From an optimization exercise on the open Yosys and OpenROAD flow, aimed at small area; shortcuts taken in it are not production practice. Only simulation tests tie the RTL to the original design; equivalence was not proved. Some runs may be left out. An edit can pass the tests and still lose a function that they never use.

File: flow/config.mk
export PLATFORM = sky130hd
export DESIGN_NAME = rv0_core
export DESIGN_NICKNAME = rv0_core
export VERILOG_FILES = /design/flow/design.v
export SDC_FILE = /design/flow/constraint.sdc
export NUM_CORES = 8
export LEC_CHECK = 0
export CAP_MARGIN = 20
export CORE_MARGIN = 2
export CORE_UTILIZATION = 35
export PLACE_DENSITY = 0.5
export SLEW_MARGIN = 20
File: flow/constraint.sdc
create_clock -name core_clock -period 11.0 [get_ports {clk_i}]
set_input_delay 2.2000 -clock core_clock [delete_from_list [all_inputs] [get_ports {clk_i}]]
set_output_delay 2.2000 -clock core_clock [all_outputs]
set_load 0.01 [all_outputs]
File: flow/design.v
module fifo_sync #(
    parameter integer FIFO_DEPTH = 16,
    parameter integer DATA_RESET = 0,
    parameter integer DATA_WIDTH = 32
) (
    input  logic                    clk_i,
    input  logic                    rst_ni,
    input  logic                    clr_i,
    input  logic                    we_i,
    input  logic [DATA_WIDTH-1:0]   wdata_i,
    output logic                    full_o,
    input  logic                    re_i,
    output logic [DATA_WIDTH-1:0]   rdata_o,
    output logic                    empty_o
);
    localparam integer ADDR_WIDTH = $clog2(FIFO_DEPTH);
    logic [DATA_WIDTH-1:0] fifo_data_q [0:FIFO_DEPTH-1];
    logic [ADDR_WIDTH:0]   ri_q;
    logic [ADDR_WIDTH-1:0] ri;
    logic [ADDR_WIDTH:0]   wi_q;
    logic [ADDR_WIDTH-1:0] wi;
    assign ri = ri_q[ADDR_WIDTH-1:0];
    assign wi = wi_q[ADDR_WIDTH-1:0];
    always_ff @(posedge clk_i or negedge rst_ni) begin
        if(rst_ni == 1'b0) ri_q <= {ADDR_WIDTH+1{1'b0}};
        else begin
            if(clr_i == 1'b1) ri_q <= {ADDR_WIDTH+1{1'b0}};
            else if(re_i == 1'b1) ri_q <= ri_q + {{ADDR_WIDTH{1'b0}}, 1'b1};
        end
    end
    always_ff @(posedge clk_i or negedge rst_ni) begin
        if(rst_ni == 1'b0) wi_q <= {ADDR_WIDTH+1{1'b0}};
        else begin
            if(clr_i == 1'b1) wi_q <= {ADDR_WIDTH+1{1'b0}};
            else if(we_i == 1'b1) wi_q <= wi_q + {{ADDR_WIDTH{1'b0}}, 1'b1};
        end
    end
    genvar g;
    for(g = 0; g < FIFO_DEPTH; g = g + 1) begin : fifo_data_genblk
        if(DATA_RESET != 0) begin : rst_genblk
            always_ff @(posedge clk_i or negedge rst_ni) begin
                if(rst_ni == 1'b0) fifo_data_q[g] <= {DATA_WIDTH{1'b0}};
                else if(clr_i == 1'b1) fifo_data_q[g] <= {DATA_WIDTH{1'b0}};
                else if(we_i == 1'b1 && wi == g) fifo_data_q[g] <= wdata_i;
            end
        end
        else begin : nrst_genblk
            always_ff @(posedge clk_i) begin
                if(clr_i == 1'b1) fifo_data_q[g] <= {DATA_WIDTH{1'b0}};
                else if(we_i == 1'b1 && wi == g) fifo_data_q[g] <= wdata_i;
            end
        end
    end
    assign rdata_o = fifo_data_q[ri];
    assign full_o = (ri_q[ADDR_WIDTH] != wi_q[ADDR_WIDTH]) &&
                    (ri_q[ADDR_WIDTH-1:0] == wi_q[ADDR_WIDTH-1:0]);
    assign empty_o = ri_q == wi_q;
endmodule
module rv0_sbuf (
    input  logic            clk_i,
    input  logic            rst_ni,
    input  logic            flush_i,
    input  logic [31:0]     addr_i,
    input  logic [31:0]     insn_i,
    input  logic [31:0]     idata1_i,
    input  logic [31:0]     idata2_i,
    input  logic [31:0]     tags_i,
    input  logic            rdy_i,
    output logic            ack_o,
    output logic [31:0]     insn_o,
    output logic [31:0]     addr_o,
    output logic [31:0]     idata1_o,
    output logic [31:0]     idata2_o,
    output logic [31:0]     tags_o,
    output logic            rdy_o,
    input  logic            ack_i
);
    always_ff @(posedge clk_i or negedge rst_ni) begin
        if(rst_ni == 1'b0) begin
            insn_o   <= 32'h13;
            addr_o   <= 32'h0;
            idata1_o <= 32'h0;
            idata2_o <= 32'h0;
            tags_o   <= 32'h0;
            rdy_o    <= 1'b0;
        end
        else begin
            if(rdy_i == 1'b1 && ack_i == 1'b1) begin
                addr_o   <= addr_i;
                insn_o   <= insn_i;
                idata1_o <= idata1_i;
                idata2_o <= idata2_i;
                tags_o   <= tags_i;
            end
            rdy_o <= rdy_i || (rdy_o && !ack_i);
            if(flush_i == 1'b1) begin
                rdy_o <= 1'b0;
            end
        end
    end
    assign ack_o = ack_i;
endmodule
module rv0_ifu #(
    parameter logic [31:0] PC_RST_VAL = 32'h0010_0000
) (
    input  logic            clk_i,
    input  logic            rst_ni,
    input  logic            ifu_flush_i,
    input  logic [31:0]     ct_target_i,
    input  logic            ct_trans_i,
    output logic [31:0]     sbuf_insn_o,
    output logic [31:0]     sbuf_addr_o,
    output logic            sbuf_rdy_o,
    input  logic            sbuf_ack_i,
    output logic [31:0]     imem_haddr_o,
    output logic [1:0]      imem_htrans_o,
    input  logic [31:0]     imem_hrdata_i,
    input  logic            imem_hreadyout_i
);
    localparam logic [1:0] HTRANS_IDLE   = 2'd0;
    localparam logic [1:0] HTRANS_NONSEQ = 2'd2;
    localparam logic [1:0] HTRANS_SEQ    = 2'd3;
    localparam logic [5:0] S_IDLE       = 6'b000001;
    localparam logic [5:0] S_REQ_NONSEQ = 6'b000010;
    localparam logic [5:0] S_REQ_SEQ    = 6'b000100;
    localparam logic [5:0] S_PEND_RSP   = 6'b010000;
    localparam logic [5:0] S_PEND_ACK   = 6'b100000;
    logic [31:0]    pc_q;
    logic [31:0]    pc_d;
    logic [31:0]    sbuf_insn;
    logic [31:0]    sbuf_addr;
    logic           sbuf_rdy;
    logic           sbuf_ack;
    logic [31:0]    pend_addr_q;
    logic [31:0]    pend_addr_d;
    logic [5:0]     imem_fsm_state_q;
    logic [5:0]     imem_fsm_state_d;
    always_comb begin
        imem_fsm_state_d = imem_fsm_state_q;
        case(imem_fsm_state_q)
            S_IDLE: begin
                if(sbuf_ack == 1'b1) begin
                    imem_fsm_state_d = S_REQ_NONSEQ;
                end
            end
            S_REQ_NONSEQ: begin
                if(imem_hreadyout_i == 1'b1) begin
                    imem_fsm_state_d = S_REQ_SEQ;
                end
                else begin
                    imem_fsm_state_d = S_PEND_RSP;
                end
            end
            S_REQ_SEQ: begin
                if(sbuf_ack == 1'b0) begin
                    imem_fsm_state_d = S_PEND_ACK;
                end
                if(imem_hreadyout_i == 1'b0) begin
                    imem_fsm_state_d = S_PEND_RSP;
                end
            end
            S_PEND_RSP: begin
                if(imem_hreadyout_i == 1'b1) begin
                    imem_fsm_state_d = S_REQ_SEQ;
                end
            end
            S_PEND_ACK: begin
                if(sbuf_ack == 1'b1) begin
                    imem_fsm_state_d = S_IDLE;
                end
            end
            default: ;
        endcase
        if(ct_trans_i == 1'b1) imem_fsm_state_d = S_IDLE;
    end
    always_ff @(posedge clk_i or negedge rst_ni) begin
        if(rst_ni == 1'b0) imem_fsm_state_q <= S_IDLE;
        else imem_fsm_state_q <= imem_fsm_state_d;
    end
    always_comb begin
        pc_d = pc_q;
        case(imem_fsm_state_q)
            S_REQ_NONSEQ: pc_d = pc_q + 32'h4;
            S_REQ_SEQ:    pc_d = pc_q + 32'h4;
            default: ;
        endcase
        case(imem_fsm_state_d)
            S_PEND_ACK:   pc_d = pc_q;
            S_PEND_RSP:   pc_d = pc_q;
            default: ;
        endcase
        if(ct_trans_i == 1'b1) begin
            pc_d = ct_target_i;
        end
    end
    always_ff @(posedge clk_i or negedge rst_ni) begin
        if(rst_ni == 1'b0) pc_q <= PC_RST_VAL;
        else pc_q <= pc_d;
    end
    assign imem_haddr_o = pc_q;
    always_comb begin
        case(imem_fsm_state_q)
            S_REQ_NONSEQ: imem_htrans_o = HTRANS_NONSEQ;
            S_REQ_SEQ:    imem_htrans_o = HTRANS_SEQ;
            default:      imem_htrans_o = HTRANS_IDLE;
        endcase
        if(sbuf_ack == 1'b0) imem_htrans_o = HTRANS_IDLE;
    end
    always_comb begin
        pend_addr_d = pend_addr_q;
        case(imem_fsm_state_q)
            S_REQ_NONSEQ: pend_addr_d = pc_q;
            S_REQ_SEQ:    pend_addr_d = pc_q;
            default: ;
        endcase
        if(imem_fsm_state_d == S_PEND_ACK) begin
            pend_addr_d = pend_addr_q;
        end
        if(imem_fsm_state_d == S_PEND_RSP) begin
            pend_addr_d = pend_addr_q;
        end
    end
    always_ff @(posedge clk_i or negedge rst_ni) begin
        if(rst_ni == 1'b0) pend_addr_q <= PC_RST_VAL;
        else pend_addr_q <= pend_addr_d;
    end
    always_comb begin
        sbuf_rdy = 1'b0;
        case(imem_fsm_state_q)
            S_REQ_SEQ:     sbuf_rdy = 1'b1;
            S_PEND_ACK:    sbuf_rdy = 1'b1;
            default: ;
        endcase
        if(imem_hreadyout_i == 1'b0) begin
            sbuf_rdy = 1'b0;
        end
    end
    assign sbuf_insn = imem_hrdata_i;
    assign sbuf_addr = pend_addr_q;
    rv0_sbuf
    u_ifu_sbuf (
        .clk_i      (clk_i          ),
        .rst_ni     (rst_ni         ),
        .flush_i    (ifu_flush_i    ),
        .addr_i     (sbuf_addr      ),
        .insn_i     (sbuf_insn      ),
        .idata1_i   (32'h0          ),
        .idata2_i   (32'h0          ),
        .tags_i     (32'h0          ),
        .rdy_i      (sbuf_rdy       ),
        .ack_o      (sbuf_ack       ),
        .insn_o     (sbuf_insn_o    ),
        .addr_o     (sbuf_addr_o    ),
        .idata1_o   (               ),
        .idata2_o   (               ),
        .tags_o     (               ),
        .rdy_o      (sbuf_rdy_o     ),
        .ack_i      (sbuf_ack_i     )
    );
endmodule
module rv0_rf_i (
    input  logic            clk_i,
    input  logic            rst_ni,
    input  logic [4:0]      raddr1_i,
    output logic [31:0]     rdata1_o,
    input  logic [4:0]      raddr2_i,
    output logic [31:0]     rdata2_o,
    input  logic [4:0]      waddr_i,
    input  logic [31:0]     wdata_i,
    input  logic            we_i
);
    logic [31:0] reg_out [0:31];
    assign reg_out[0] = 32'h0;
    genvar i;
    for(i = 1; i < 32; i = i + 1) begin : rf_i_genblk
        logic [31:0] reg_q;
        always_ff @(posedge clk_i or negedge rst_ni) begin
            if(rst_ni == 1'b0) reg_q <= 32'h0;
            else if(we_i == 1'b1 && waddr_i == i) reg_q <= wdata_i;
        end
        assign reg_out[i] = reg_q;
    end  
    assign rdata1_o = reg_out[raddr1_i];
    assign rdata2_o = reg_out[raddr2_i];
endmodule
module rv0_idu (
    input  logic            clk_i,
    input  logic            rst_ni,
    input  logic            idu_flush_i,
    input  logic [4:0]      rfi_waddr_i,
    input  logic [31:0]     rfi_wdata_i,
    input  logic            rfi_we_i,
    input  logic [31:0]     ipu_insn_i,
    input  logic [31:0]     ipu_addr_i,
    input  logic            ipu_rdy_i,
    output logic            ipu_ack_o,
    output logic [31:0]     idu0_insn_o,
    output logic [31:0]     idu0_addr_o,
    output logic [31:0]     idu0_idata1_o,
    output logic [31:0]     idu0_idata2_o,
    output logic            idu0_rdy_o,
    input  logic            idu0_ack_i,
    output logic [31:0]     idu1_insn_o,
    output logic [31:0]     idu1_addr_o,
    output logic [31:0]     idu1_idata1_o,
    output logic [31:0]     idu1_idata2_o,
    output logic            idu1_rdy_o,
    input  logic            idu1_ack_i
);
    localparam logic [6:0] LUI       = 7'b0110111;
    localparam logic [6:0] AUIPC     = 7'b0010111;
    localparam logic [6:0] JAL       = 7'b1101111;
    localparam logic [6:0] JALR      = 7'b1100111;
    localparam logic [6:0] BRANCH    = 7'b1100011;
    localparam logic [6:0] LOAD      = 7'b0000011;
    localparam logic [6:0] STORE     = 7'b0100011;
    localparam logic [6:0] OP_IMM    = 7'b0010011;
    localparam logic [6:0] OP        = 7'b0110011;
    localparam logic [6:0] OP_IMM_32 = 7'b0011011;
    localparam logic [6:0] OP_32     = 7'b0111011;
    logic [6:0] opcode;
    logic [4:0] rd;
    logic [4:0] rs1;
    logic [4:0] rs2;
    assign opcode = ipu_insn_i[6:0];
    assign rd     = ipu_insn_i[11:7];
    assign rs1    = ipu_insn_i[19:15];
    assign rs2    = ipu_insn_i[24:20];
    logic r_lsu;
    assign r_lsu = opcode == LOAD || opcode == STORE;
    logic [2:0] r_reg;
    always_comb begin
        case(opcode)
            LUI:        r_reg = 3'b001;
            AUIPC:      r_reg = 3'b001;
            JAL:        r_reg = 3'b001;
            JALR:       r_reg = 3'b011;
            BRANCH:     r_reg = 3'b110;
            LOAD:       r_reg = 3'b011;
            STORE:      r_reg = 3'b110;
            OP_IMM:     r_reg = 3'b011;
            OP:         r_reg = 3'b111;
            OP_IMM_32:  r_reg = 3'b011;
            OP_32:      r_reg = 3'b111;
            default:    r_reg = 3'b000;
        endcase
    end
    logic [7:0] ireg_res_cnt_q [0:31];
    logic [7:0] ireg_res_cnt_d [0:31];
    assign ireg_res_cnt_q[0] = 8'h0;
    assign ireg_res_cnt_d[0] = 8'h0;
    genvar i;
    for(i = 1; i < 32; i = i + 1) begin : res_cnt_genblk
        always_comb begin
            ireg_res_cnt_d[i] = ireg_res_cnt_q[i];
            if(r_reg[0] == 1'b1 && rd == i && ipu_rdy_i == 1'b1 && ipu_ack_o == 1'b1) begin
                ireg_res_cnt_d[i] = ireg_res_cnt_d[i] + 8'h1;
            end
            if(rfi_waddr_i == i && rfi_we_i == 1'b1) begin
                ireg_res_cnt_d[i] = ireg_res_cnt_d[i] - 8'h1;
            end
            if(idu_flush_i == 1'b1) begin
                ireg_res_cnt_d[i] = 8'h0;
            end
        end
        always_ff @(posedge clk_i or negedge rst_ni) begin
            if(rst_ni == 1'b0) ireg_res_cnt_q[i] <= 8'h0;
            else ireg_res_cnt_q[i] <= ireg_res_cnt_d[i];
        end
    end  
    logic [31:0] rfi_rdata1;
    logic [31:0] rfi_rdata2;
    rv0_rf_i
    u_rfi (
        .clk_i              (clk_i              ),
        .rst_ni             (rst_ni             ),
        .raddr1_i           (rs1                ),
        .rdata1_o           (rfi_rdata1         ),
        .raddr2_i           (rs2                ),
        .rdata2_o           (rfi_rdata2         ),
        .waddr_i            (rfi_waddr_i        ),
        .wdata_i            (rfi_wdata_i        ),
        .we_i               (rfi_we_i           )
    );
    logic [31:0] imm;
    always_comb begin
        case(opcode)
            LUI:     imm = {ipu_insn_i[31:12], 12'h0};
            AUIPC:   imm = {ipu_insn_i[31:12], 12'h0};
            OP_IMM:  imm = {{20{ipu_insn_i[31]}}, ipu_insn_i[31:20]};
            default: imm = 32'h0;
        endcase
    end
    logic [31:0] irdata1;
    logic [31:0] irdata2;
    assign irdata1 = r_reg[1] ? rfi_rdata1 : 32'h0;
    assign irdata2 = r_reg[2] ? rfi_rdata2 : imm;
    logic stall;
    logic iss;
    logic idx;
    assign stall = (ireg_res_cnt_q[rs1] != 8'h0 && r_reg[1] == 1'b1) ||
                   (ireg_res_cnt_q[rs2] != 8'h0 && r_reg[2] == 1'b1);
    assign iss   = !stall;
    assign idx   = r_lsu;
    logic idu_sbuf_rdy0;
    logic idu_sbuf_rdy1;
    logic idu_sbuf_ack0;
    logic idu_sbuf_ack1;
    assign idu_sbuf_rdy0 = ipu_rdy_i && iss && idx == 1'b0;
    assign idu_sbuf_rdy1 = ipu_rdy_i && iss && idx == 1'b1;
    always_comb begin
        ipu_ack_o = idx ? idu_sbuf_ack1 : idu_sbuf_ack0;
        if(iss == 1'b0) begin
            ipu_ack_o = 1'b0;
        end
        if(ipu_rdy_i == 1'b0) begin
            ipu_ack_o = 1'b1;
        end
    end
    rv0_sbuf
    u_idu_sbuf0 (
        .clk_i      (clk_i              ),
        .rst_ni     (rst_ni             ),
        .flush_i    (idu_flush_i        ),
        .addr_i     (ipu_addr_i         ),
        .insn_i     (ipu_insn_i         ),
        .idata1_i   (irdata1            ),
        .idata2_i   (irdata2            ),
        .tags_i     (32'h0              ),
        .rdy_i      (idu_sbuf_rdy0      ),
        .ack_o      (idu_sbuf_ack0      ),
        .insn_o     (idu0_insn_o        ),
        .addr_o     (idu0_addr_o        ),
        .idata1_o   (idu0_idata1_o      ),
        .idata2_o   (idu0_idata2_o      ),
        .tags_o     (                   ),
        .rdy_o      (idu0_rdy_o         ),
        .ack_i      (idu0_ack_i         )
    );
    rv0_sbuf
    u_idu_sbuf1 (
        .clk_i      (clk_i              ),
        .rst_ni     (rst_ni             ),
        .flush_i    (idu_flush_i        ),
        .addr_i     (ipu_addr_i         ),
        .insn_i     (ipu_insn_i         ),
        .idata1_i   (irdata1            ),
        .idata2_i   (irdata2            ),
        .tags_i     (32'h0              ),
        .rdy_i      (idu_sbuf_rdy1      ),
        .ack_o      (idu_sbuf_ack1      ),
        .insn_o     (idu1_insn_o        ),
        .addr_o     (idu1_addr_o        ),
        .idata1_o   (idu1_idata1_o      ),
        .idata2_o   (idu1_idata2_o      ),
        .tags_o     (                   ),
        .rdy_o      (idu1_rdy_o         ),
        .ack_i      (idu1_ack_i         )
    );
endmodule
module rv0_alu_i (
    input  logic [31:0]     alu_insn_i,
    input  logic [31:0]     alu_addr_i,
    input  logic [31:0]     alu_rdata1_i,
    input  logic [31:0]     alu_rdata2_i,
    output logic [31:0]     alu_wdata_o
);
    localparam logic [6:0] LUI    = 7'b0110111;
    localparam logic [6:0] AUIPC  = 7'b0010111;
    localparam logic [6:0] OP_IMM = 7'b0010011;
    localparam logic [6:0] OP     = 7'b0110011;
    localparam logic [2:0] ADD  = 3'b000;
    localparam logic [2:0] SLL  = 3'b001;
    localparam logic [2:0] SLT  = 3'b010;
    localparam logic [2:0] SLTU = 3'b011;
    localparam logic [2:0] XOR  = 3'b100;
    localparam logic [2:0] SRL  = 3'b101;
    localparam logic [2:0] OR   = 3'b110;
    localparam logic [2:0] AND  = 3'b111;
    logic [6:0]         opcode;
    logic [2:0]         funct3;
    logic [4:0]         shamt;
    logic               mod;
    logic [31:0]        alu_res;
    assign opcode = alu_insn_i[6:0];
    assign funct3 = alu_insn_i[14:12];
    assign mod    = alu_insn_i[30];
    logic        [31:0] rdata1;
    logic        [31:0] rdata2;
    logic signed [31:0] srdata1;
    logic signed [31:0] srdata2;
    assign rdata1  = alu_rdata1_i;
    assign rdata2  = alu_rdata2_i;
    assign srdata1 = alu_rdata1_i;
    assign srdata2 = alu_rdata2_i;
    assign shamt = rdata2[4:0];
    always_comb begin
        alu_res = 32'h0;
        case(opcode)
            LUI:   alu_res = {alu_insn_i[31:12], 12'h0};
            AUIPC: alu_res = {alu_insn_i[31:12], 12'h0} + alu_addr_i;
            OP_IMM: begin
                case(funct3)
                    ADD:  alu_res = rdata1 + rdata2;
                    SLL:  alu_res = rdata1 << shamt;
                    SLT:  alu_res = {31'h0, srdata1 < srdata2};
                    SLTU: alu_res = {31'h0, rdata1 < rdata2};
                    XOR:  alu_res = rdata1 ^ rdata2;
                    SRL: begin
                        if(mod == 1'b1) alu_res = srdata1 >>> shamt;
                        else alu_res = rdata1 >> shamt;
                    end
                    OR:   alu_res = rdata1 | rdata2;
                    AND:  alu_res = rdata1 & rdata2;
                endcase
            end
            OP: begin
                case(funct3)
                    ADD:  alu_res = mod ? rdata1 - rdata2 : rdata1 + rdata2;
                    SLL:  alu_res = rdata1 << shamt;
                    SLT:  alu_res = {31'h0, srdata1 < srdata2};
                    SLTU: alu_res = {31'h0, rdata1 < rdata2};
                    XOR:  alu_res = rdata1 ^ rdata2;
                    SRL: begin
                        if(mod) alu_res = srdata1 >>> shamt;
                        else alu_res = rdata1 >> shamt;
                    end
                    OR:   alu_res = rdata1 | rdata2;
                    AND:  alu_res = rdata1 & rdata2;
                endcase
            end
            default: alu_res = rdata1 + rdata2;
        endcase
    end
    assign alu_wdata_o = alu_res;
endmodule
module rv0_alu_b (
    input  logic [31:0]     alu_insn_i,
    input  logic [31:0]     alu_addr_i,
    input  logic [31:0]     alu_rdata1_i,
    input  logic [31:0]     alu_rdata2_i,
    output logic [31:0]     alu_ct_wdata_o,
    output logic [31:0]     alu_ct_target_o,
    output logic            alu_ct_trans_o
);
    localparam logic [6:0] JAL    = 7'b1101111;
    localparam logic [6:0] JALR   = 7'b1100111;
    localparam logic [6:0] BRANCH = 7'b1100011;
    localparam logic [2:0] BEQ  = 3'b000;
    localparam logic [2:0] BNE  = 3'b001;
    localparam logic [2:0] BLT  = 3'b100;
    localparam logic [2:0] BGE  = 3'b101;
    localparam logic [2:0] BLTU = 3'b110;
    localparam logic [2:0] BGEU = 3'b111;
    logic [6:0]     opcode;
    logic [2:0]     funct3;
    assign opcode = alu_insn_i[6:0];
    assign funct3 = alu_insn_i[14:12];
    logic        [31:0] rdata1;
    logic        [31:0] rdata2;
    logic signed [31:0] srdata1;
    logic signed [31:0] srdata2;
    assign rdata1  = alu_rdata1_i;
    assign rdata2  = alu_rdata2_i;
    assign srdata1 = alu_rdata1_i;
    assign srdata2 = alu_rdata2_i;
    logic [31:0] jal_ct_target_offs;
    logic [31:0] jalr_ct_target_offs;
    logic [31:0] branch_ct_target_offs;
    assign jal_ct_target_offs = {
        {11{alu_insn_i[31]}},
        alu_insn_i[31],
        alu_insn_i[19:12],
        alu_insn_i[20],
        alu_insn_i[30:21],
        1'b0
    };
    assign jalr_ct_target_offs = {
        {20{alu_insn_i[31]}},
        alu_insn_i[31:20]
    };
    assign branch_ct_target_offs = {
        {19{alu_insn_i[31]}},
        alu_insn_i[31],
        alu_insn_i[7],
        alu_insn_i[30:25],
        alu_insn_i[11:8],
        1'b0
    };
    always_comb begin
        alu_ct_wdata_o  = 32'h0;
        alu_ct_target_o = 32'h0;
        alu_ct_trans_o  = 1'b0;
        case(opcode)
            JAL: begin
                alu_ct_wdata_o  = alu_addr_i + 32'h4;
                alu_ct_target_o = alu_addr_i + jal_ct_target_offs;
                alu_ct_trans_o  = 1'b1;
            end
            JALR: begin
                alu_ct_wdata_o  = alu_addr_i + 32'h4;
                alu_ct_target_o = (rdata1 + jalr_ct_target_offs) & 32'hffff_fffe;
                alu_ct_trans_o  = 1'b1;
            end
            BRANCH: begin
                alu_ct_target_o = alu_addr_i + branch_ct_target_offs;
                case(funct3)
                    BEQ:  alu_ct_trans_o = rdata1 == rdata2;
                    BNE:  alu_ct_trans_o = rdata1 != rdata2;
                    BLT:  alu_ct_trans_o = srdata1 <  srdata2;
                    BGE:  alu_ct_trans_o = srdata1 >= srdata2;
                    BLTU: alu_ct_trans_o = rdata1 <  rdata2;
                    BGEU: alu_ct_trans_o = rdata1 >= rdata2;
                    default: ;
                endcase
            end
            default: ;
        endcase
    end
endmodule
module rv0_exu_ib (
    input  logic            clk_i,
    input  logic            rst_ni,
    input  logic            exu_flush_i,
    input  logic [31:0]     idu_insn_i,
    input  logic [31:0]     idu_addr_i,
    input  logic [31:0]     idu_idata1_i,
    input  logic [31:0]     idu_idata2_i,
    input  logic            idu_rdy_i,
    output logic            idu_ack_o,
    output logic [31:0]     exu_insn_o,
    output logic [31:0]     exu_addr_o,
    output logic [31:0]     exu_idata1_o,
    output logic [31:0]     exu_idata2_o,
    output logic [31:0]     exu_tags_o,
    output logic            exu_rdy_o,
    input  logic            exu_ack_i
);
    localparam logic [6:0] JAL  = 7'b1101111;
    localparam logic [6:0] JALR = 7'b1100111;
    localparam integer EXU_BUF_WIDTH = 3*32 + 32;
    logic                       exu_buf_we;
    logic [EXU_BUF_WIDTH-1:0]   exu_buf_wdata;
    logic                       exu_buf_full;
    logic                       exu_buf_re;
    logic [EXU_BUF_WIDTH-1:0]   exu_buf_rdata;
    logic                       exu_buf_empty;
    logic [31:0]                exu_buf_insn;
    logic [31:0]                exu_buf_addr;
    logic [31:0]                exu_buf_idata1;
    logic [31:0]                exu_buf_idata2;
    logic [6:0]                 exu_sbuf_opcode;
    logic [31:0]                exu_sbuf_insn;
    logic [31:0]                exu_sbuf_addr;
    logic [31:0]                exu_sbuf_idata1;
    logic [31:0]                exu_sbuf_idata2;
    logic [31:0]                exu_sbuf_tags;
    logic                       exu_sbuf_rdy;
    logic                       exu_sbuf_ack;
    logic [31:0]                alu_wdata;
    logic [31:0]                alu_ct_wdata;
    logic [31:0]                alu_ct_target;
    logic                       alu_ct_trans;
    assign exu_buf_we = idu_rdy_i == 1'b1 && idu_ack_o == 1'b1 && exu_buf_full == 1'b0;
    assign exu_buf_re = exu_sbuf_rdy == 1'b1 && exu_sbuf_ack == 1'b1 && exu_buf_empty == 1'b0;
    assign exu_buf_wdata = {
        idu_insn_i,
        idu_addr_i,
        idu_idata1_i,
        idu_idata2_i
    };
    assign idu_ack_o = exu_buf_full == 1'b0;
    assign {
        exu_buf_insn,
        exu_buf_addr,
        exu_buf_idata1,
        exu_buf_idata2
    } = exu_buf_rdata;
    assign exu_sbuf_opcode = exu_buf_insn[6:0];
    assign exu_sbuf_insn   = exu_buf_insn;
    assign exu_sbuf_addr   = exu_buf_addr;
    assign exu_sbuf_idata2 = alu_ct_target;
    assign exu_sbuf_tags   = {
        30'b0,
        alu_ct_trans,
        1'b0
    };
    assign exu_sbuf_rdy    = exu_buf_empty == 1'b0;
    always_comb begin
        case(exu_sbuf_opcode)
            JAL:     exu_sbuf_idata1 = alu_ct_wdata;
            JALR:    exu_sbuf_idata1 = alu_ct_wdata;
            default: exu_sbuf_idata1 = alu_wdata;
        endcase
    end
    fifo_sync #(.DATA_WIDTH(EXU_BUF_WIDTH))
    u_exu_buf (
        .clk_i              (clk_i              ),
        .rst_ni             (rst_ni             ),
        .clr_i              (exu_flush_i        ),
        .we_i               (exu_buf_we         ),
        .wdata_i            (exu_buf_wdata      ),
        .full_o             (exu_buf_full       ),
        .re_i               (exu_buf_re         ),
        .rdata_o            (exu_buf_rdata      ),
        .empty_o            (exu_buf_empty      )
    );
    rv0_alu_i
    u_alu_i (
        .alu_insn_i         (exu_buf_insn       ),
        .alu_addr_i         (exu_buf_addr       ),
        .alu_rdata1_i       (exu_buf_idata1     ),
        .alu_rdata2_i       (exu_buf_idata2     ),
        .alu_wdata_o        (alu_wdata          )
    );
    rv0_alu_b
    u_alu_b (
        .alu_insn_i         (exu_buf_insn       ),
        .alu_addr_i         (exu_buf_addr       ),
        .alu_rdata1_i       (exu_buf_idata1     ),
        .alu_rdata2_i       (exu_buf_idata2     ),
        .alu_ct_wdata_o     (alu_ct_wdata       ),
        .alu_ct_target_o    (alu_ct_target      ),
        .alu_ct_trans_o     (alu_ct_trans       )
    );
    rv0_sbuf
    u_exu_sbuf (
        .clk_i              (clk_i              ),
        .rst_ni             (rst_ni             ),
        .flush_i            (exu_flush_i        ),
        .addr_i             (exu_sbuf_addr      ),
        .insn_i             (exu_sbuf_insn      ),
        .idata1_i           (exu_sbuf_idata1    ),
        .idata2_i           (exu_sbuf_idata2    ),
        .tags_i             (exu_sbuf_tags      ),
        .rdy_i              (exu_sbuf_rdy       ),
        .ack_o              (exu_sbuf_ack       ),
        .insn_o             (exu_insn_o         ),
        .addr_o             (exu_addr_o         ),
        .idata1_o           (exu_idata1_o       ),
        .idata2_o           (exu_idata2_o       ),
        .tags_o             (exu_tags_o         ),
        .rdy_o              (exu_rdy_o          ),
        .ack_i              (exu_ack_i          )
    );
endmodule
module rv0_lsu (
    input  logic            clk_i,
    input  logic            rst_ni,
    input  logic            exu_flush_i,
    input  logic [31:0]     idu_insn_i,
    input  logic [31:0]     idu_addr_i,
    input  logic [31:0]     idu_idata1_i,
    input  logic [31:0]     idu_idata2_i,
    input  logic            idu_rdy_i,
    output logic            idu_ack_o,
    output logic [31:0]     exu_insn_o,
    output logic [31:0]     exu_addr_o,
    output logic [31:0]     exu_idata1_o,
    output logic [31:0]     exu_idata2_o,
    output logic [31:0]     exu_tags_o,
    output logic            exu_rdy_o,
    input  logic            exu_ack_i,
    output logic [31:0]     dmem_haddr_o,
    output logic [2:0]      dmem_hsize_o,
    output logic [1:0]      dmem_htrans_o,
    output logic [31:0]     dmem_hwdata_o,
    output logic [3:0]      dmem_hwstrb_o,
    output logic            dmem_hwrite_o,
    input  logic [31:0]     dmem_hrdata_i,
    input  logic            dmem_hreadyout_i
);
    localparam logic [6:0] STORE = 7'b0100011;
    localparam logic [1:0] HTRANS_IDLE   = 2'd0;
    localparam logic [1:0] HTRANS_NONSEQ = 2'd2;
    localparam logic [2:0] LB  = 3'b000;
    localparam logic [2:0] LH  = 3'b001;
    localparam logic [2:0] LW  = 3'b010;
    localparam logic [2:0] LBU = 3'b100;
    localparam logic [2:0] LHU = 3'b101;
    localparam logic [2:0] SB = 3'b000;
    localparam logic [2:0] SH = 3'b001;
    localparam logic [2:0] SW = 3'b010;
    localparam logic [2:0] SD = 3'b011;
    localparam logic [2:0] S_IDLE    = 3'b001;
    localparam logic [2:0] S_LD_NSEQ = 3'b010;
    localparam logic [2:0] S_ST_NSEQ = 3'b100;
    logic [2:0] dmem_fsm_state_q;
    logic [2:0] dmem_fsm_state_d;
    localparam integer DMEM_BUF_WIDTH = 3*32 + 32;
    logic                       exu_buf_we;
    logic [DMEM_BUF_WIDTH-1:0]  exu_buf_wdata;
    logic                       exu_buf_full;
    logic                       exu_buf_re;
    logic [DMEM_BUF_WIDTH-1:0]  exu_buf_rdata;
    logic                       exu_buf_empty;
    logic [31:0]                exu_insn_q;
    logic [31:0]                exu_insn_d;
    logic [31:0]                exu_addr_q;
    logic [31:0]                exu_addr_d;
    logic [31:0]                exu_idata1;
    logic [31:0]                exu_idata2;
    logic [31:0]                exu_sbuf_insn;
    logic [31:0]                exu_sbuf_addr;
    logic [31:0]                exu_sbuf_idata;
    logic                       exu_sbuf_rdy;
    logic                       exu_sbuf_ack;
    fifo_sync #(.DATA_WIDTH(DMEM_BUF_WIDTH), .DATA_RESET(1))
    u_exu_buf (
        .clk_i      (clk_i              ),
        .rst_ni     (rst_ni             ),
        .clr_i      (exu_flush_i        ),
        .we_i       (exu_buf_we         ),
        .wdata_i    (exu_buf_wdata      ),
        .full_o     (exu_buf_full       ),
        .re_i       (exu_buf_re         ),
        .rdata_o    (exu_buf_rdata      ),
        .empty_o    (exu_buf_empty      )
    );
    assign exu_buf_we = idu_rdy_i == 1'b1 && idu_ack_o == 1'b1;
    assign exu_buf_wdata = {
        idu_insn_i,
        idu_addr_i,
        idu_idata1_i,
        idu_idata2_i
    };
    always_comb begin
        exu_buf_re = 1'b0;
        case(dmem_fsm_state_d)
            S_LD_NSEQ: exu_buf_re = dmem_hreadyout_i;
            S_ST_NSEQ: exu_buf_re = dmem_hreadyout_i;
            default: ;
        endcase
        if(exu_sbuf_ack == 1'b0) exu_buf_re = 1'b0;
    end
    assign {
        exu_insn_d,
        exu_addr_d,
        exu_idata1,
        exu_idata2
    } = exu_buf_rdata;
    always_ff @(posedge clk_i) begin
        if(dmem_hreadyout_i == 1'b1 && exu_sbuf_ack == 1'b1) begin
            exu_insn_q <= exu_insn_d;
            exu_addr_q <= exu_addr_d;
        end
    end
    logic buf_st;
    assign buf_st = exu_insn_d[6:0] == STORE;
    always_comb begin
        dmem_fsm_state_d = dmem_fsm_state_q;
        case(dmem_fsm_state_q)
            S_IDLE: begin
                if(exu_buf_empty == 1'b0 && buf_st == 1'b1) begin
                    dmem_fsm_state_d = S_ST_NSEQ;
                end
                if(exu_buf_empty == 1'b0 && buf_st == 1'b0) begin
                    dmem_fsm_state_d = S_LD_NSEQ;
                end
            end
            S_LD_NSEQ: begin
                if(exu_buf_empty == 1'b1) begin
                    dmem_fsm_state_d = S_IDLE;
                end
                else if(buf_st == 1'b1) begin
                    dmem_fsm_state_d = S_ST_NSEQ;
                end
                if(dmem_hreadyout_i == 1'b0) begin
                    dmem_fsm_state_d = S_LD_NSEQ;
                end
                if(exu_sbuf_ack == 1'b0) begin
                    dmem_fsm_state_d = S_IDLE;
                end
            end
            S_ST_NSEQ: begin
                if(exu_buf_empty == 1'b1) begin
                    dmem_fsm_state_d = S_IDLE;
                end
                else if(buf_st == 1'b0) begin
                    dmem_fsm_state_d = S_LD_NSEQ;
                end
                if(dmem_hreadyout_i == 1'b0) begin
                    dmem_fsm_state_d = S_LD_NSEQ;
                end
                if(exu_sbuf_ack == 1'b0) begin
                    dmem_fsm_state_d = S_IDLE;
                end
            end
            default: ;
        endcase
    end
    always_ff @(posedge clk_i or negedge rst_ni) begin
        if(rst_ni == 1'b0) dmem_fsm_state_q <= S_IDLE;
        else dmem_fsm_state_q <= dmem_fsm_state_d;
    end
    always_comb begin
        dmem_haddr_o = 32'h0;
        case(dmem_fsm_state_d)
            S_LD_NSEQ: dmem_haddr_o = exu_idata1;
            S_ST_NSEQ: dmem_haddr_o = exu_idata1;
            default: ;
        endcase
    end
    always_comb begin
        dmem_hsize_o = 3'h0;
        case(dmem_fsm_state_d)
            S_LD_NSEQ: dmem_hsize_o = {1'b0, exu_insn_d[13:12]};
            S_ST_NSEQ: dmem_hsize_o = {1'b0, exu_insn_d[13:12]};
            default: ;
        endcase
    end
    always_comb begin
        dmem_htrans_o = HTRANS_IDLE;
        case(dmem_fsm_state_d)
            S_LD_NSEQ: dmem_htrans_o = HTRANS_NONSEQ;
            S_ST_NSEQ: dmem_htrans_o = HTRANS_NONSEQ;
            default: ;
        endcase
    end
    always_ff @(posedge clk_i or negedge rst_ni) begin
        if(rst_ni == 1'b0) dmem_hwdata_o <= 32'h0;
        else if(dmem_fsm_state_d == S_ST_NSEQ) begin
            dmem_hwdata_o <= exu_idata2;
        end
    end
    always_comb begin
        dmem_hwstrb_o = 4'h0;
        if(dmem_fsm_state_d == S_ST_NSEQ) begin
            case(exu_insn_d[14:12])
                SB: dmem_hwstrb_o = 4'b0001;
                SH: dmem_hwstrb_o = 4'b0011;
                SW: dmem_hwstrb_o = 4'b1111;
                SD: dmem_hwstrb_o = 4'b1111;
                default: ;
            endcase
        end
    end
    assign dmem_hwrite_o = dmem_fsm_state_d == S_ST_NSEQ;
    always_comb begin
        idu_ack_o = 1'b1;
        if(exu_buf_full == 1'b1) begin
            idu_ack_o = 1'b0;
        end
        if(idu_rdy_i == 1'b0) begin
            idu_ack_o = 1'b1;
        end
    end
    always_comb begin
        exu_sbuf_idata = 32'h0;
        case(exu_sbuf_insn[14:12])
            LB:  exu_sbuf_idata = {{24{dmem_hrdata_i[7]}},  dmem_hrdata_i[7:0]};
            LH:  exu_sbuf_idata = {{16{dmem_hrdata_i[15]}}, dmem_hrdata_i[15:0]};
            LW:  exu_sbuf_idata = dmem_hrdata_i;
            LBU: exu_sbuf_idata = {24'h0, dmem_hrdata_i[7:0]};
            LHU: exu_sbuf_idata = {16'h0, dmem_hrdata_i[15:0]};
            default: ;
        endcase
    end
    logic rsp_pend_q;
    logic rsp_pend_d;
    logic ack_pend_q;
    logic ack_pend_d;
    always_comb begin
        rsp_pend_d = rsp_pend_q;
        if(dmem_htrans_o != HTRANS_IDLE && dmem_hreadyout_i == 1'b1) rsp_pend_d = 1'b1;
        if(dmem_htrans_o == HTRANS_IDLE && dmem_hreadyout_i == 1'b1) rsp_pend_d = 1'b0;
    end
    always_ff @(posedge clk_i or negedge rst_ni) begin
        if(rst_ni == 1'b0) rsp_pend_q <= 1'b0;
        else rsp_pend_q <= rsp_pend_d;
    end
    always_comb begin
        ack_pend_d = ack_pend_q;
        if(exu_sbuf_rdy == 1'b1 && exu_sbuf_ack == 1'b0) begin
            ack_pend_d = 1'b1;
        end
        if(exu_sbuf_ack == 1'b1) begin
            ack_pend_d = 1'b0;
        end
    end
    always_ff @(posedge clk_i or negedge rst_ni) begin
        if(rst_ni == 1'b0) ack_pend_q <= 1'b0;
        else ack_pend_q <= ack_pend_d;
    end
    assign exu_sbuf_insn = exu_insn_q;
    assign exu_sbuf_addr = exu_addr_q;
    always_comb begin
        exu_sbuf_rdy = 1'b0;
        case(dmem_fsm_state_q)
            S_IDLE: begin
                exu_sbuf_rdy = rsp_pend_q && dmem_hreadyout_i == 1'b1;
            end
            S_LD_NSEQ: begin
                exu_sbuf_rdy = dmem_hreadyout_i;
            end
            S_ST_NSEQ: begin
                exu_sbuf_rdy = dmem_hreadyout_i;
            end
            default: ;
        endcase
        if(ack_pend_q == 1'b1) begin
            exu_sbuf_rdy = 1'b1;
        end
    end
    rv0_sbuf
    u_exu_sbuf (
        .clk_i      (clk_i              ),
        .rst_ni     (rst_ni             ),
        .flush_i    (exu_flush_i        ),
        .addr_i     (exu_sbuf_addr      ),
        .insn_i     (exu_sbuf_insn      ),
        .idata1_i   (exu_sbuf_idata     ),
        .idata2_i   (32'h0              ),
        .tags_i     (32'h0              ),
        .rdy_i      (exu_sbuf_rdy       ),
        .ack_o      (exu_sbuf_ack       ),
        .insn_o     (exu_insn_o         ),
        .addr_o     (exu_addr_o         ),
        .idata1_o   (exu_idata1_o       ),
        .idata2_o   (exu_idata2_o       ),
        .tags_o     (exu_tags_o         ),
        .rdy_o      (exu_rdy_o          ),
        .ack_i      (exu_ack_i          )
    );
endmodule
module rv0_wbu (
    input  logic            clk_i,
    input  logic            rst_ni,
    output logic [31:0]     ct_target_o,
    output logic            ct_trans_o,
    input  logic [31:0]     exu0_insn_i,
    input  logic [31:0]     exu0_idata1_i,
    input  logic [31:0]     exu0_idata2_i,
    input  logic [31:0]     exu0_tags_i,
    input  logic            exu0_rdy_i,
    output logic            exu0_ack_o,
    input  logic [31:0]     exu1_insn_i,
    input  logic [31:0]     exu1_idata1_i,
    input  logic [31:0]     exu1_idata2_i,
    input  logic [31:0]     exu1_tags_i,
    input  logic            exu1_rdy_i,
    output logic            exu1_ack_o,
    output logic [4:0]      rfi_waddr_o,
    output logic [31:0]     rfi_wdata_o,
    output logic            rfi_we_o
);
    localparam logic [6:0] LUI       = 7'b0110111;
    localparam logic [6:0] AUIPC     = 7'b0010111;
    localparam logic [6:0] JAL       = 7'b1101111;
    localparam logic [6:0] JALR      = 7'b1100111;
    localparam logic [6:0] BRANCH    = 7'b1100011;
    localparam logic [6:0] LOAD      = 7'b0000011;
    localparam logic [6:0] OP_IMM    = 7'b0010011;
    localparam logic [6:0] OP        = 7'b0110011;
    localparam logic [6:0] OP_IMM_32 = 7'b0011011;
    localparam logic [6:0] OP_32     = 7'b0111011;
    logic exu_idx_q;
    logic exu_idx_d;
    always_comb begin
        exu_idx_d = exu_idx_q;
        if(exu_idx_q == 1'b0) begin
            if(exu0_rdy_i == 1'b1) exu_idx_d = 1'b0;
            if(exu1_rdy_i == 1'b1) exu_idx_d = 1'b1;
        end
        else begin
            if(exu1_rdy_i == 1'b1) exu_idx_d = 1'b1;
            if(exu0_rdy_i == 1'b1) exu_idx_d = 1'b0;
        end
    end
    always_ff @(posedge clk_i or negedge rst_ni) begin
        if(rst_ni == 1'b0) exu_idx_q <= 1'b0;
        else exu_idx_q <= exu_idx_d;
    end
    assign exu0_ack_o = exu0_rdy_i == 1'b0 || exu_idx_q == 1'b0;
    assign exu1_ack_o = exu1_rdy_i == 1'b0 || exu_idx_q == 1'b1;
    logic [31:0] wbu_insn;
    logic [31:0] wbu_idata1;
    logic [31:0] wbu_idata2;
    logic [31:0] wbu_tags;
    logic        wbu_rdy;
    logic [6:0]  wbu_opcode;
    assign wbu_insn   = exu_idx_q ? exu1_insn_i   : exu0_insn_i;
    assign wbu_idata1 = exu_idx_q ? exu1_idata1_i : exu0_idata1_i;
    assign wbu_idata2 = exu_idx_q ? exu1_idata2_i : exu0_idata2_i;
    assign wbu_tags   = exu_idx_q ? exu1_tags_i   : exu0_tags_i;
    assign wbu_rdy    = exu_idx_q ? exu1_rdy_i    : exu0_rdy_i;
    assign wbu_opcode = wbu_insn[6:0];
    always_comb begin
        case(wbu_opcode)
            LUI:        rfi_we_o = 1'b1;
            AUIPC:      rfi_we_o = 1'b1;
            JAL:        rfi_we_o = 1'b1;
            JALR:       rfi_we_o = 1'b1;
            LOAD:       rfi_we_o = 1'b1;
            OP_IMM:     rfi_we_o = 1'b1;
            OP:         rfi_we_o = 1'b1;
            OP_IMM_32:  rfi_we_o = 1'b1;
            OP_32:      rfi_we_o = 1'b1;
            default:    rfi_we_o = 1'b0;
        endcase
        if(wbu_rdy == 1'b0) rfi_we_o = 1'b0;
    end
    assign rfi_waddr_o = wbu_insn[11:7];
    assign rfi_wdata_o = wbu_idata1;
    always_comb begin
        ct_trans_o = 1'b0;
        case(wbu_opcode)
            JAL:    ct_trans_o = 1'b1;
            JALR:   ct_trans_o = 1'b1;
            BRANCH: ct_trans_o = ^wbu_tags[1:0];
            default: ;
        endcase
        if(wbu_rdy == 1'b0) ct_trans_o = 1'b0;
    end
    assign ct_target_o = wbu_idata2;
endmodule
module rv0_core (
    input  logic            clk_i,
    input  logic            rst_ni,
    output logic [31:0]     imem_haddr_o,
    output logic [1:0]      imem_htrans_o,
    input  logic [31:0]     imem_hrdata_i,
    input  logic            imem_hreadyout_i,
    output logic [31:0]     dmem_haddr_o,
    output logic [2:0]      dmem_hsize_o,
    output logic [1:0]      dmem_htrans_o,
    output logic [31:0]     dmem_hwdata_o,
    output logic [3:0]      dmem_hwstrb_o,
    output logic            dmem_hwrite_o,
    input  logic [31:0]     dmem_hrdata_i,
    input  logic            dmem_hreadyout_i
);
    logic [31:0]    ifu_insn;
    logic [31:0]    ifu_addr;
    logic           ifu_rdy;
    logic           ifu_ack;
    logic [31:0]    idu0_insn,   idu1_insn;
    logic [31:0]    idu0_addr,   idu1_addr;
    logic [31:0]    idu0_idata1, idu1_idata1;
    logic [31:0]    idu0_idata2, idu1_idata2;
    logic           idu0_rdy,    idu1_rdy;
    logic           idu0_ack,    idu1_ack;
    logic [31:0]    exu0_insn,   exu1_insn;
    logic [31:0]    exu0_idata1, exu1_idata1;
    logic [31:0]    exu0_idata2, exu1_idata2;
    logic [31:0]    exu0_tags,   exu1_tags;
    logic           exu0_rdy,    exu1_rdy;
    logic           exu0_ack,    exu1_ack;
    logic [4:0]     rfi_waddr;
    logic [31:0]    rfi_wdata;
    logic           rfi_we;
    logic [31:0]    ct_target;
    logic           ct_trans;
    logic           flush;
    assign flush = ct_trans == 1'b1;
    rv0_ifu
    u_ifu (
        .clk_i              (clk_i              ),
        .rst_ni             (rst_ni             ),
        .ifu_flush_i        (flush              ),
        .ct_target_i        (ct_target          ),
        .ct_trans_i         (ct_trans           ),
        .sbuf_insn_o        (ifu_insn           ),
        .sbuf_addr_o        (ifu_addr           ),
        .sbuf_rdy_o         (ifu_rdy            ),
        .sbuf_ack_i         (ifu_ack            ),
        .imem_haddr_o       (imem_haddr_o       ),
        .imem_htrans_o      (imem_htrans_o      ),
        .imem_hrdata_i      (imem_hrdata_i      ),
        .imem_hreadyout_i   (imem_hreadyout_i   )
    );
    rv0_idu
    u_idu (
        .clk_i              (clk_i              ),
        .rst_ni             (rst_ni             ),
        .idu_flush_i        (flush              ),
        .rfi_waddr_i        (rfi_waddr          ),
        .rfi_wdata_i        (rfi_wdata          ),
        .rfi_we_i           (rfi_we             ),
        .ipu_insn_i         (ifu_insn           ),
        .ipu_addr_i         (ifu_addr           ),
        .ipu_rdy_i          (ifu_rdy            ),
        .ipu_ack_o          (ifu_ack            ),
        .idu0_insn_o        (idu0_insn          ),
        .idu0_addr_o        (idu0_addr          ),
        .idu0_idata1_o      (idu0_idata1        ),
        .idu0_idata2_o      (idu0_idata2        ),
        .idu0_rdy_o         (idu0_rdy           ),
        .idu0_ack_i         (idu0_ack           ),
        .idu1_insn_o        (idu1_insn          ),
        .idu1_addr_o        (idu1_addr          ),
        .idu1_idata1_o      (idu1_idata1        ),
        .idu1_idata2_o      (idu1_idata2        ),
        .idu1_rdy_o         (idu1_rdy           ),
        .idu1_ack_i         (idu1_ack           )
    );
    rv0_exu_ib
    u_exu_ib (
        .clk_i              (clk_i              ),
        .rst_ni             (rst_ni             ),
        .exu_flush_i        (flush              ),
        .idu_insn_i         (idu0_insn          ),
        .idu_addr_i         (idu0_addr          ),
        .idu_idata1_i       (idu0_idata1        ),
        .idu_idata2_i       (idu0_idata2        ),
        .idu_rdy_i          (idu0_rdy           ),
        .idu_ack_o          (idu0_ack           ),
        .exu_insn_o         (exu0_insn          ),
        .exu_addr_o         (                   ),
        .exu_idata1_o       (exu0_idata1        ),
        .exu_idata2_o       (exu0_idata2        ),
        .exu_tags_o         (exu0_tags          ),
        .exu_rdy_o          (exu0_rdy           ),
        .exu_ack_i          (exu0_ack           )
    );
    rv0_lsu
    u_lsu (
        .clk_i              (clk_i              ),
        .rst_ni             (rst_ni             ),
        .exu_flush_i        (flush              ),
        .idu_insn_i         (idu1_insn          ),
        .idu_addr_i         (idu1_addr          ),
        .idu_idata1_i       (idu1_idata1        ),
        .idu_idata2_i       (idu1_idata2        ),
        .idu_rdy_i          (idu1_rdy           ),
        .idu_ack_o          (idu1_ack           ),
        .exu_insn_o         (exu1_insn          ),
        .exu_addr_o         (                   ),
        .exu_idata1_o       (exu1_idata1        ),
        .exu_idata2_o       (exu1_idata2        ),
        .exu_tags_o         (exu1_tags          ),
        .exu_rdy_o          (exu1_rdy           ),
        .exu_ack_i          (exu1_ack           ),
        .dmem_haddr_o       (dmem_haddr_o       ),
        .dmem_hsize_o       (dmem_hsize_o       ),
        .dmem_htrans_o      (dmem_htrans_o      ),
        .dmem_hwdata_o      (dmem_hwdata_o      ),
        .dmem_hwstrb_o      (dmem_hwstrb_o      ),
        .dmem_hwrite_o      (dmem_hwrite_o      ),
        .dmem_hrdata_i      (dmem_hrdata_i      ),
        .dmem_hreadyout_i   (dmem_hreadyout_i   )
    );
    rv0_wbu
    u_wbu (
        .clk_i              (clk_i              ),
        .rst_ni             (rst_ni             ),
        .ct_target_o        (ct_target          ),
        .ct_trans_o         (ct_trans           ),
        .exu0_insn_i        (exu0_insn          ),
        .exu0_idata1_i      (exu0_idata1        ),
        .exu0_idata2_i      (exu0_idata2        ),
        .exu0_tags_i        (exu0_tags          ),
        .exu0_rdy_i         (exu0_rdy           ),
        .exu0_ack_o         (exu0_ack           ),
        .exu1_insn_i        (exu1_insn          ),
        .exu1_idata1_i      (exu1_idata1        ),
        .exu1_idata2_i      (exu1_idata2        ),
        .exu1_tags_i        (exu1_tags          ),
        .exu1_rdy_i         (exu1_rdy           ),
        .exu1_ack_o         (exu1_ack           ),
        .rfi_waddr_o        (rfi_waddr          ),
        .rfi_wdata_o        (rfi_wdata          ),
        .rfi_we_o           (rfi_we             )
    );
endmodule
File: flow/run.sh
#!/bin/bash
# synth_recipe.tcl (not shown) runs the flow's synth.tcl, then flattens the netlist and writes it again
# the make line also repeats each setting of config.mk as NAME=value (left out here)
make -C /OpenROAD-flow-scripts/flow DESIGN_CONFIG=/design/flow/config.mk WORK_HOME=/design/flow/orfs CLKGATE_MAP_FILE= SYNTH_SCRIPT=/design/flow/synth_recipe.tcl finish
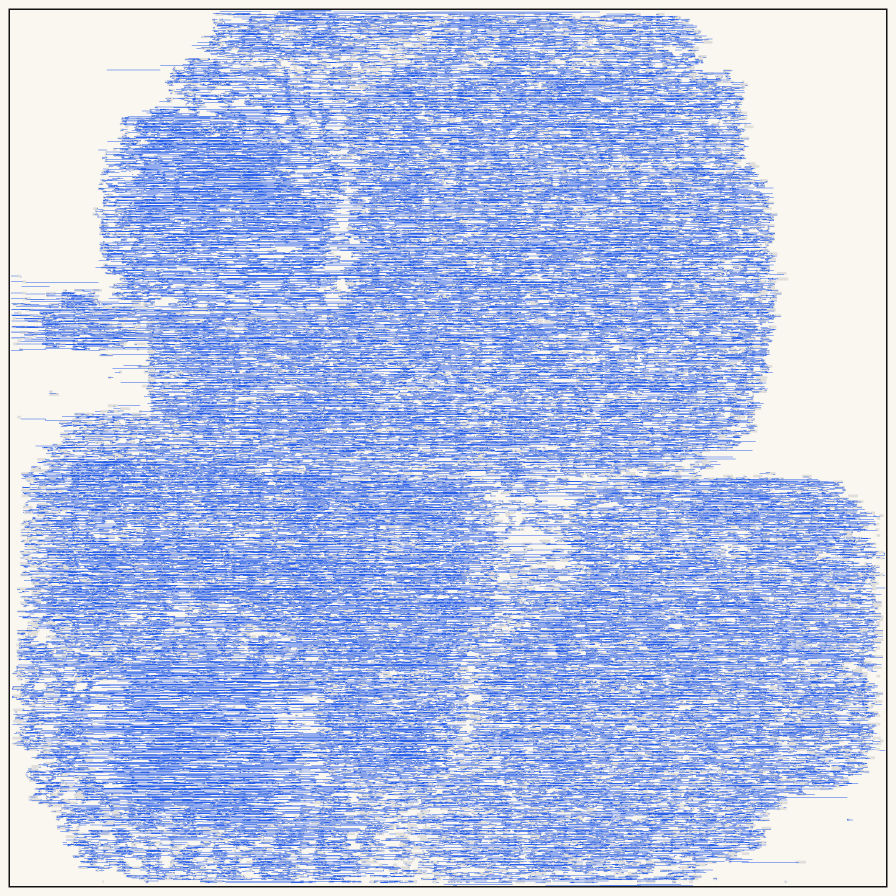
Run 1: metal 1
Cells faint in the background.
wire length on this layer: 536 mm
share of all routed wire: 40%
Total Routed Length: 1325000 um
grt met1 use: 47.84%
total number of vias: 241677

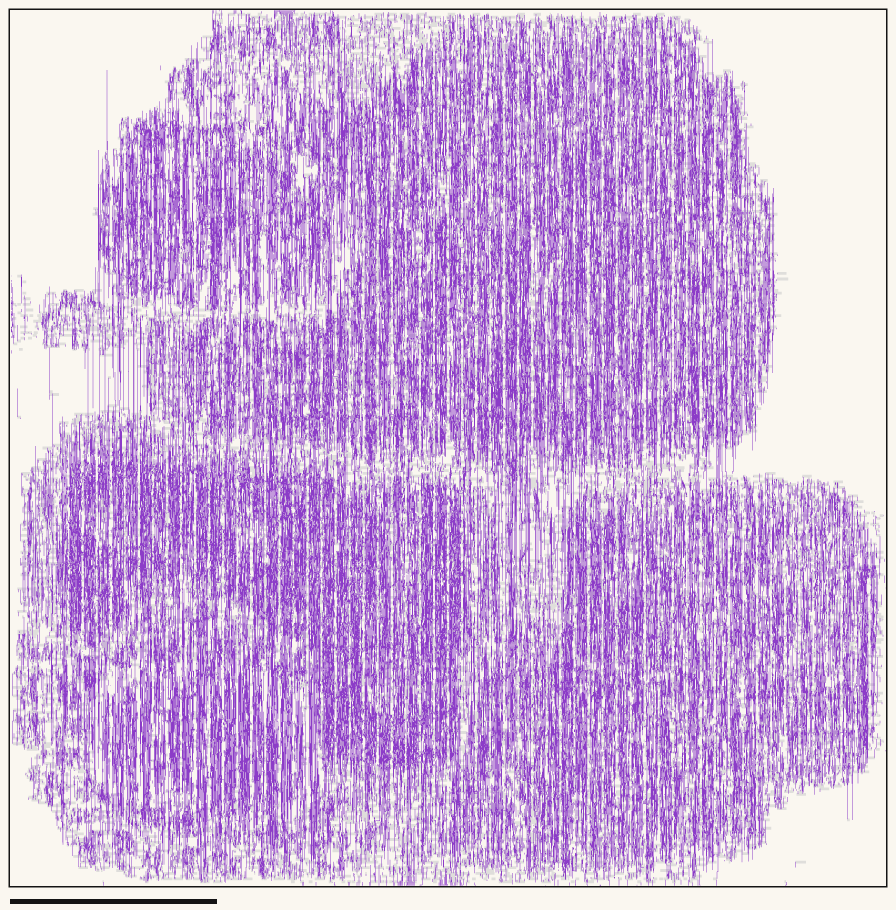
Run 1: signal wires on met2
Bar = 200 um. Cells faint in the background.
main direction: vertical
wire length on this layer: 556 mm
longest straight run: 209 um
nets with wire on the layer: 21232

==> notes.md, run 1 <==
DR WL met2: 555500 um
adder-cell area share of the yosys netlist: 1.335%
register area: 0.1173 mm2
most flop-heavy register: u_exu_ib.u_exu_buf.fifo_data_q
FF+latch count, synth: 5092
Multi-input gate area: 0.1205 mm2
1st-iter DRT viols: 36532
final std cells w/o fill: 38636
Yosys warnings: 16
clk_skew: 0.09551 ns
multi-input combinational area share: 43.22%
syn avg cell area: 8.205 um2
fin area: 0.2787 mm2
fmax: 106.4 MHz
Simple-Gate Fraction of Synth Area: 19.18%
Worst-path clk slew: 0.07 ns
kind of critical path: flop to primary output
Max Cap Violations: 0
Largest regs: u_exu_ib.u_exu_buf.fifo_data_q: 2048 flops, u_lsu.u_exu_buf.fifo_data_q: 1264 flops, u_idu.u_rfi.rf_i_genblk.reg_q: 992 flops
largest net degree at the start of global routing: 229
CP Cell Sequence: nand2_1, nor2_4, buf_4, o21a_1, a2111oi_0, nand4_1, o31ai_4, nand3_1, o21ai_2, and2_1, clkdlybuf4s50_1
Placeable Area: 0.7071 mm2
Residual DRC: 0
Critical Path Source Type: flop
initial antenna violation count: 109
met1 WL: 536200 um
final antenna-violating net count: 0
Placed Area: 0.2583 mm2
sequential share of the synthesized area: 47.27%
RSZ-0062 raised after global routing: no
met2 Use GR: 51.77%
area delta synth->final: 12.31%
largest family of logic cells by synthesized area: compound AO/OA/AOI/OAI gates
Final Max Slew Viols: 0
signal buffers share of area: 2.926%
Die Wd: 846.0 um
WP depth: 11
fill count: 70901
Hold EP: u_exu_ib.u_exu_buf.fifo_data_q[0][72]
max reg flops: 2048
Sink Count: 5092
synth cell count leaders: nand2_1, a21oi_1, dfrtp_1, clkbuf_1, dfxtp_1
Max-area cell class: multi-input gates
Finish-stage setup viols: 0
Signal buffers: 907
clk cell area share: 7.205%
I/O pins: 176
Worst Tran Pin Value: 1.336 ns
Slowest cell on crit path: nand2_1
status: finished clean
top-area cell type share of the netlist area: 30.36%
max incr delay on CP: 0.97 ns
Worst setup endpoint: imem_htrans_o[1]
total gr overflow: 0
most common cell after layout, fill and taps aside: nand2_1
Slew HR: 10.93%
Routed WL per cell: 34.28 um
Post-synth EDFFs: 15
Top FF cell, synth: dfrtp_1
HP Start: u_exu_ib.u_exu_buf.fifo_data_q[0][72]
type of the worst min-delay path: flop to flop
initial core utilization: 35.09%
WHS: 0.4497 ns
post-synthesis mux area share: 2.798%
CP bufs+invs: 2
# H-tree levels: 6
clkbuf count: 900
Worst Path Max Fanout: 18
setup TNS: 0 ns
die height: 846.0 um
CP Capture Type: primary output
final cycle utilization of the critical path: 85.42%
worst r2r path cells: 26
# Post-CTS Setup Buffers: 0
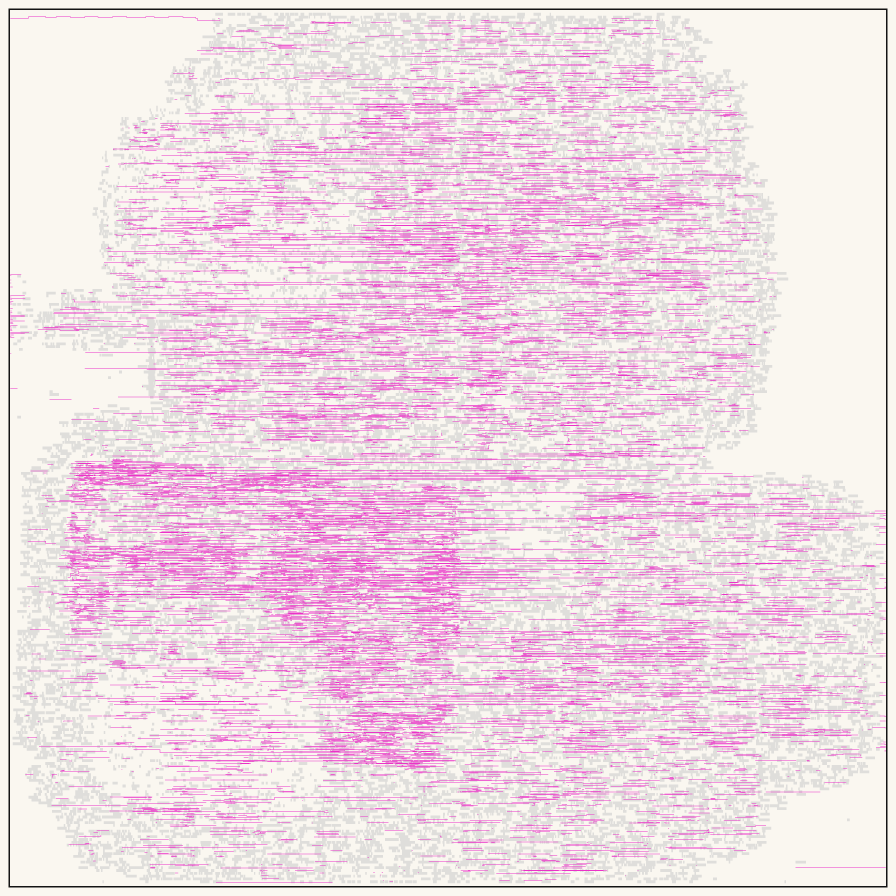
Run 1: met3 routing
Cells faint in the background.
longest straight run: 481 um
share of all routed wire: 11%
met3 usage: 9.603%

Run 1, the clock tree on the layout:
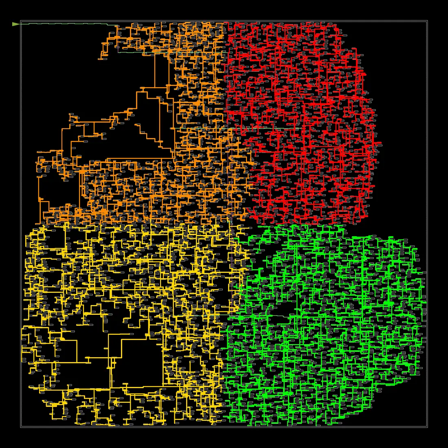

==> run 2: too many edits to list; what changed since run 1 <==
flow/design.v: 1265 -> 895 lines; modules unchanged: 0
  fifo_sync: edited, 58 -> 59 lines
  rv0_sbuf: edited, 44 -> 20 lines
  rv0_ifu: edited, 158 -> 89 lines
  rv0_rf_i: edited, 25 -> 30 lines
  rv0_idu: edited, 175 -> 214 lines
  rv0_alu_i: edited, 76 -> 66 lines
  rv0_alu_b: edited, 84 -> 59 lines
  rv0_exu_ib: edited, 126 -> 45 lines
  rv0_lsu: edited, 279 -> 156 lines
  rv0_wbu: edited, 91 -> 38 lines
  rv0_core: edited, 149 -> 119 lines
==> module rv0_exu_ib as of run 2 <==
module rv0_exu_ib (
    input  logic            clk_i,
    input  logic            rst_ni,
    input  logic            exu_flush_i,
    input  logic [37:0]     idu_data_i,
    input  logic            idu_rdy_i,
    output logic            idu_ack_o,
    output logic [37:0]     exu_data_o,
    output logic            exu_rdy_o,
    input  logic            exu_ack_i
);
    logic           exu_buf_we;
    logic           exu_buf_full;
    logic           exu_buf_re;
    logic [37:0]    exu_buf_rdata;
    logic           exu_buf_empty;
    assign idu_ack_o  = exu_buf_full == 1'b0;
    assign exu_buf_we = idu_rdy_i == 1'b1 && exu_buf_full == 1'b0;
    assign exu_buf_re = exu_buf_empty == 1'b0 && exu_ack_i == 1'b1;
    fifo_sync #(.DATA_WIDTH(38))
    u_exu_buf (
        .clk_i              (clk_i              ),
        .rst_ni             (rst_ni             ),
        .clr_i              (exu_flush_i        ),
        .we_i               (exu_buf_we         ),
        .wdata_i            (idu_data_i         ),
        .full_o             (exu_buf_full       ),
        .re_i               (exu_buf_re         ),
        .rdata_o            (exu_buf_rdata      ),
        .empty_o            (exu_buf_empty      ),
        .wi_o               (                   ),
        .ri_o               (                   )
    );
    rv0_sbuf #(.WIDTH(38))
    u_exu_sbuf (
        .clk_i              (clk_i              ),
        .rst_ni             (rst_ni             ),
        .flush_i            (exu_flush_i        ),
        .data_i             (exu_buf_rdata      ),
        .rdy_i              (!exu_buf_empty     ),
        .data_o             (exu_data_o         ),
        .rdy_o              (exu_rdy_o          ),
        .ack_i              (exu_ack_i          )
    );
endmodule
==> module rv0_core as of run 2 <==
module rv0_core (
    input  logic            clk_i,
    input  logic            rst_ni,
    output logic [31:0]     imem_haddr_o,
    output logic [1:0]      imem_htrans_o,
    input  logic [31:0]     imem_hrdata_i,
    input  logic            imem_hreadyout_i,
    output logic [31:0]     dmem_haddr_o,
    output logic [2:0]      dmem_hsize_o,
    output logic [1:0]      dmem_htrans_o,
    output logic [31:0]     dmem_hwdata_o,
    output logic [3:0]      dmem_hwstrb_o,
    output logic            dmem_hwrite_o,
    input  logic [31:0]     dmem_hrdata_i,
    input  logic            dmem_hreadyout_i
);
    logic [31:0]    ifu_insn;
    logic [31:1]    ifu_addr;
    logic           ifu_rdy;
    logic           ifu_ack;
    logic [37:0]    idu0_data;
    logic [67:0]    idu1_data;
    logic           idu0_rdy,    idu1_rdy;
    logic           idu0_ack,    idu1_ack;
    logic [37:0]    exu0_data;
    logic [36:0]    exu1_data;
    logic           exu0_rdy,    exu1_rdy;
    logic           exu0_ack,    exu1_ack;
    logic [4:0]     rfi_waddr;
    logic [31:0]    rfi_wdata;
    logic           rfi_we;
    logic [31:1]    ct_target;
    logic           ct_trans;
    logic           flush;
    assign flush = ct_trans;
    rv0_ifu
    u_ifu (
        .clk_i              (clk_i              ),
        .rst_ni             (rst_ni             ),
        .ifu_flush_i        (flush              ),
        .ct_target_i        (ct_target          ),
        .ct_trans_i         (ct_trans           ),
        .sbuf_insn_o        (ifu_insn           ),
        .sbuf_addr_o        (ifu_addr           ),
        .sbuf_rdy_o         (ifu_rdy            ),
        .sbuf_ack_i         (ifu_ack            ),
        .imem_haddr_o       (imem_haddr_o       ),
        .imem_htrans_o      (imem_htrans_o      ),
        .imem_hrdata_i      (imem_hrdata_i      ),
        .imem_hreadyout_i   (imem_hreadyout_i   )
    );
    rv0_idu
    u_idu (
        .clk_i              (clk_i              ),
        .rst_ni             (rst_ni             ),
        .idu_flush_i        (flush              ),
        .rfi_waddr_i        (rfi_waddr          ),
        .rfi_wdata_i        (rfi_wdata          ),
        .rfi_we_i           (rfi_we             ),
        .ipu_insn_i         (ifu_insn           ),
        .ipu_addr_i         (ifu_addr           ),
        .ipu_rdy_i          (ifu_rdy            ),
        .ipu_ack_o          (ifu_ack            ),
        .idu0_data_o        (idu0_data          ),
        .idu0_rdy_o         (idu0_rdy           ),
        .idu0_ack_i         (idu0_ack           ),
        .idu1_data_o        (idu1_data          ),
        .idu1_rdy_o         (idu1_rdy           ),
        .idu1_ack_i         (idu1_ack           ),
        .ct_target_o        (ct_target          )
    );
    rv0_exu_ib
    u_exu_ib (
        .clk_i              (clk_i              ),
        .rst_ni             (rst_ni             ),
        .exu_flush_i        (flush              ),
        .idu_data_i         (idu0_data          ),
        .idu_rdy_i          (idu0_rdy           ),
        .idu_ack_o          (idu0_ack           ),
        .exu_data_o         (exu0_data          ),
        .exu_rdy_o          (exu0_rdy           ),
        .exu_ack_i          (exu0_ack           )
    );
    rv0_lsu
    u_lsu (
        .clk_i              (clk_i              ),
        .rst_ni             (rst_ni             ),
        .exu_flush_i        (flush              ),
        .idu_data_i         (idu1_data          ),
        .idu_rdy_i          (idu1_rdy           ),
        .idu_ack_o          (idu1_ack           ),
        .exu_data_o         (exu1_data          ),
        .exu_rdy_o          (exu1_rdy           ),
        .exu_ack_i          (exu1_ack           ),
        .dmem_haddr_o       (dmem_haddr_o       ),
        .dmem_hsize_o       (dmem_hsize_o       ),
        .dmem_htrans_o      (dmem_htrans_o      ),
        .dmem_hwdata_o      (dmem_hwdata_o      ),
        .dmem_hwstrb_o      (dmem_hwstrb_o      ),
        .dmem_hwrite_o      (dmem_hwrite_o      ),
        .dmem_hrdata_i      (dmem_hrdata_i      ),
        .dmem_hreadyout_i   (dmem_hreadyout_i   )
    );
    rv0_wbu
    u_wbu (
        .clk_i              (clk_i              ),
        .rst_ni             (rst_ni             ),
        .ct_trans_o         (ct_trans           ),
        .exu0_data_i        (exu0_data          ),
        .exu0_rdy_i         (exu0_rdy           ),
        .exu0_ack_o         (exu0_ack           ),
        .exu1_data_i        (exu1_data          ),
        .exu1_rdy_i         (exu1_rdy           ),
        .exu1_ack_o         (exu1_ack           ),
        .rfi_waddr_o        (rfi_waddr          ),
        .rfi_wdata_o        (rfi_wdata          ),
        .rfi_we_o           (rfi_we             )
    );
endmodule
==> module fifo_sync as of run 2 <==
module fifo_sync #(
    parameter integer FIFO_DEPTH = 16,
    parameter integer DATA_WIDTH = 32,
    parameter integer CLR_WIDTH  = 0     
) (
    input  logic                    clk_i,
    input  logic                    rst_ni,
    input  logic                    clr_i,
    input  logic                    we_i,
    input  logic [DATA_WIDTH-1:0]   wdata_i,
    output logic                    full_o,
    input  logic                    re_i,
    output logic [DATA_WIDTH-1:0]   rdata_o,
    output logic                    empty_o,
    output logic [$clog2(FIFO_DEPTH)-1:0] wi_o,
    output logic [$clog2(FIFO_DEPTH)-1:0] ri_o
);
    localparam integer ADDR_WIDTH = $clog2(FIFO_DEPTH);
    logic [DATA_WIDTH-1:0] fifo_data_q [0:FIFO_DEPTH-1];
    logic [ADDR_WIDTH:0]   ri_q;
    logic [ADDR_WIDTH:0]   wi_q;
    logic [ADDR_WIDTH-1:0] ri;
    logic [ADDR_WIDTH-1:0] wi;
    assign ri = ri_q[ADDR_WIDTH-1:0];
    assign wi = wi_q[ADDR_WIDTH-1:0];
    assign ri_o = ri;
    assign wi_o = wi;
    always_ff @(posedge clk_i or negedge rst_ni) begin
        if(rst_ni == 1'b0) ri_q <= {ADDR_WIDTH+1{1'b0}};
        else begin
            if(clr_i == 1'b1) ri_q <= {ADDR_WIDTH+1{1'b0}};
            else if(re_i == 1'b1) ri_q <= ri_q + {{ADDR_WIDTH{1'b0}}, 1'b1};
        end
    end
    always_ff @(posedge clk_i or negedge rst_ni) begin
        if(rst_ni == 1'b0) wi_q <= {ADDR_WIDTH+1{1'b0}};
        else begin
            if(clr_i == 1'b1) wi_q <= {ADDR_WIDTH+1{1'b0}};
            else if(we_i == 1'b1) wi_q <= wi_q + {{ADDR_WIDTH{1'b0}}, 1'b1};
        end
    end
    genvar g;
    for(g = 0; g < FIFO_DEPTH; g = g + 1) begin : fifo_data_genblk
        always_ff @(posedge clk_i) begin
            if(we_i == 1'b1 && wi == g) fifo_data_q[g][DATA_WIDTH-CLR_WIDTH-1:0] <= wdata_i[DATA_WIDTH-CLR_WIDTH-1:0];
        end
        if(CLR_WIDTH > 0) begin : clr_genblk
            always_ff @(posedge clk_i or negedge rst_ni) begin
                if(rst_ni == 1'b0) fifo_data_q[g][DATA_WIDTH-1:DATA_WIDTH-CLR_WIDTH] <= {CLR_WIDTH{1'b0}};
                else if(clr_i == 1'b1) fifo_data_q[g][DATA_WIDTH-1:DATA_WIDTH-CLR_WIDTH] <= {CLR_WIDTH{1'b0}};
                else if(we_i == 1'b1 && wi == g) fifo_data_q[g][DATA_WIDTH-1:DATA_WIDTH-CLR_WIDTH] <= wdata_i[DATA_WIDTH-1:DATA_WIDTH-CLR_WIDTH];
            end
        end
    end
    assign rdata_o = fifo_data_q[ri];
    assign full_o = (ri_q[ADDR_WIDTH] != wi_q[ADDR_WIDTH]) &&
                    (ri_q[ADDR_WIDTH-1:0] == wi_q[ADDR_WIDTH-1:0]);
    assign empty_o = ri_q == wi_q;
endmodule
==> module rv0_alu_b as of run 2 <==
module rv0_alu_b (
    input  logic [31:0]     insn_i,
    input  logic [31:1]     addr_i,
    input  logic [31:0]     rdata1_i,
    input  logic            eq_i,
    input  logic            lt_i,
    input  logic            ltu_i,
    output logic [31:1]     ct_target_o,
    output logic            ct_trans_o
);
    localparam logic [6:0] JAL    = 7'b1101111;
    localparam logic [6:0] JALR   = 7'b1100111;
    localparam logic [6:0] BRANCH = 7'b1100011;
    localparam logic [2:0] BEQ  = 3'b000;
    localparam logic [2:0] BNE  = 3'b001;
    localparam logic [2:0] BLT  = 3'b100;
    localparam logic [2:0] BGE  = 3'b101;
    localparam logic [2:0] BLTU = 3'b110;
    localparam logic [2:0] BGEU = 3'b111;
    logic [6:0]  opcode;
    logic [2:0]  funct3;
    logic [31:0] base;
    logic [31:0] offs;
    logic [31:0] target;
    assign opcode = insn_i[6:0];
    assign funct3 = insn_i[14:12];
    always_comb begin
        base = {addr_i, 1'b0};
        case(opcode)
            JAL:  offs = {{12{insn_i[31]}}, insn_i[19:12], insn_i[20], insn_i[30:21], 1'b0};
            JALR: begin
                offs = {{20{insn_i[31]}}, insn_i[31:20]};
                base = rdata1_i;
            end
            default: offs = {{20{insn_i[31]}}, insn_i[7], insn_i[30:25], insn_i[11:8], 1'b0};
        endcase
    end
    assign target      = base + offs;
    assign ct_target_o = target[31:1];
    always_comb begin
        ct_trans_o = 1'b0;
        case(opcode)
            JAL:  ct_trans_o = 1'b1;
            JALR: ct_trans_o = 1'b1;
            BRANCH: begin
                case(funct3)
                    BEQ:  ct_trans_o = eq_i;
                    BNE:  ct_trans_o = !eq_i;
                    BLT:  ct_trans_o = lt_i;
                    BGE:  ct_trans_o = !lt_i;
                    BLTU: ct_trans_o = ltu_i;
                    BGEU: ct_trans_o = !ltu_i;
                    default: ;
                endcase
            end
            default: ;
        endcase
    end
endmodule
==> module rv0_sbuf as of run 2 <==
module rv0_sbuf #(
    parameter integer WIDTH = 32
) (
    input  logic                clk_i,
    input  logic                rst_ni,
    input  logic                flush_i,
    input  logic [WIDTH-1:0]    data_i,
    input  logic                rdy_i,
    output logic [WIDTH-1:0]    data_o,
    output logic                rdy_o,
    input  logic                ack_i
);
    always_ff @(posedge clk_i) begin
        if(rdy_i == 1'b1 && ack_i == 1'b1) data_o <= data_i;
    end
    always_ff @(posedge clk_i or negedge rst_ni) begin
        if(rst_ni == 1'b0) rdy_o <= 1'b0;
        else rdy_o <= (rdy_i || (rdy_o && !ack_i)) && !flush_i;
    end
endmodule
==> module rv0_ifu as of run 2 <==
module rv0_ifu #(
    parameter logic [31:0] PC_RST_VAL = 32'h0010_0000
) (
    input  logic            clk_i,
    input  logic            rst_ni,
    input  logic            ifu_flush_i,
    input  logic [31:1]     ct_target_i,
    input  logic            ct_trans_i,
    output logic [31:0]     sbuf_insn_o,
    output logic [31:1]     sbuf_addr_o,
    output logic            sbuf_rdy_o,
    input  logic            sbuf_ack_i,
    output logic [31:0]     imem_haddr_o,
    output logic [1:0]      imem_htrans_o,
    input  logic [31:0]     imem_hrdata_i,
    input  logic            imem_hreadyout_i
);
    localparam logic [1:0] HTRANS_IDLE   = 2'd0;
    localparam logic [1:0] HTRANS_NONSEQ = 2'd2;
    localparam logic [1:0] HTRANS_SEQ    = 2'd3;
    localparam logic [2:0] S_IDLE       = 3'd0;
    localparam logic [2:0] S_REQ_NONSEQ = 3'd1;
    localparam logic [2:0] S_REQ_SEQ    = 3'd2;
    localparam logic [2:0] S_PEND_RSP   = 3'd3;
    localparam logic [2:0] S_PEND_ACK   = 3'd4;
    logic [31:1]    pc_q;
    logic [31:1]    pc_d;
    logic [31:1]    pend_addr_q;
    logic [2:0]     state_q;
    logic [2:0]     state_d;
    logic           sbuf_rdy;
    logic           req;
    logic           hold;
    always_comb begin
        state_d = state_q;
        case(state_q)
            S_IDLE:       if(sbuf_ack_i) state_d = S_REQ_NONSEQ;
            S_REQ_NONSEQ: state_d = imem_hreadyout_i ? S_REQ_SEQ : S_PEND_RSP;
            S_REQ_SEQ: begin
                if(!sbuf_ack_i) state_d = S_PEND_ACK;
                if(!imem_hreadyout_i) state_d = S_PEND_RSP;
            end
            S_PEND_RSP:   if(imem_hreadyout_i) state_d = S_REQ_SEQ;
            S_PEND_ACK:   if(sbuf_ack_i) state_d = S_IDLE;
            default: ;
        endcase
        if(ct_trans_i) state_d = S_IDLE;
    end
    always_ff @(posedge clk_i or negedge rst_ni) begin
        if(rst_ni == 1'b0) state_q <= S_IDLE;
        else state_q <= state_d;
    end
    assign req  = state_q == S_REQ_NONSEQ || state_q == S_REQ_SEQ;
    assign hold = state_d == S_PEND_ACK || state_d == S_PEND_RSP;
    always_comb begin
        pc_d = pc_q;
        if(req && !hold) pc_d = pc_q + 31'h2;
        if(ct_trans_i) pc_d = ct_target_i;
    end
    always_ff @(posedge clk_i or negedge rst_ni) begin
        if(rst_ni == 1'b0) pc_q <= PC_RST_VAL[31:1];
        else pc_q <= pc_d;
    end
    always_ff @(posedge clk_i or negedge rst_ni) begin
        if(rst_ni == 1'b0) pend_addr_q <= PC_RST_VAL[31:1];
        else if(req && !hold) pend_addr_q <= pc_q;
    end
    assign imem_haddr_o = {pc_q, 1'b0};
    always_comb begin
        case(state_q)
            S_REQ_NONSEQ: imem_htrans_o = HTRANS_NONSEQ;
            S_REQ_SEQ:    imem_htrans_o = HTRANS_SEQ;
            default:      imem_htrans_o = HTRANS_IDLE;
        endcase
        if(!sbuf_ack_i) imem_htrans_o = HTRANS_IDLE;
    end
    assign sbuf_rdy = (state_q == S_REQ_SEQ || state_q == S_PEND_ACK) && imem_hreadyout_i;
    rv0_sbuf #(.WIDTH(63))
    u_ifu_sbuf (
        .clk_i      (clk_i                          ),
        .rst_ni     (rst_ni                         ),
        .flush_i    (ifu_flush_i                    ),
        .data_i     ({imem_hrdata_i, pend_addr_q}   ),
        .rdy_i      (sbuf_rdy                       ),
        .data_o     ({sbuf_insn_o, sbuf_addr_o}     ),
        .rdy_o      (sbuf_rdy_o                     ),
        .ack_i      (sbuf_ack_i                     )
    );
endmodule
==> module rv0_rf_i as of run 2 <==
module rv0_rf_i (
    input  logic            clk_i,
    input  logic            rst_ni,
    input  logic [4:0]      raddr1_i,
    output logic [31:0]     rdata1_o,
    input  logic [4:0]      raddr2_i,
    output logic [31:0]     rdata2_o,
    input  logic [4:0]      waddr_i,
    input  logic [31:0]     wdata_i,
    input  logic            we_i
);
    logic [31:0] reg_out [0:31];
    logic [31:0] vld;
    assign reg_out[0] = 32'h0;
    assign vld[0]     = 1'b0;
    genvar i;
    for(i = 1; i < 32; i = i + 1) begin : rf_i_genblk
        logic [31:0] reg_q;
        always_ff @(posedge clk_i) begin
            if(we_i == 1'b1 && waddr_i == i) reg_q <= wdata_i;
        end
        always_ff @(posedge clk_i or negedge rst_ni) begin
            if(rst_ni == 1'b0) vld[i] <= 1'b0;
            else if(we_i == 1'b1 && waddr_i == i) vld[i] <= 1'b1;
        end
        assign reg_out[i] = reg_q;
    end  
    assign rdata1_o = vld[raddr1_i] ? reg_out[raddr1_i] : 32'h0;
    assign rdata2_o = vld[raddr2_i] ? reg_out[raddr2_i] : 32'h0;
endmodule
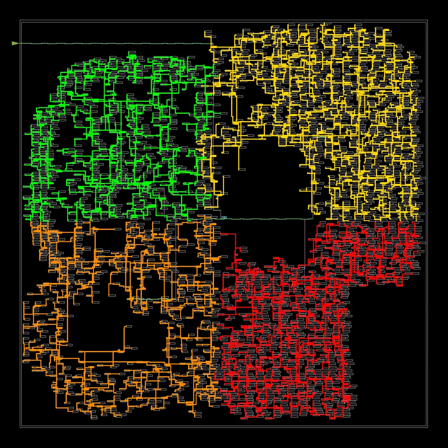
Run 2: the clock tree on the layout
Sink Count: 3378
clk root buf: clkbuf_16

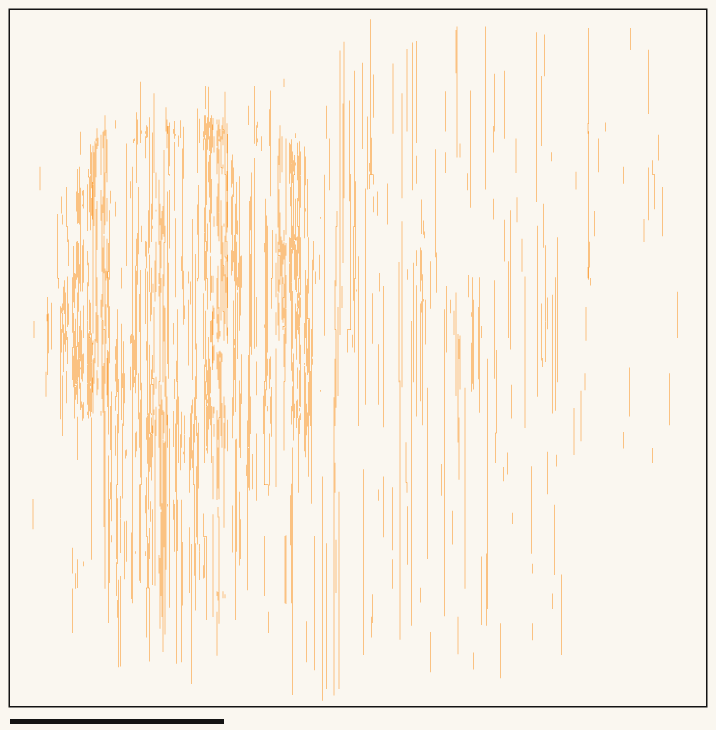
Run 2: M4 wires
Bar = 200 um.
nets with wire on the layer: 441
main direction: vertical
longest straight run: 408 um
share of all routed wire: 6.2%
total number of vias: 108136
Total Routed Length: 682700 um

==> run 2 against run 1 <==
Clock skew is 0.013 ns lower. Via count down 55%. Die area fell by 41%. Area after synthesis decreased by 41%. Maximum frequency down 2.0%. Critical path depth did not move. Cell count decreased by 57%. Still clean on timing, DRC and antenna.
==> notes.md, run 2 <==
status: finished clean
clkbuf count: 475
I/O pins: 176
syn avg cell area: 13.70 um2
Worst Path Max Fanout: 25
clk cell area share: 7.160%
Worst-path clk slew: 0.06 ns
largest net degree at the start of global routing: 137
Max Cap Violations: 0
CP Capture Type: primary output
FF+latch count, synth: 3378
Final Max Slew Viols: 0
area delta synth->final: 14.95%
signal buffers share of area: 2.853%
Finish-stage setup viols: 0
Yosys warnings: 19
kind of critical path: flop to primary output
final antenna-violating net count: 0
max reg flops: 1088
Slew HR: 14.04%
Worst setup endpoint: imem_htrans_o[0]
total gr overflow: 0
Post-synth EDFFs: 2987
Signal buffers: 548
multi-input combinational area share: 26.27%
Critical Path Source Type: flop
WHS: 0.4166 ns
Worst Tran Pin Value: 1.289 ns
met1 WL: 259200 um
top-area cell type share of the netlist area: 61.22%
met3 usage: 7.320%
Max-area cell class: registers
CP Cell Sequence: nand2b_1, nor2_4, a22o_1, a2111oi_0, nand4_1, nor4_1, a221oi_1, o31a_1, or2_2, nor3b_1, clkdlybuf4s50_1
clk_skew: 0.08254 ns
Slowest cell on crit path: nand2b_1
Hold EP: u_ifu.u_ifu_sbuf.data_o[7]
Routed WL per cell: 40.68 um
grt met1 use: 39.93%
Largest regs: u_lsu.u_exu_buf.fifo_data_q: 1088 flops, u_idu.u_rfi.rf_i_genblk.reg_q: 992 flops, u_exu_ib.u_exu_buf.fifo_data_q: 608 flops
RSZ-0062 raised after global routing: no
Top FF cell, synth: edfxtp_1
fin area: 0.1684 mm2
adder-cell area share of the yosys netlist: 1.770%
final cycle utilization of the critical path: 87.18%
worst r2r path cells: 23
Multi-input gate area: 0.04424 mm2
# Post-CTS Setup Buffers: 0
most common cell after layout, fill and taps aside: edfxtp_1
HP Start: u_ifu.pend_addr_q[8]
1st-iter DRT viols: 17909
sequential share of the synthesized area: 67.90%
die height: 651.0 um
DR WL met2: 310700 um
met2 Use GR: 49.08%
synth cell count leaders: edfxtp_1, a22oi_1, nor2_1, nand2_1, nand3_1
post-synthesis mux area share: 2.473%
WP depth: 11
type of the worst min-delay path: flop to flop
most flop-heavy register: u_lsu.u_exu_buf.fifo_data_q
max incr delay on CP: 1.06 ns
Simple-Gate Fraction of Synth Area: 9.896%
largest family of logic cells by synthesized area: compound AO/OA/AOI/OAI gates
Run 2, met3 routing:
Cells faint in the background.
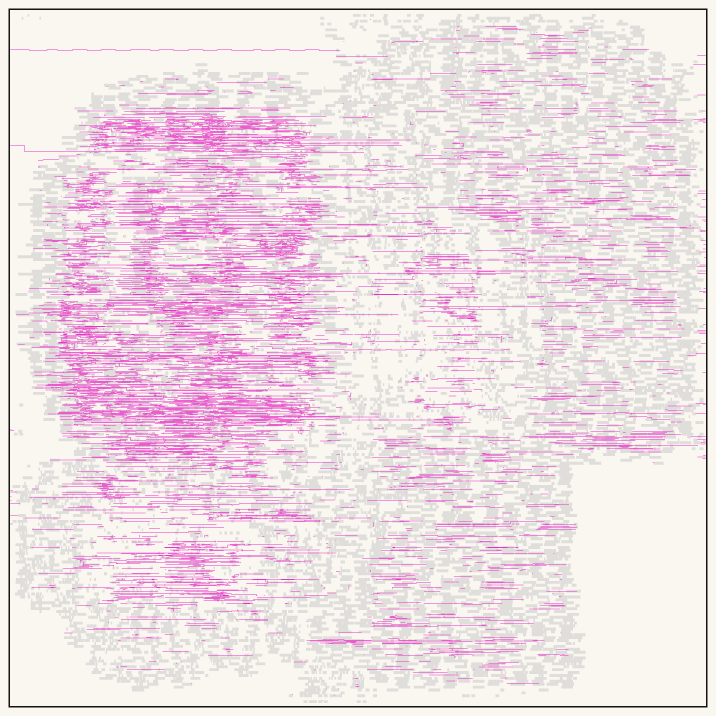

==> inputs of run 3 (changes only) <==
--- a/flow/design.v
+++ b/flow/design.v
@@ -26,17 +26,11 @@
     assign ri_o = ri;
     assign wi_o = wi;
-    always_ff @(posedge clk_i or negedge rst_ni) begin
-        if(rst_ni == 1'b0) ri_q <= {ADDR_WIDTH+1{1'b0}};
-        else begin
-            if(clr_i == 1'b1) ri_q <= {ADDR_WIDTH+1{1'b0}};
-            else if(re_i == 1'b1) ri_q <= ri_q + {{ADDR_WIDTH{1'b0}}, 1'b1};
-        end
+    always_ff @(posedge clk_i) begin
+        if(!rst_ni || clr_i) ri_q <= {ADDR_WIDTH+1{1'b0}};
+        else if(re_i == 1'b1) ri_q <= ri_q + {{ADDR_WIDTH{1'b0}}, 1'b1};
     end
-    always_ff @(posedge clk_i or negedge rst_ni) begin
-        if(rst_ni == 1'b0) wi_q <= {ADDR_WIDTH+1{1'b0}};
-        else begin
-            if(clr_i == 1'b1) wi_q <= {ADDR_WIDTH+1{1'b0}};
-            else if(we_i == 1'b1) wi_q <= wi_q + {{ADDR_WIDTH{1'b0}}, 1'b1};
-        end
+    always_ff @(posedge clk_i) begin
+        if(!rst_ni || clr_i) wi_q <= {ADDR_WIDTH+1{1'b0}};
+        else if(we_i == 1'b1) wi_q <= wi_q + {{ADDR_WIDTH{1'b0}}, 1'b1};
     end
     genvar g;
@@ -46,7 +40,6 @@
         end
         if(CLR_WIDTH > 0) begin : clr_genblk
-            always_ff @(posedge clk_i or negedge rst_ni) begin
-                if(rst_ni == 1'b0) fifo_data_q[g][DATA_WIDTH-1:DATA_WIDTH-CLR_WIDTH] <= {CLR_WIDTH{1'b0}};
-                else if(clr_i == 1'b1) fifo_data_q[g][DATA_WIDTH-1:DATA_WIDTH-CLR_WIDTH] <= {CLR_WIDTH{1'b0}};
+            always_ff @(posedge clk_i) begin
+                if(!rst_ni || clr_i) fifo_data_q[g][DATA_WIDTH-1:DATA_WIDTH-CLR_WIDTH] <= {CLR_WIDTH{1'b0}};
                 else if(we_i == 1'b1 && wi == g) fifo_data_q[g][DATA_WIDTH-1:DATA_WIDTH-CLR_WIDTH] <= wdata_i[DATA_WIDTH-1:DATA_WIDTH-CLR_WIDTH];
             end
@@ -73,7 +66,6 @@
         if(rdy_i == 1'b1 && ack_i == 1'b1) data_o <= data_i;
     end
-    always_ff @(posedge clk_i or negedge rst_ni) begin
-        if(rst_ni == 1'b0) rdy_o <= 1'b0;
-        else rdy_o <= (rdy_i || (rdy_o && !ack_i)) && !flush_i;
+    always_ff @(posedge clk_i) begin
+        rdy_o <= (rdy_i || (rdy_o && !ack_i)) && !flush_i && rst_ni;
     end
 endmodule
@@ -273,9 +265,8 @@
                 c_dn[k] = c_dn[k-1] && !ireg_res_cnt_q[i][k-1];
             end
-            ireg_res_cnt_d[i] = (ireg_res_cnt_q[i] ^ (c_up | c_dn)) & {8{!idu_flush_i}};
+            ireg_res_cnt_d[i] = (ireg_res_cnt_q[i] ^ (c_up | c_dn)) & {8{!idu_flush_i && rst_ni}};
         end
-        always_ff @(posedge clk_i or negedge rst_ni) begin
-            if(rst_ni == 1'b0) ireg_res_cnt_q[i] <= 8'h0;
-            else ireg_res_cnt_q[i] <= ireg_res_cnt_d[i];
+        always_ff @(posedge clk_i) begin
+            ireg_res_cnt_q[i] <= ireg_res_cnt_d[i];
         end
     end  
@@ -376,11 +367,12 @@
     end
     logic ct_pend_q;
-    always_ff @(posedge clk_i or negedge rst_ni) begin
-        if(rst_ni == 1'b0) ct_pend_q <= 1'b0;
-        else if(idu_flush_i) ct_pend_q <= 1'b0;
-        else if(idu_sbuf_rdy0 && idu0_ack_i && ct_trans) ct_pend_q <= 1'b1;
+    logic sbuf0_ct;
+    assign sbuf0_ct = idu0_rdy_o && idu0_data_o[0];
+    always_ff @(posedge clk_i) begin
+        if(!rst_ni || idu_flush_i) ct_pend_q <= 1'b0;
+        else if(sbuf0_ct && idu0_ack_i) ct_pend_q <= 1'b1;
     end
     always_ff @(posedge clk_i) begin
-        if(!ct_pend_q && idu_sbuf_rdy0 && idu0_ack_i) ct_target_o <= ct_target;
+        if(!ct_pend_q && !sbuf0_ct && idu_sbuf_rdy0 && idu0_ack_i) ct_target_o <= ct_target;
     end
     logic        ld;
@@ -438,5 +430,5 @@
     assign shamt  = b_i[4:0];
     assign sum   = {1'b0, a_i} + {1'b0, sub_i ? ~b_i : b_i} + {32'h0, sub_i};
-    assign eq_o  = sum[31:0] == 32'h0;
+    assign eq_o  = a_i == b_i;
     assign ltu_o = !sum[32];
     assign lt_o  = (a_i[31] != b_i[31]) ? a_i[31] : sum[31];
--- a/flow/config.mk
+++ b/flow/config.mk
@@ -8,5 +8,7 @@
 export CAP_MARGIN = 20
 export CORE_MARGIN = 2
-export CORE_UTILIZATION = 35
-export PLACE_DENSITY = 0.5
+export CORE_UTILIZATION = 60
+export CTS_CLUSTER_DIAMETER = 60
+export CTS_CLUSTER_SIZE = 26
+export PLACE_DENSITY = 0.75
 export SLEW_MARGIN = 20
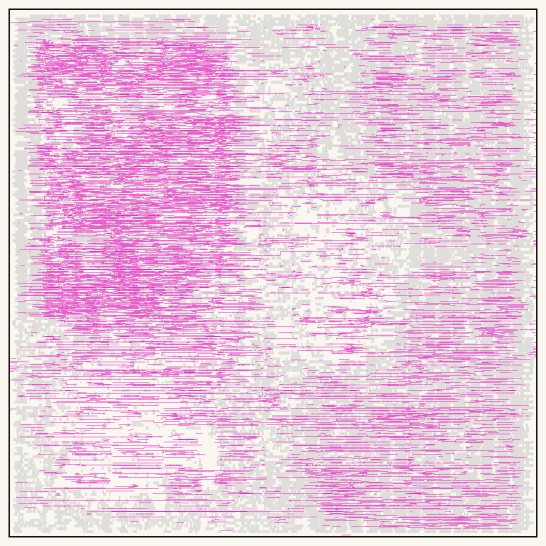
Run 3: met3 routing
Cells faint in the background.
nets with wire on the layer: 2229
longest straight run: 204 um
wire length on this layer: 92.3 mm
met3 usage: 16.71%
total number of vias: 109355
Total Routed Length: 597700 um

==> run 3 against run 2 <==
Critical path type unchanged. Area after synthesis down 0.62%. Still clean. Sequential share of layout area up 2.9 points. Clock skew shrank 0.019 ns. Register-to-register slack gained 0.49 ns.
==> notes.md, run 3 <==
status: finished clean
Placed Area: 0.1516 mm2
invs w/o clock: 196
Finish-stage setup viols: 0
Yosys warnings: 19
top-count cell post-synth: edfxtp_1
WL met3: 92270 um
Hold Vio Cnt, Final: 0
worst r2r path cells: 21
clk_skew: 0.06358 ns
Residual DRC: 0
Cell Count Post-Placement: 13743
adder-cell area share of the yosys netlist: 1.787%
Critical Path Source Type: flop
clkbuf count: 234
clk cell area share: 4.155%
WP depth: 13
largest family of logic cells by synthesized area: compound AO/OA/AOI/OAI gates
clk root buf: clkbuf_16
Hold EP: u_lsu.u_exu_sbuf.data_o[36]
die height: 496.6 um
crit-path leading delay family: compound AO/OA/AOI/OAI gates
Simple-Gate Fraction of Synth Area: 10.40%
Worst Path Max Fanout: 15
row cnt: 180
largest net degree at the start of global routing: 102
Final Max Slew Viols: 0
GRT Util Overall: 47.48%
most crowded layer after global routing: met2
RSZ-0062 raised after global routing: no
sequential share of the synthesized area: 67.33%
multi-input combinational area share: 28.18%
Netlist cell types: 110
Area contributors post-synth: edfxtp_1, a22oi_1, dfxtp_1, nor2_1, ha_1
Placeable Area: 0.2410 mm2
Post-Synthesis Cells: 10778
initial antenna violation count: 52
sequential share of cell area: 61.93%
Slowest cell on crit path: o31ai_4
initial core utilization: 60.42%
Max Cap Violations: 0
post-synthesis mux area share: 2.581%
DR WL met2: 253900 um
WHS: 0.4469 ns
signal buffers share of area: 2.663%
# Post-CTS Setup Buffers: 0
Post-Synth XOR/XNOR Area: 2.334%
post-CTS resize count: 0
Synth async-reset ratio: 2.990%
Post-synth EDFFs: 2987
CTS tree: built
GPL Wtd Cong: 1.067
Nets: 11027
fill count: 16817
total die area: 0.2466 mm2
drt first pass iters: 17
area delta synth->final: 8.720%
kind of critical path: flop to primary output
Worst-path clk slew: 0.09 ns
clk buf depth: 3
post-DP HPWL: 377700 um
Largest regs: u_lsu.u_exu_buf.fifo_data_q: 1088 flops, u_idu.u_rfi.rf_i_genblk.reg_q: 992 flops, u_exu_ib.u_exu_buf.fifo_data_q: 608 flops
Multi-input gate area: 0.04461 mm2
DR top layer: met5
Max-area cell class: registers
Sink Count: 3378
tap cell count: 3185
Slew HR: 10.42%
# H-tree levels: 4
TritonCTS buffer count: 190
max incr delay on CP: 0.99 ns
grt met1 use: 60.36%
type of the worst min-delay path: flop to flop
register area: 0.09803 mm2
n_diodes: 39
Seq Cell Count: 3378
Worst Tran Pin Value: 1.341 ns
1st-iter DRT viols: 22734
top-area cell type share of the netlist area: 61.61%
met2 Use GR: 69.63%
I/O pins: 176
worst reg2reg endpoint: u_idu.u_idu_sbuf0.data_o[0]
FF+latch count, synth: 3378
max reg flops: 1088
Place WS: 2.638 ns
Die Wd: 496.6 um
vias in the first global route: 100284
Worst setup endpoint: imem_htrans_o[1]
synth cell count leaders: edfxtp_1, a22oi_1, nor2_1, nand2_1, nand3_1
first-pass GRT wire length: 805900 um
CP Capture Type: primary output
most common cell after layout, fill and taps aside: edfxtp_1
Synth Cell Area: 0.1456 mm2
WP data required: 8.80 ns
CP bufs+invs: 4
Signal buffers: 494
Routed WL per cell: 42.30 um
DR vias/cell: 7.739
final antenna-violating net count: 0
total gr overflow: 0
count of multi-input gates: 6493
r2r setup slk: 2.14 ns
Arr. time, crit path: 7.15 ns
syn avg cell area: 13.51 um2
worst-skew pair later-pin latency: 0.95 ns
Hold Path Stages: 0
Top FF cell, synth: edfxtp_1
R2R Path Start: u_ifu.u_ifu_sbuf.data_o[52]
CTS Hold Bufs: 0
crit path time final: 9.352 ns
met1 WL: 199700 um
share of cells above drive strength 1: 9.811%
final std cells w/o fill: 14130
HP Start: u_lsu.rd_q[4]
most frequent cells in the layout: edfxtp_1, a22oi_1, nor2_1
fin area: 0.1583 mm2
area leader, netlist: edfxtp_1
Critical Path Most Common Cell: buf_4
setup TNS: 0 ns
CP Cell Sequence: buf_4, nand2b_1, nor2_4, buf_4, a22oi_1, nand4_1, a2111oi_0, and4_1, a31oi_1, o31ai_4, inv_1, nor3_1, clkdlybuf4s50_1
final cycle utilization of the critical path: 85.02%
most flop-heavy register: u_lsu.u_exu_buf.fifo_data_q
final core utilization: 65.69%
I/O Buffers: 172
compound-cell area share of the yosys netlist: 12.96%
fmax: 106.9 MHz
CP startpoint: u_ifu.u_ifu_sbuf.data_o[46]
final setup margin: 1.648 ns
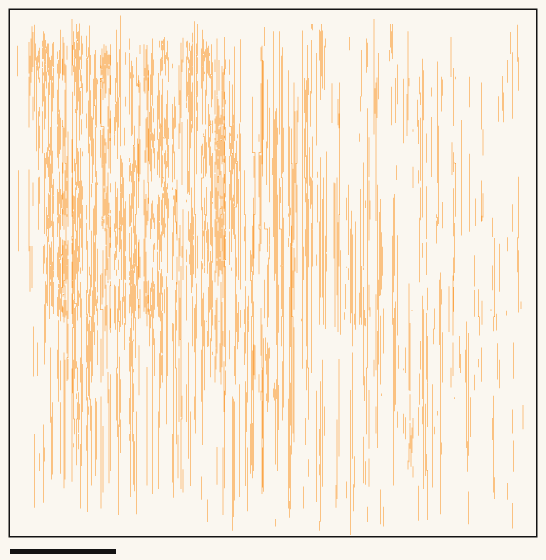
Run 3: M4 wires
Bar = 100 um.
main direction: vertical
share of all routed wire: 8.6%
wire length on this layer: 51.4 mm
longest straight run: 319 um
nets with wire on the layer: 647

Run 3, metal 1:
Cells faint in the background.
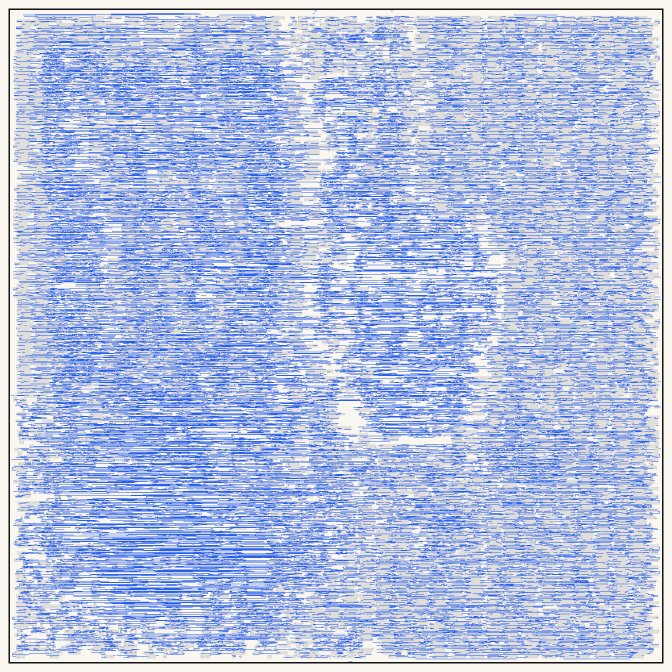

==> inputs of run 4 (changes only) <==
==> flow/flow/run.sh (new file) <==
#!/bin/bash
# Layout flow: the standard layout (standard.sh), with changes that only reduce cell area:
#  - synthesis maps the combinational logic with an area-oriented ABC script
#    (flow/abc_area.script); the registers are the standard synthesis's, which ABC does not touch;
#  - input and output ports are buffered with buf_1;
#  - clock tree synthesis inserts no dummy loads and clusters up to 26 sinks within 60 um.
# Each tool's output goes to a log of its own: synth.log, layout.log, and ORFS's per-step logs
# under orfs/logs.
set -euo pipefail
W=$(pwd)

# the standard synthesis script, with ABC's script swapped for the area one
{
  echo 'proc abc {args} {'
  echo '  set i [lsearch -exact $args -script]'
  echo "  if {\$i >= 0} { lset args [expr {\$i + 1}] {$W/flow/abc_area.script} }"
  echo '  yosys abc {*}$args'
  echo '}'
  cat "$W/synth_recipe.tcl"
} > "$W/own_synth.tcl"

CTS="-sink_clustering_enable -repair_clock_nets -dont_use_dummy_load"
CTS="$CTS -sink_clustering_size 26 -sink_clustering_max_diameter 60"

bash "$W/standard.sh" "SYNTH_SCRIPT=$W/own_synth.tcl" synth > "$W/synth.log" 2>&1
bash "$W/standard.sh" "SYNTH_SCRIPT=$W/own_synth.tcl" \
  "BUFFER_PORTS_ARGS=-buffer_cell sky130_fd_sc_hd__buf_1" \
  "CTS_ARGS=$CTS" finish > "$W/layout.log" 2>&1
==> flow/flow/abc_area.script (new file) <==
strash
&get -n
&fraig -x
&put
dc2
strash
&get -n
&dch -f
&nf -R 40
&put
==> flow/standard.sh (new file) <==
#!/bin/bash
# synth_recipe.tcl (not shown) runs the flow's synth.tcl, then flattens the netlist and writes it again
# the make line also repeats each setting of config.mk as NAME=value (left out here)
make -C /OpenROAD-flow-scripts/flow DESIGN_CONFIG=/design/flow/config.mk WORK_HOME=/design/flow/orfs CLKGATE_MAP_FILE= SYNTH_SCRIPT=/design/flow/synth_recipe.tcl "${@:-finish}"
--- a/flow/config.mk
+++ b/flow/config.mk
@@ -9,6 +9,4 @@
 export CORE_MARGIN = 2
 export CORE_UTILIZATION = 60
-export CTS_CLUSTER_DIAMETER = 60
-export CTS_CLUSTER_SIZE = 26
 export PLACE_DENSITY = 0.75
 export SLEW_MARGIN = 20
removed: flow/run.sh
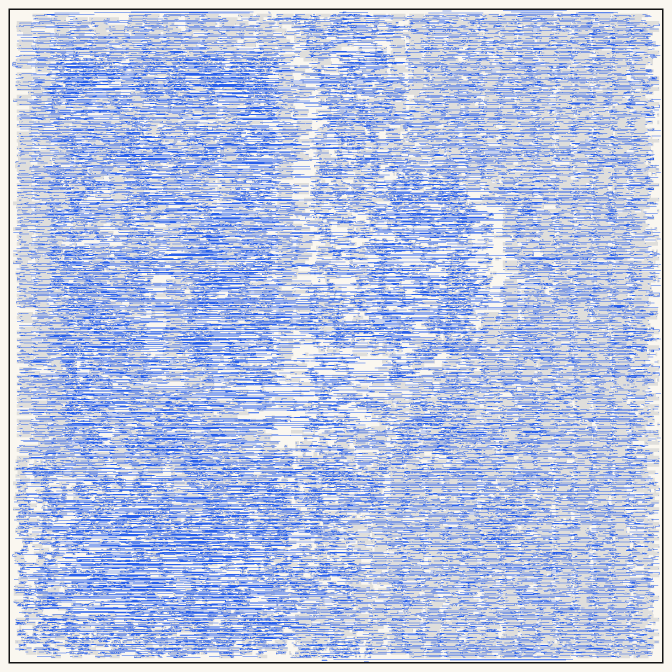
Run 4: metal 1
Cells faint in the background.
wire length on this layer: 184 mm
nets with wire on the layer: 9651
grt met1 use: 61.48%
total number of vias: 103305

==> run 4 against run 3 <==
Highest routed layer unchanged. Count of clock-buffer cells in the layout decreased by 46. Synthesized cell count fell by 16%. Core utilization rose by 0.38 points. Largest cell class unchanged.
==> notes.md, run 4 <==
status: finished clean
Worst Path Max Fanout: 7
vias in the first global route: 96030
synth cell count leaders: edfxtp_1, a222oi_1, a21oi_1, a22oi_1, nand2_1
n_diodes: 18
met3 usage: 16.52%
drt first pass iters: 19
die height: 481.4 um
DR top layer: met5
invs w/o clock: 194
sequential share of cell area: 65.35%
final setup margin: 0.9934 ns
count of multi-input gates: 5476
Post-Synthesis Cells: 9052
most frequent cells in the layout: edfxtp_1, a222oi_1, a21oi_1
CP bufs+invs: 2
Simple-Gate Fraction of Synth Area: 7.287%
Nets: 10086
max reg flops: 1088
WP depth: 45
setup TNS: 0 ns
Sink Count: 3378
top-count cell post-synth: edfxtp_1
r2r setup slk: 0.99 ns
largest family of logic cells by synthesized area: compound AO/OA/AOI/OAI gates
worst r2r path cells: 45
initial core utilization: 60.23%
Placed Area: 0.1452 mm2
R2R Path Start: u_ifu.u_ifu_sbuf.data_o[48]
post-synthesis mux area share: 1.672%
signal buffers share of area: 2.503%
I/O pins: 176
final std cells w/o fill: 12837
multi-input combinational area share: 25.97%
Netlist cell types: 57
# Post-CTS Setup Buffers: 0
clk cell area share: 3.136%
HP Start: u_idu.ct_target_o[1]
RSZ-0062 raised after global routing: no
Cell Count Post-Placement: 12629
Routed WL per cell: 43.69 um
adder-cell area share of the yosys netlist: 1.896%
share of cells above drive strength 1: 8.186%
fin area: 0.1500 mm2
total gr overflow: 0
Placeable Area: 0.2271 mm2
register area: 0.09803 mm2
crit-path leading delay family: compound AO/OA/AOI/OAI gates
largest net degree at the start of global routing: 102
Worst-path clk slew: 0.09 ns
Slew HR: 10.16%
post-DP HPWL: 349600 um
FF+latch count, synth: 3378
Signal buffers: 574
Finish-stage setup viols: 0
max incr delay on CP: 0.61 ns
clkbuf count: 188
Top FF cell, synth: edfxtp_1
Synth Cell Area: 0.1368 mm2
worst-skew pair later-pin latency: 0.95 ns
GRT Util Overall: 47.43%
Post-synth EDFFs: 2987
top-area cell type share of the netlist area: 65.59%
Yosys warnings: 19
final antenna-violating net count: 0
CTS Hold Bufs: 0
initial antenna violation count: 27
area delta synth->final: 9.691%
final cycle utilization of the critical path: 90.97%
Worst Tran Pin Value: 1.337 ns
row cnt: 175
Place WS: 1.163 ns
Die Wd: 481.4 um
Max Cap Violations: 0
Worst setup endpoint: u_idu.u_idu_sbuf0.data_o[0]
Max-area cell class: registers
DR vias/cell: 8.047
Slowest cell on crit path: a2111oi_0
most common cell after layout, fill and taps aside: edfxtp_1
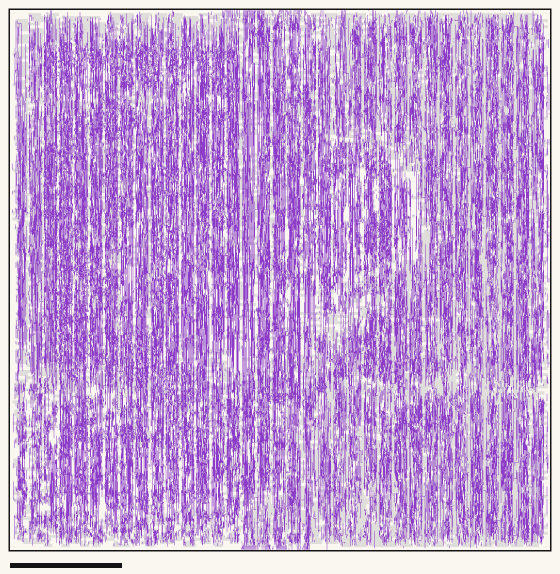
Run 4: signal wires on met2
Bar = 100 um. Cells faint in the background.
wire length on this layer: 238 mm
share of all routed wire: 43%
main direction: vertical
longest straight run: 195 um
nets with wire on the layer: 8766

Run 4, finished layout with every layer on:
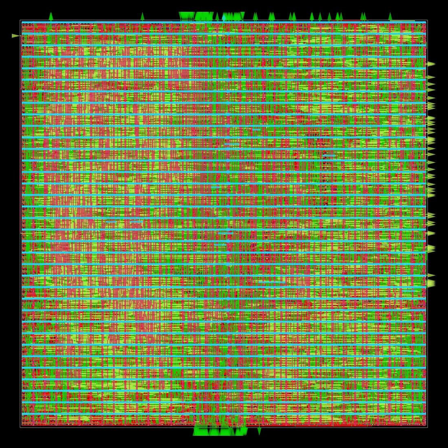

==> inputs of run 5 (changes only) <==
--- a/flow/design.v
+++ b/flow/design.v
@@ -118,5 +118,5 @@
         if(ct_trans_i) state_d = S_IDLE;
     end
-    always_ff @(posedge clk_i or negedge rst_ni) begin
+    always_ff @(posedge clk_i) begin
         if(rst_ni == 1'b0) state_q <= S_IDLE;
         else state_q <= state_d;
@@ -129,9 +129,9 @@
         if(ct_trans_i) pc_d = ct_target_i;
     end
-    always_ff @(posedge clk_i or negedge rst_ni) begin
+    always_ff @(posedge clk_i) begin
         if(rst_ni == 1'b0) pc_q <= PC_RST_VAL[31:1];
         else pc_q <= pc_d;
     end
-    always_ff @(posedge clk_i or negedge rst_ni) begin
+    always_ff @(posedge clk_i) begin
         if(rst_ni == 1'b0) pend_addr_q <= PC_RST_VAL[31:1];
         else if(req && !hold) pend_addr_q <= pc_q;
@@ -180,5 +180,5 @@
             if(we_i == 1'b1 && waddr_i == i) reg_q <= wdata_i;
         end
-        always_ff @(posedge clk_i or negedge rst_ni) begin
+        always_ff @(posedge clk_i) begin
             if(rst_ni == 1'b0) vld[i] <= 1'b0;
             else if(we_i == 1'b1 && waddr_i == i) vld[i] <= 1'b1;
@@ -661,5 +661,5 @@
         endcase
     end
-    always_ff @(posedge clk_i or negedge rst_ni) begin
+    always_ff @(posedge clk_i) begin
         if(rst_ni == 1'b0) state_q <= S_IDLE;
         else state_q <= state_d;
@@ -701,9 +701,9 @@
     logic rsp_pend_q;
     logic ack_pend_q;
-    always_ff @(posedge clk_i or negedge rst_ni) begin
+    always_ff @(posedge clk_i) begin
         if(rst_ni == 1'b0) rsp_pend_q <= 1'b0;
         else if(hready) rsp_pend_q <= state_d != S_IDLE;
     end
-    always_ff @(posedge clk_i or negedge rst_ni) begin
+    always_ff @(posedge clk_i) begin
         if(rst_ni == 1'b0) ack_pend_q <= 1'b0;
         else if(sbuf_ack) ack_pend_q <= 1'b0;
@@ -756,5 +756,5 @@
         end
     end
-    always_ff @(posedge clk_i or negedge rst_ni) begin
+    always_ff @(posedge clk_i) begin
         if(rst_ni == 1'b0) exu_idx_q <= 1'b0;
         else exu_idx_q <= exu_idx_d;
--- a/flow/flow/run.sh
+++ b/flow/flow/run.sh
@@ -4,5 +4,6 @@
 #    (flow/abc_area.script); the registers are the standard synthesis's, which ABC does not touch;
 #  - input and output ports are buffered with buf_1;
-#  - clock tree synthesis inserts no dummy loads and clusters up to 26 sinks within 60 um.
+#  - clock tree synthesis inserts no dummy loads, clusters up to 26 sinks within 60 um and
+#    drives the clusters through a tree of clkbuf_4.
 # Each tool's output goes to a log of its own: synth.log, layout.log, and ORFS's per-step logs
 # under orfs/logs.
@@ -22,4 +23,5 @@
 CTS="-sink_clustering_enable -repair_clock_nets -dont_use_dummy_load"
 CTS="$CTS -sink_clustering_size 26 -sink_clustering_max_diameter 60"
+CTS="$CTS -tree_buf sky130_fd_sc_hd__clkbuf_4 -sink_clustering_buffer sky130_fd_sc_hd__clkbuf_16"
 
 bash "$W/standard.sh" "SYNTH_SCRIPT=$W/own_synth.tcl" synth > "$W/synth.log" 2>&1
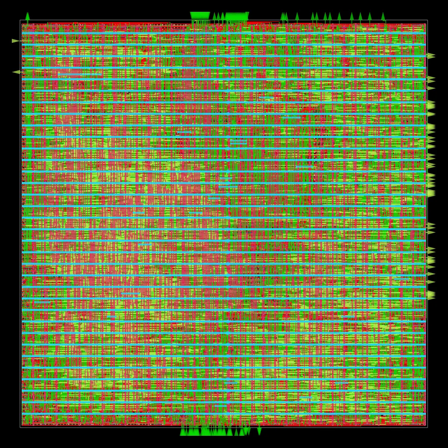
Run 5: finished layout with every layer on
fin area: 0.1491 mm2
I/O pins: 176
total die area: 0.2310 mm2
Total Routed Length: 562300 um

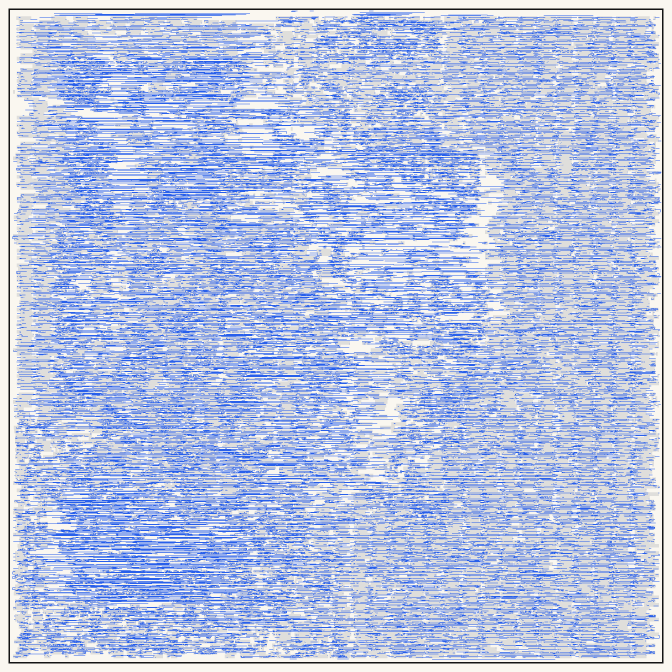
Run 5: metal 1
Cells faint in the background.
wire length on this layer: 181 mm
share of all routed wire: 32%
main direction: horizontal
longest straight run: 130 um
total number of vias: 103446
grt met1 use: 59.17%

==> run 5 against run 4 <==
Register-to-register slack got worse by 0.14 ns. Maximum frequency decreased by 7.8%. Largest cell class unchanged. Flip-flop and latch count is the same. Non-clock buffer count is 21 lower. Clock skew increased by 0.13 ns.
==> notes.md, run 5 <==
status: finished clean
# Post-CTS Setup Buffers: 0
met1 WL: 181000 um
Placed Area: 0.1445 mm2
Die Wd: 480.6 um
FF+latch count, synth: 3378
worst r2r path cells: 41
post-CTS resize count: 0
die height: 480.6 um
Slowest cell on crit path: nor3_2
most common cell after layout, fill and taps aside: edfxtp_1
GRT Util Overall: 47.61%
Sink Count: 3378
area delta synth->final: 9.412%
Multi-input gate area: 0.03884 mm2
first-pass GRT wire length: 760200 um
sequential share of the synthesized area: 71.56%
Arr. time, crit path: 8.66 ns
invs w/o clock: 242
clkbuf count: 189
CP startpoint: u_ifu.u_ifu_sbuf.data_o[51]
max reg flops: 1088
CTS tree: built
Post-Synthesis Cells: 9081
top-area cell type share of the netlist area: 65.81%
largest net degree at the start of global routing: 109
Signal buffers: 553
n_diodes: 34
Post-Synth XOR/XNOR Area: 0.8676%
final std cells w/o fill: 12845
I/O Buffers: 172
register area: 0.09752 mm2
count of multi-input gates: 5457
top-count cell post-synth: edfxtp_1
adder-cell area share of the yosys netlist: 1.902%
max incr delay on CP: 0.71 ns
final setup margin: 0.1430 ns
CP Cell Sequence: nand2b_1, nor2_4, buf_4, buf_4, a22o_1, a221oi_1, nand4_1, or4_1, a2111oi_0, nand4_1, nor3_2, a21oi_1, a21oi_1, and2_0, clkinv_1, a211oi_1, buf_1
Yosys warnings: 19
HP Start: u_lsu.rd_q[0]
clk cell area share: 2.984%
worst reg2reg endpoint: u_idu.u_idu_sbuf0.data_o[0]
largest family of logic cells by synthesized area: compound AO/OA/AOI/OAI gates
row cnt: 174
kind of critical path: flop to primary output
Hold EP: u_lsu.u_exu_sbuf.data_o[32]
Top FF cell, synth: edfxtp_1
# H-tree levels: 4
most frequent cells in the layout: edfxtp_1, a222oi_1, a22oi_1
TritonCTS buffer count: 189
Netlist cell types: 59
Worst setup endpoint: imem_htrans_o[0]
Hold Path Stages: 0
clk buf depth: 3
compound-cell area share of the yosys netlist: 16.08%
Slew HR: 10.61%
Synth async-reset ratio: 0%
share of cells above drive strength 1: 8.005%
Hold Vio Cnt, Final: 0
Max-area cell class: registers
Placeable Area: 0.2253 mm2
DR vias/cell: 8.053
Area contributors post-synth: edfxtp_1, dfxtp_1, a222oi_1, a22oi_1, a21oi_1
final core utilization: 66.18%
sequential share of cell area: 65.40%
setup TNS: 0 ns
WP data required: 8.80 ns
type of the worst min-delay path: flop to flop
fill count: 15512
tap cell count: 2992
Seq Cell Count: 3378
DR WL met2: 239800 um
r2r setup slk: 0.85 ns
final cycle utilization of the critical path: 98.70%
WL met3: 90780 um
GPL Wtd Cong: 1.021
Synth Cell Area: 0.1363 mm2
Worst Path Max Fanout: 19
WP depth: 17
CP bufs+invs: 4
most crowded layer after global routing: met2
multi-input combinational area share: 26.05%
Post-synth EDFFs: 2987
Finish-stage setup viols: 0
Cell Count Post-Placement: 12620
crit-path leading delay family: simple AND/OR/NAND/NOR gates
met2 Use GR: 69.91%
initial antenna violation count: 47
signal buffers share of area: 2.382%
clk root buf: clkbuf_16
fmax: 92.11 MHz
DR top layer: met5
crit path time final: 10.86 ns
Simple-Gate Fraction of Synth Area: 6.891%
met3 usage: 17.54%
R2R Path Start: u_ifu.u_ifu_sbuf.data_o[46]
synth cell count leaders: edfxtp_1, a222oi_1, a22oi_1, a21oi_1, nand2_1
Max Cap Violations: 0
Place WS: 1.041 ns
vias in the first global route: 97913
area leader, netlist: edfxtp_1
Worst Tran Pin Value: 1.335 ns
Routed WL per cell: 43.77 um
total gr overflow: 0
Final Max Slew Viols: 0
post-synthesis mux area share: 2.004%
Largest regs: u_lsu.u_exu_buf.fifo_data_q: 1088 flops, u_idu.u_rfi.rf_i_genblk.reg_q: 992 flops, u_exu_ib.u_exu_buf.fifo_data_q: 608 flops
drt first pass iters: 15
Residual DRC: 0
Worst-path clk slew: 0.10 ns
worst-skew pair later-pin latency: 1.21 ns
syn avg cell area: 15.01 um2
clk_skew: 0.2715 ns
Nets: 10095
RSZ-0062 raised after global routing: no
WHS: 0.3859 ns
initial core utilization: 60.48%
final antenna-violating net count: 0
CP Capture Type: primary output
Critical Path Source Type: flop
CTS Hold Bufs: 0
1st-iter DRT viols: 25792
post-DP HPWL: 343000 um
most flop-heavy register: u_lsu.u_exu_buf.fifo_data_q
Run 5, M4 wires:
Bar = 100 um.
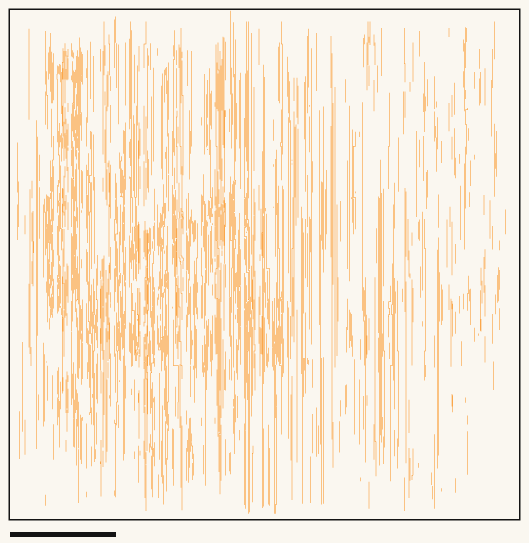

==> inputs of run 6 (changes only) <==
==> flow/flow/abc_area.script (replaced) <==
strash
&get -n
&fraig -x
&put
dc2
strash
&get -n
&deepsyn -T 300
&dch -f
&nf
&put
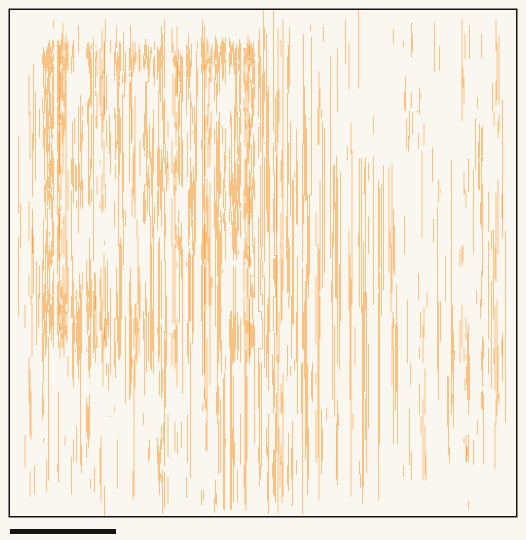
Run 6: M4 wires
Bar = 100 um.
main direction: vertical
share of all routed wire: 8.9%

==> run 6 against run 5 <==
Still clean on timing, DRC and antenna. Die area down 0.91%. Global-route usage is 0.073 points lower. Register-to-register slack is essentially flat. Clock skew shrank 0.076 ns. Critical path type is now flop to flop. Critical endpoint is now u_idu.u_idu_sbuf0.data_o[0].
==> notes.md, run 6 <==
count of multi-input gates: 5375
Sink Count: 3378
type of the worst min-delay path: flop to flop
Signal buffers: 568
first-pass GRT wire length: 748600 um
post-synthesis mux area share: 1.356%
largest net degree at the start of global routing: 135
FF+latch count, synth: 3378
Yosys warnings: 19
top-area cell type share of the netlist area: 66.42%
total die area: 0.2289 mm2
final std cells w/o fill: 12811
Worst Tran Pin Value: 1.277 ns
Place WS: 0.6401 ns
Routed WL per cell: 43.31 um
Multi-input gate area: 0.03745 mm2
compound-cell area share of the yosys netlist: 15.34%
CP Capture Type: flop
signal buffers share of area: 2.520%
WP data required: 11.71 ns
fill count: 15319
Worst-path clk slew: 0.10 ns
row cnt: 174
RSZ-0062 raised after global routing: no
final cycle utilization of the critical path: 92.30%
I/O pins: 176
worst-skew pair later-pin latency: 1.13 ns
sequential share of cell area: 65.95%
clk buf depth: 3
multi-input combinational area share: 25.32%
1st-iter DRT viols: 23745
drt first pass iters: 22
Critical Path Most Common Cell: o21ai_0
# H-tree levels: 4
clkbuf count: 183
crit-path leading delay family: compound AO/OA/AOI/OAI gates
fin area: 0.1479 mm2
Total Routed Length: 554900 um
clk cell area share: 2.907%
most frequent cells in the layout: edfxtp_1, a22oi_1, a222oi_1
Finish-stage setup viols: 0
register area: 0.09752 mm2
status: finished clean
kind of critical path: flop to flop
post-CTS resize count: 0
Residual DRC: 0
syn avg cell area: 14.96 um2
invs w/o clock: 272
clk_skew: 0.1958 ns
total number of vias: 100596
setup TNS: 0 ns
synth cell count leaders: edfxtp_1, a22oi_1, a222oi_1, nand2_1, nor2_1
sequential share of the synthesized area: 72.22%
Worst Path Max Fanout: 12
Placeable Area: 0.2242 mm2
tap cell count: 2992
GRT Util Overall: 47.53%
area delta synth->final: 9.513%
Simple-Gate Fraction of Synth Area: 7.377%
Hold Path Stages: 2
CTS tree: built
most common cell after layout, fill and taps aside: edfxtp_1
WHS: 0.3698 ns
most flop-heavy register: u_lsu.u_exu_buf.fifo_data_q
total gr overflow: 0
# Post-CTS Setup Buffers: 0
Slew HR: 14.85%
Cell Count Post-Placement: 12563
Max Cap Violations: 0
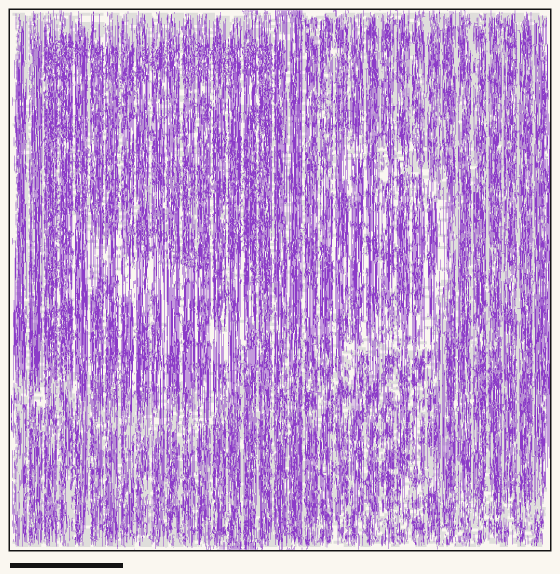
Run 6: signal wires on met2
Bar = 100 um. Cells faint in the background.
share of all routed wire: 44%
longest straight run: 208 um
nets with wire on the layer: 8697
wire length on this layer: 242 mm


==> gallery <==
Met3 routing.
Cells faint in the background.
image #1
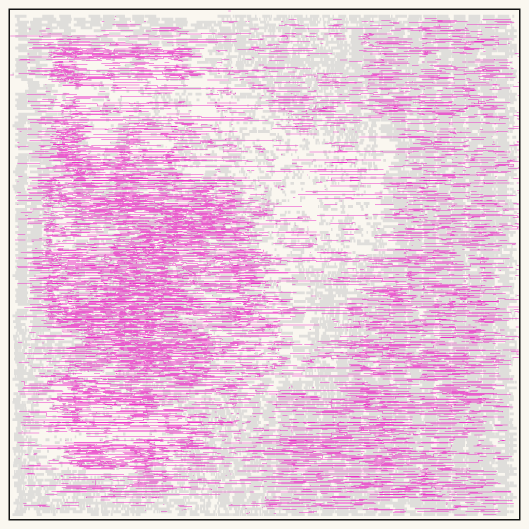
image #2
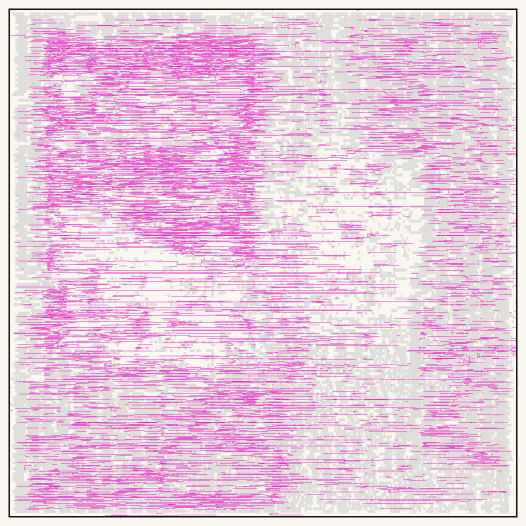
image #1 -> run 5
image #2 -> run 6

Key to image #1:
longest straight run: 200 um
nets with wire on the layer: 2024
wire length on this layer: 90.8 mm
share of all routed wire: 16%
main direction: horizontal

## separate check: timing with driven ports
No port has a modelled driver above. Below, the same layouts with a new extraction and two added sets of constraints. Step 1 sets driving cells, clkbuf_16 on the clock port and buf_2 on the other inputs (assumed; they add their load-dependent delay and slew). Step 2 also shifts input and output timing later by t, the mid clock arrival at the registers, as if the neighbouring blocks saw the same clock. a / b / c = no drivers / after step 1 / after step 2; a / b = the first two.
run	t, ns	setup slack, ns	hold slack, ns	latest minus earliest clock arrival (ns)	pins driven straight from the clock port
run 1	1.322	1.604 / 1.444 / 1.715	0.450 / 0.450 / 0.450	0.115 / 0.115	1
run 2	1.096	1.410 / 1.301 / 1.654	0.417 / 0.417 / 0.417	0.099 / 0.099	1
run 3	1.032	1.648 / 1.539 / 2.136	0.447 / 0.447 / 0.447	0.066 / 0.065	1
run 4	0.968	0.993 / 0.993 / 0.993	0.385 / 0.385 / 0.385	0.144 / 0.144	1
run 5	1.181	0.143 / 0.036 / 0.854	0.386 / 0.386 / 0.386	0.275 / 0.276	1
run 6	1.139	0.847 / 0.847 / 0.847	0.370 / 0.370 / 0.370	0.208 / 0.207	1
After both steps every run listed still meets setup and hold.
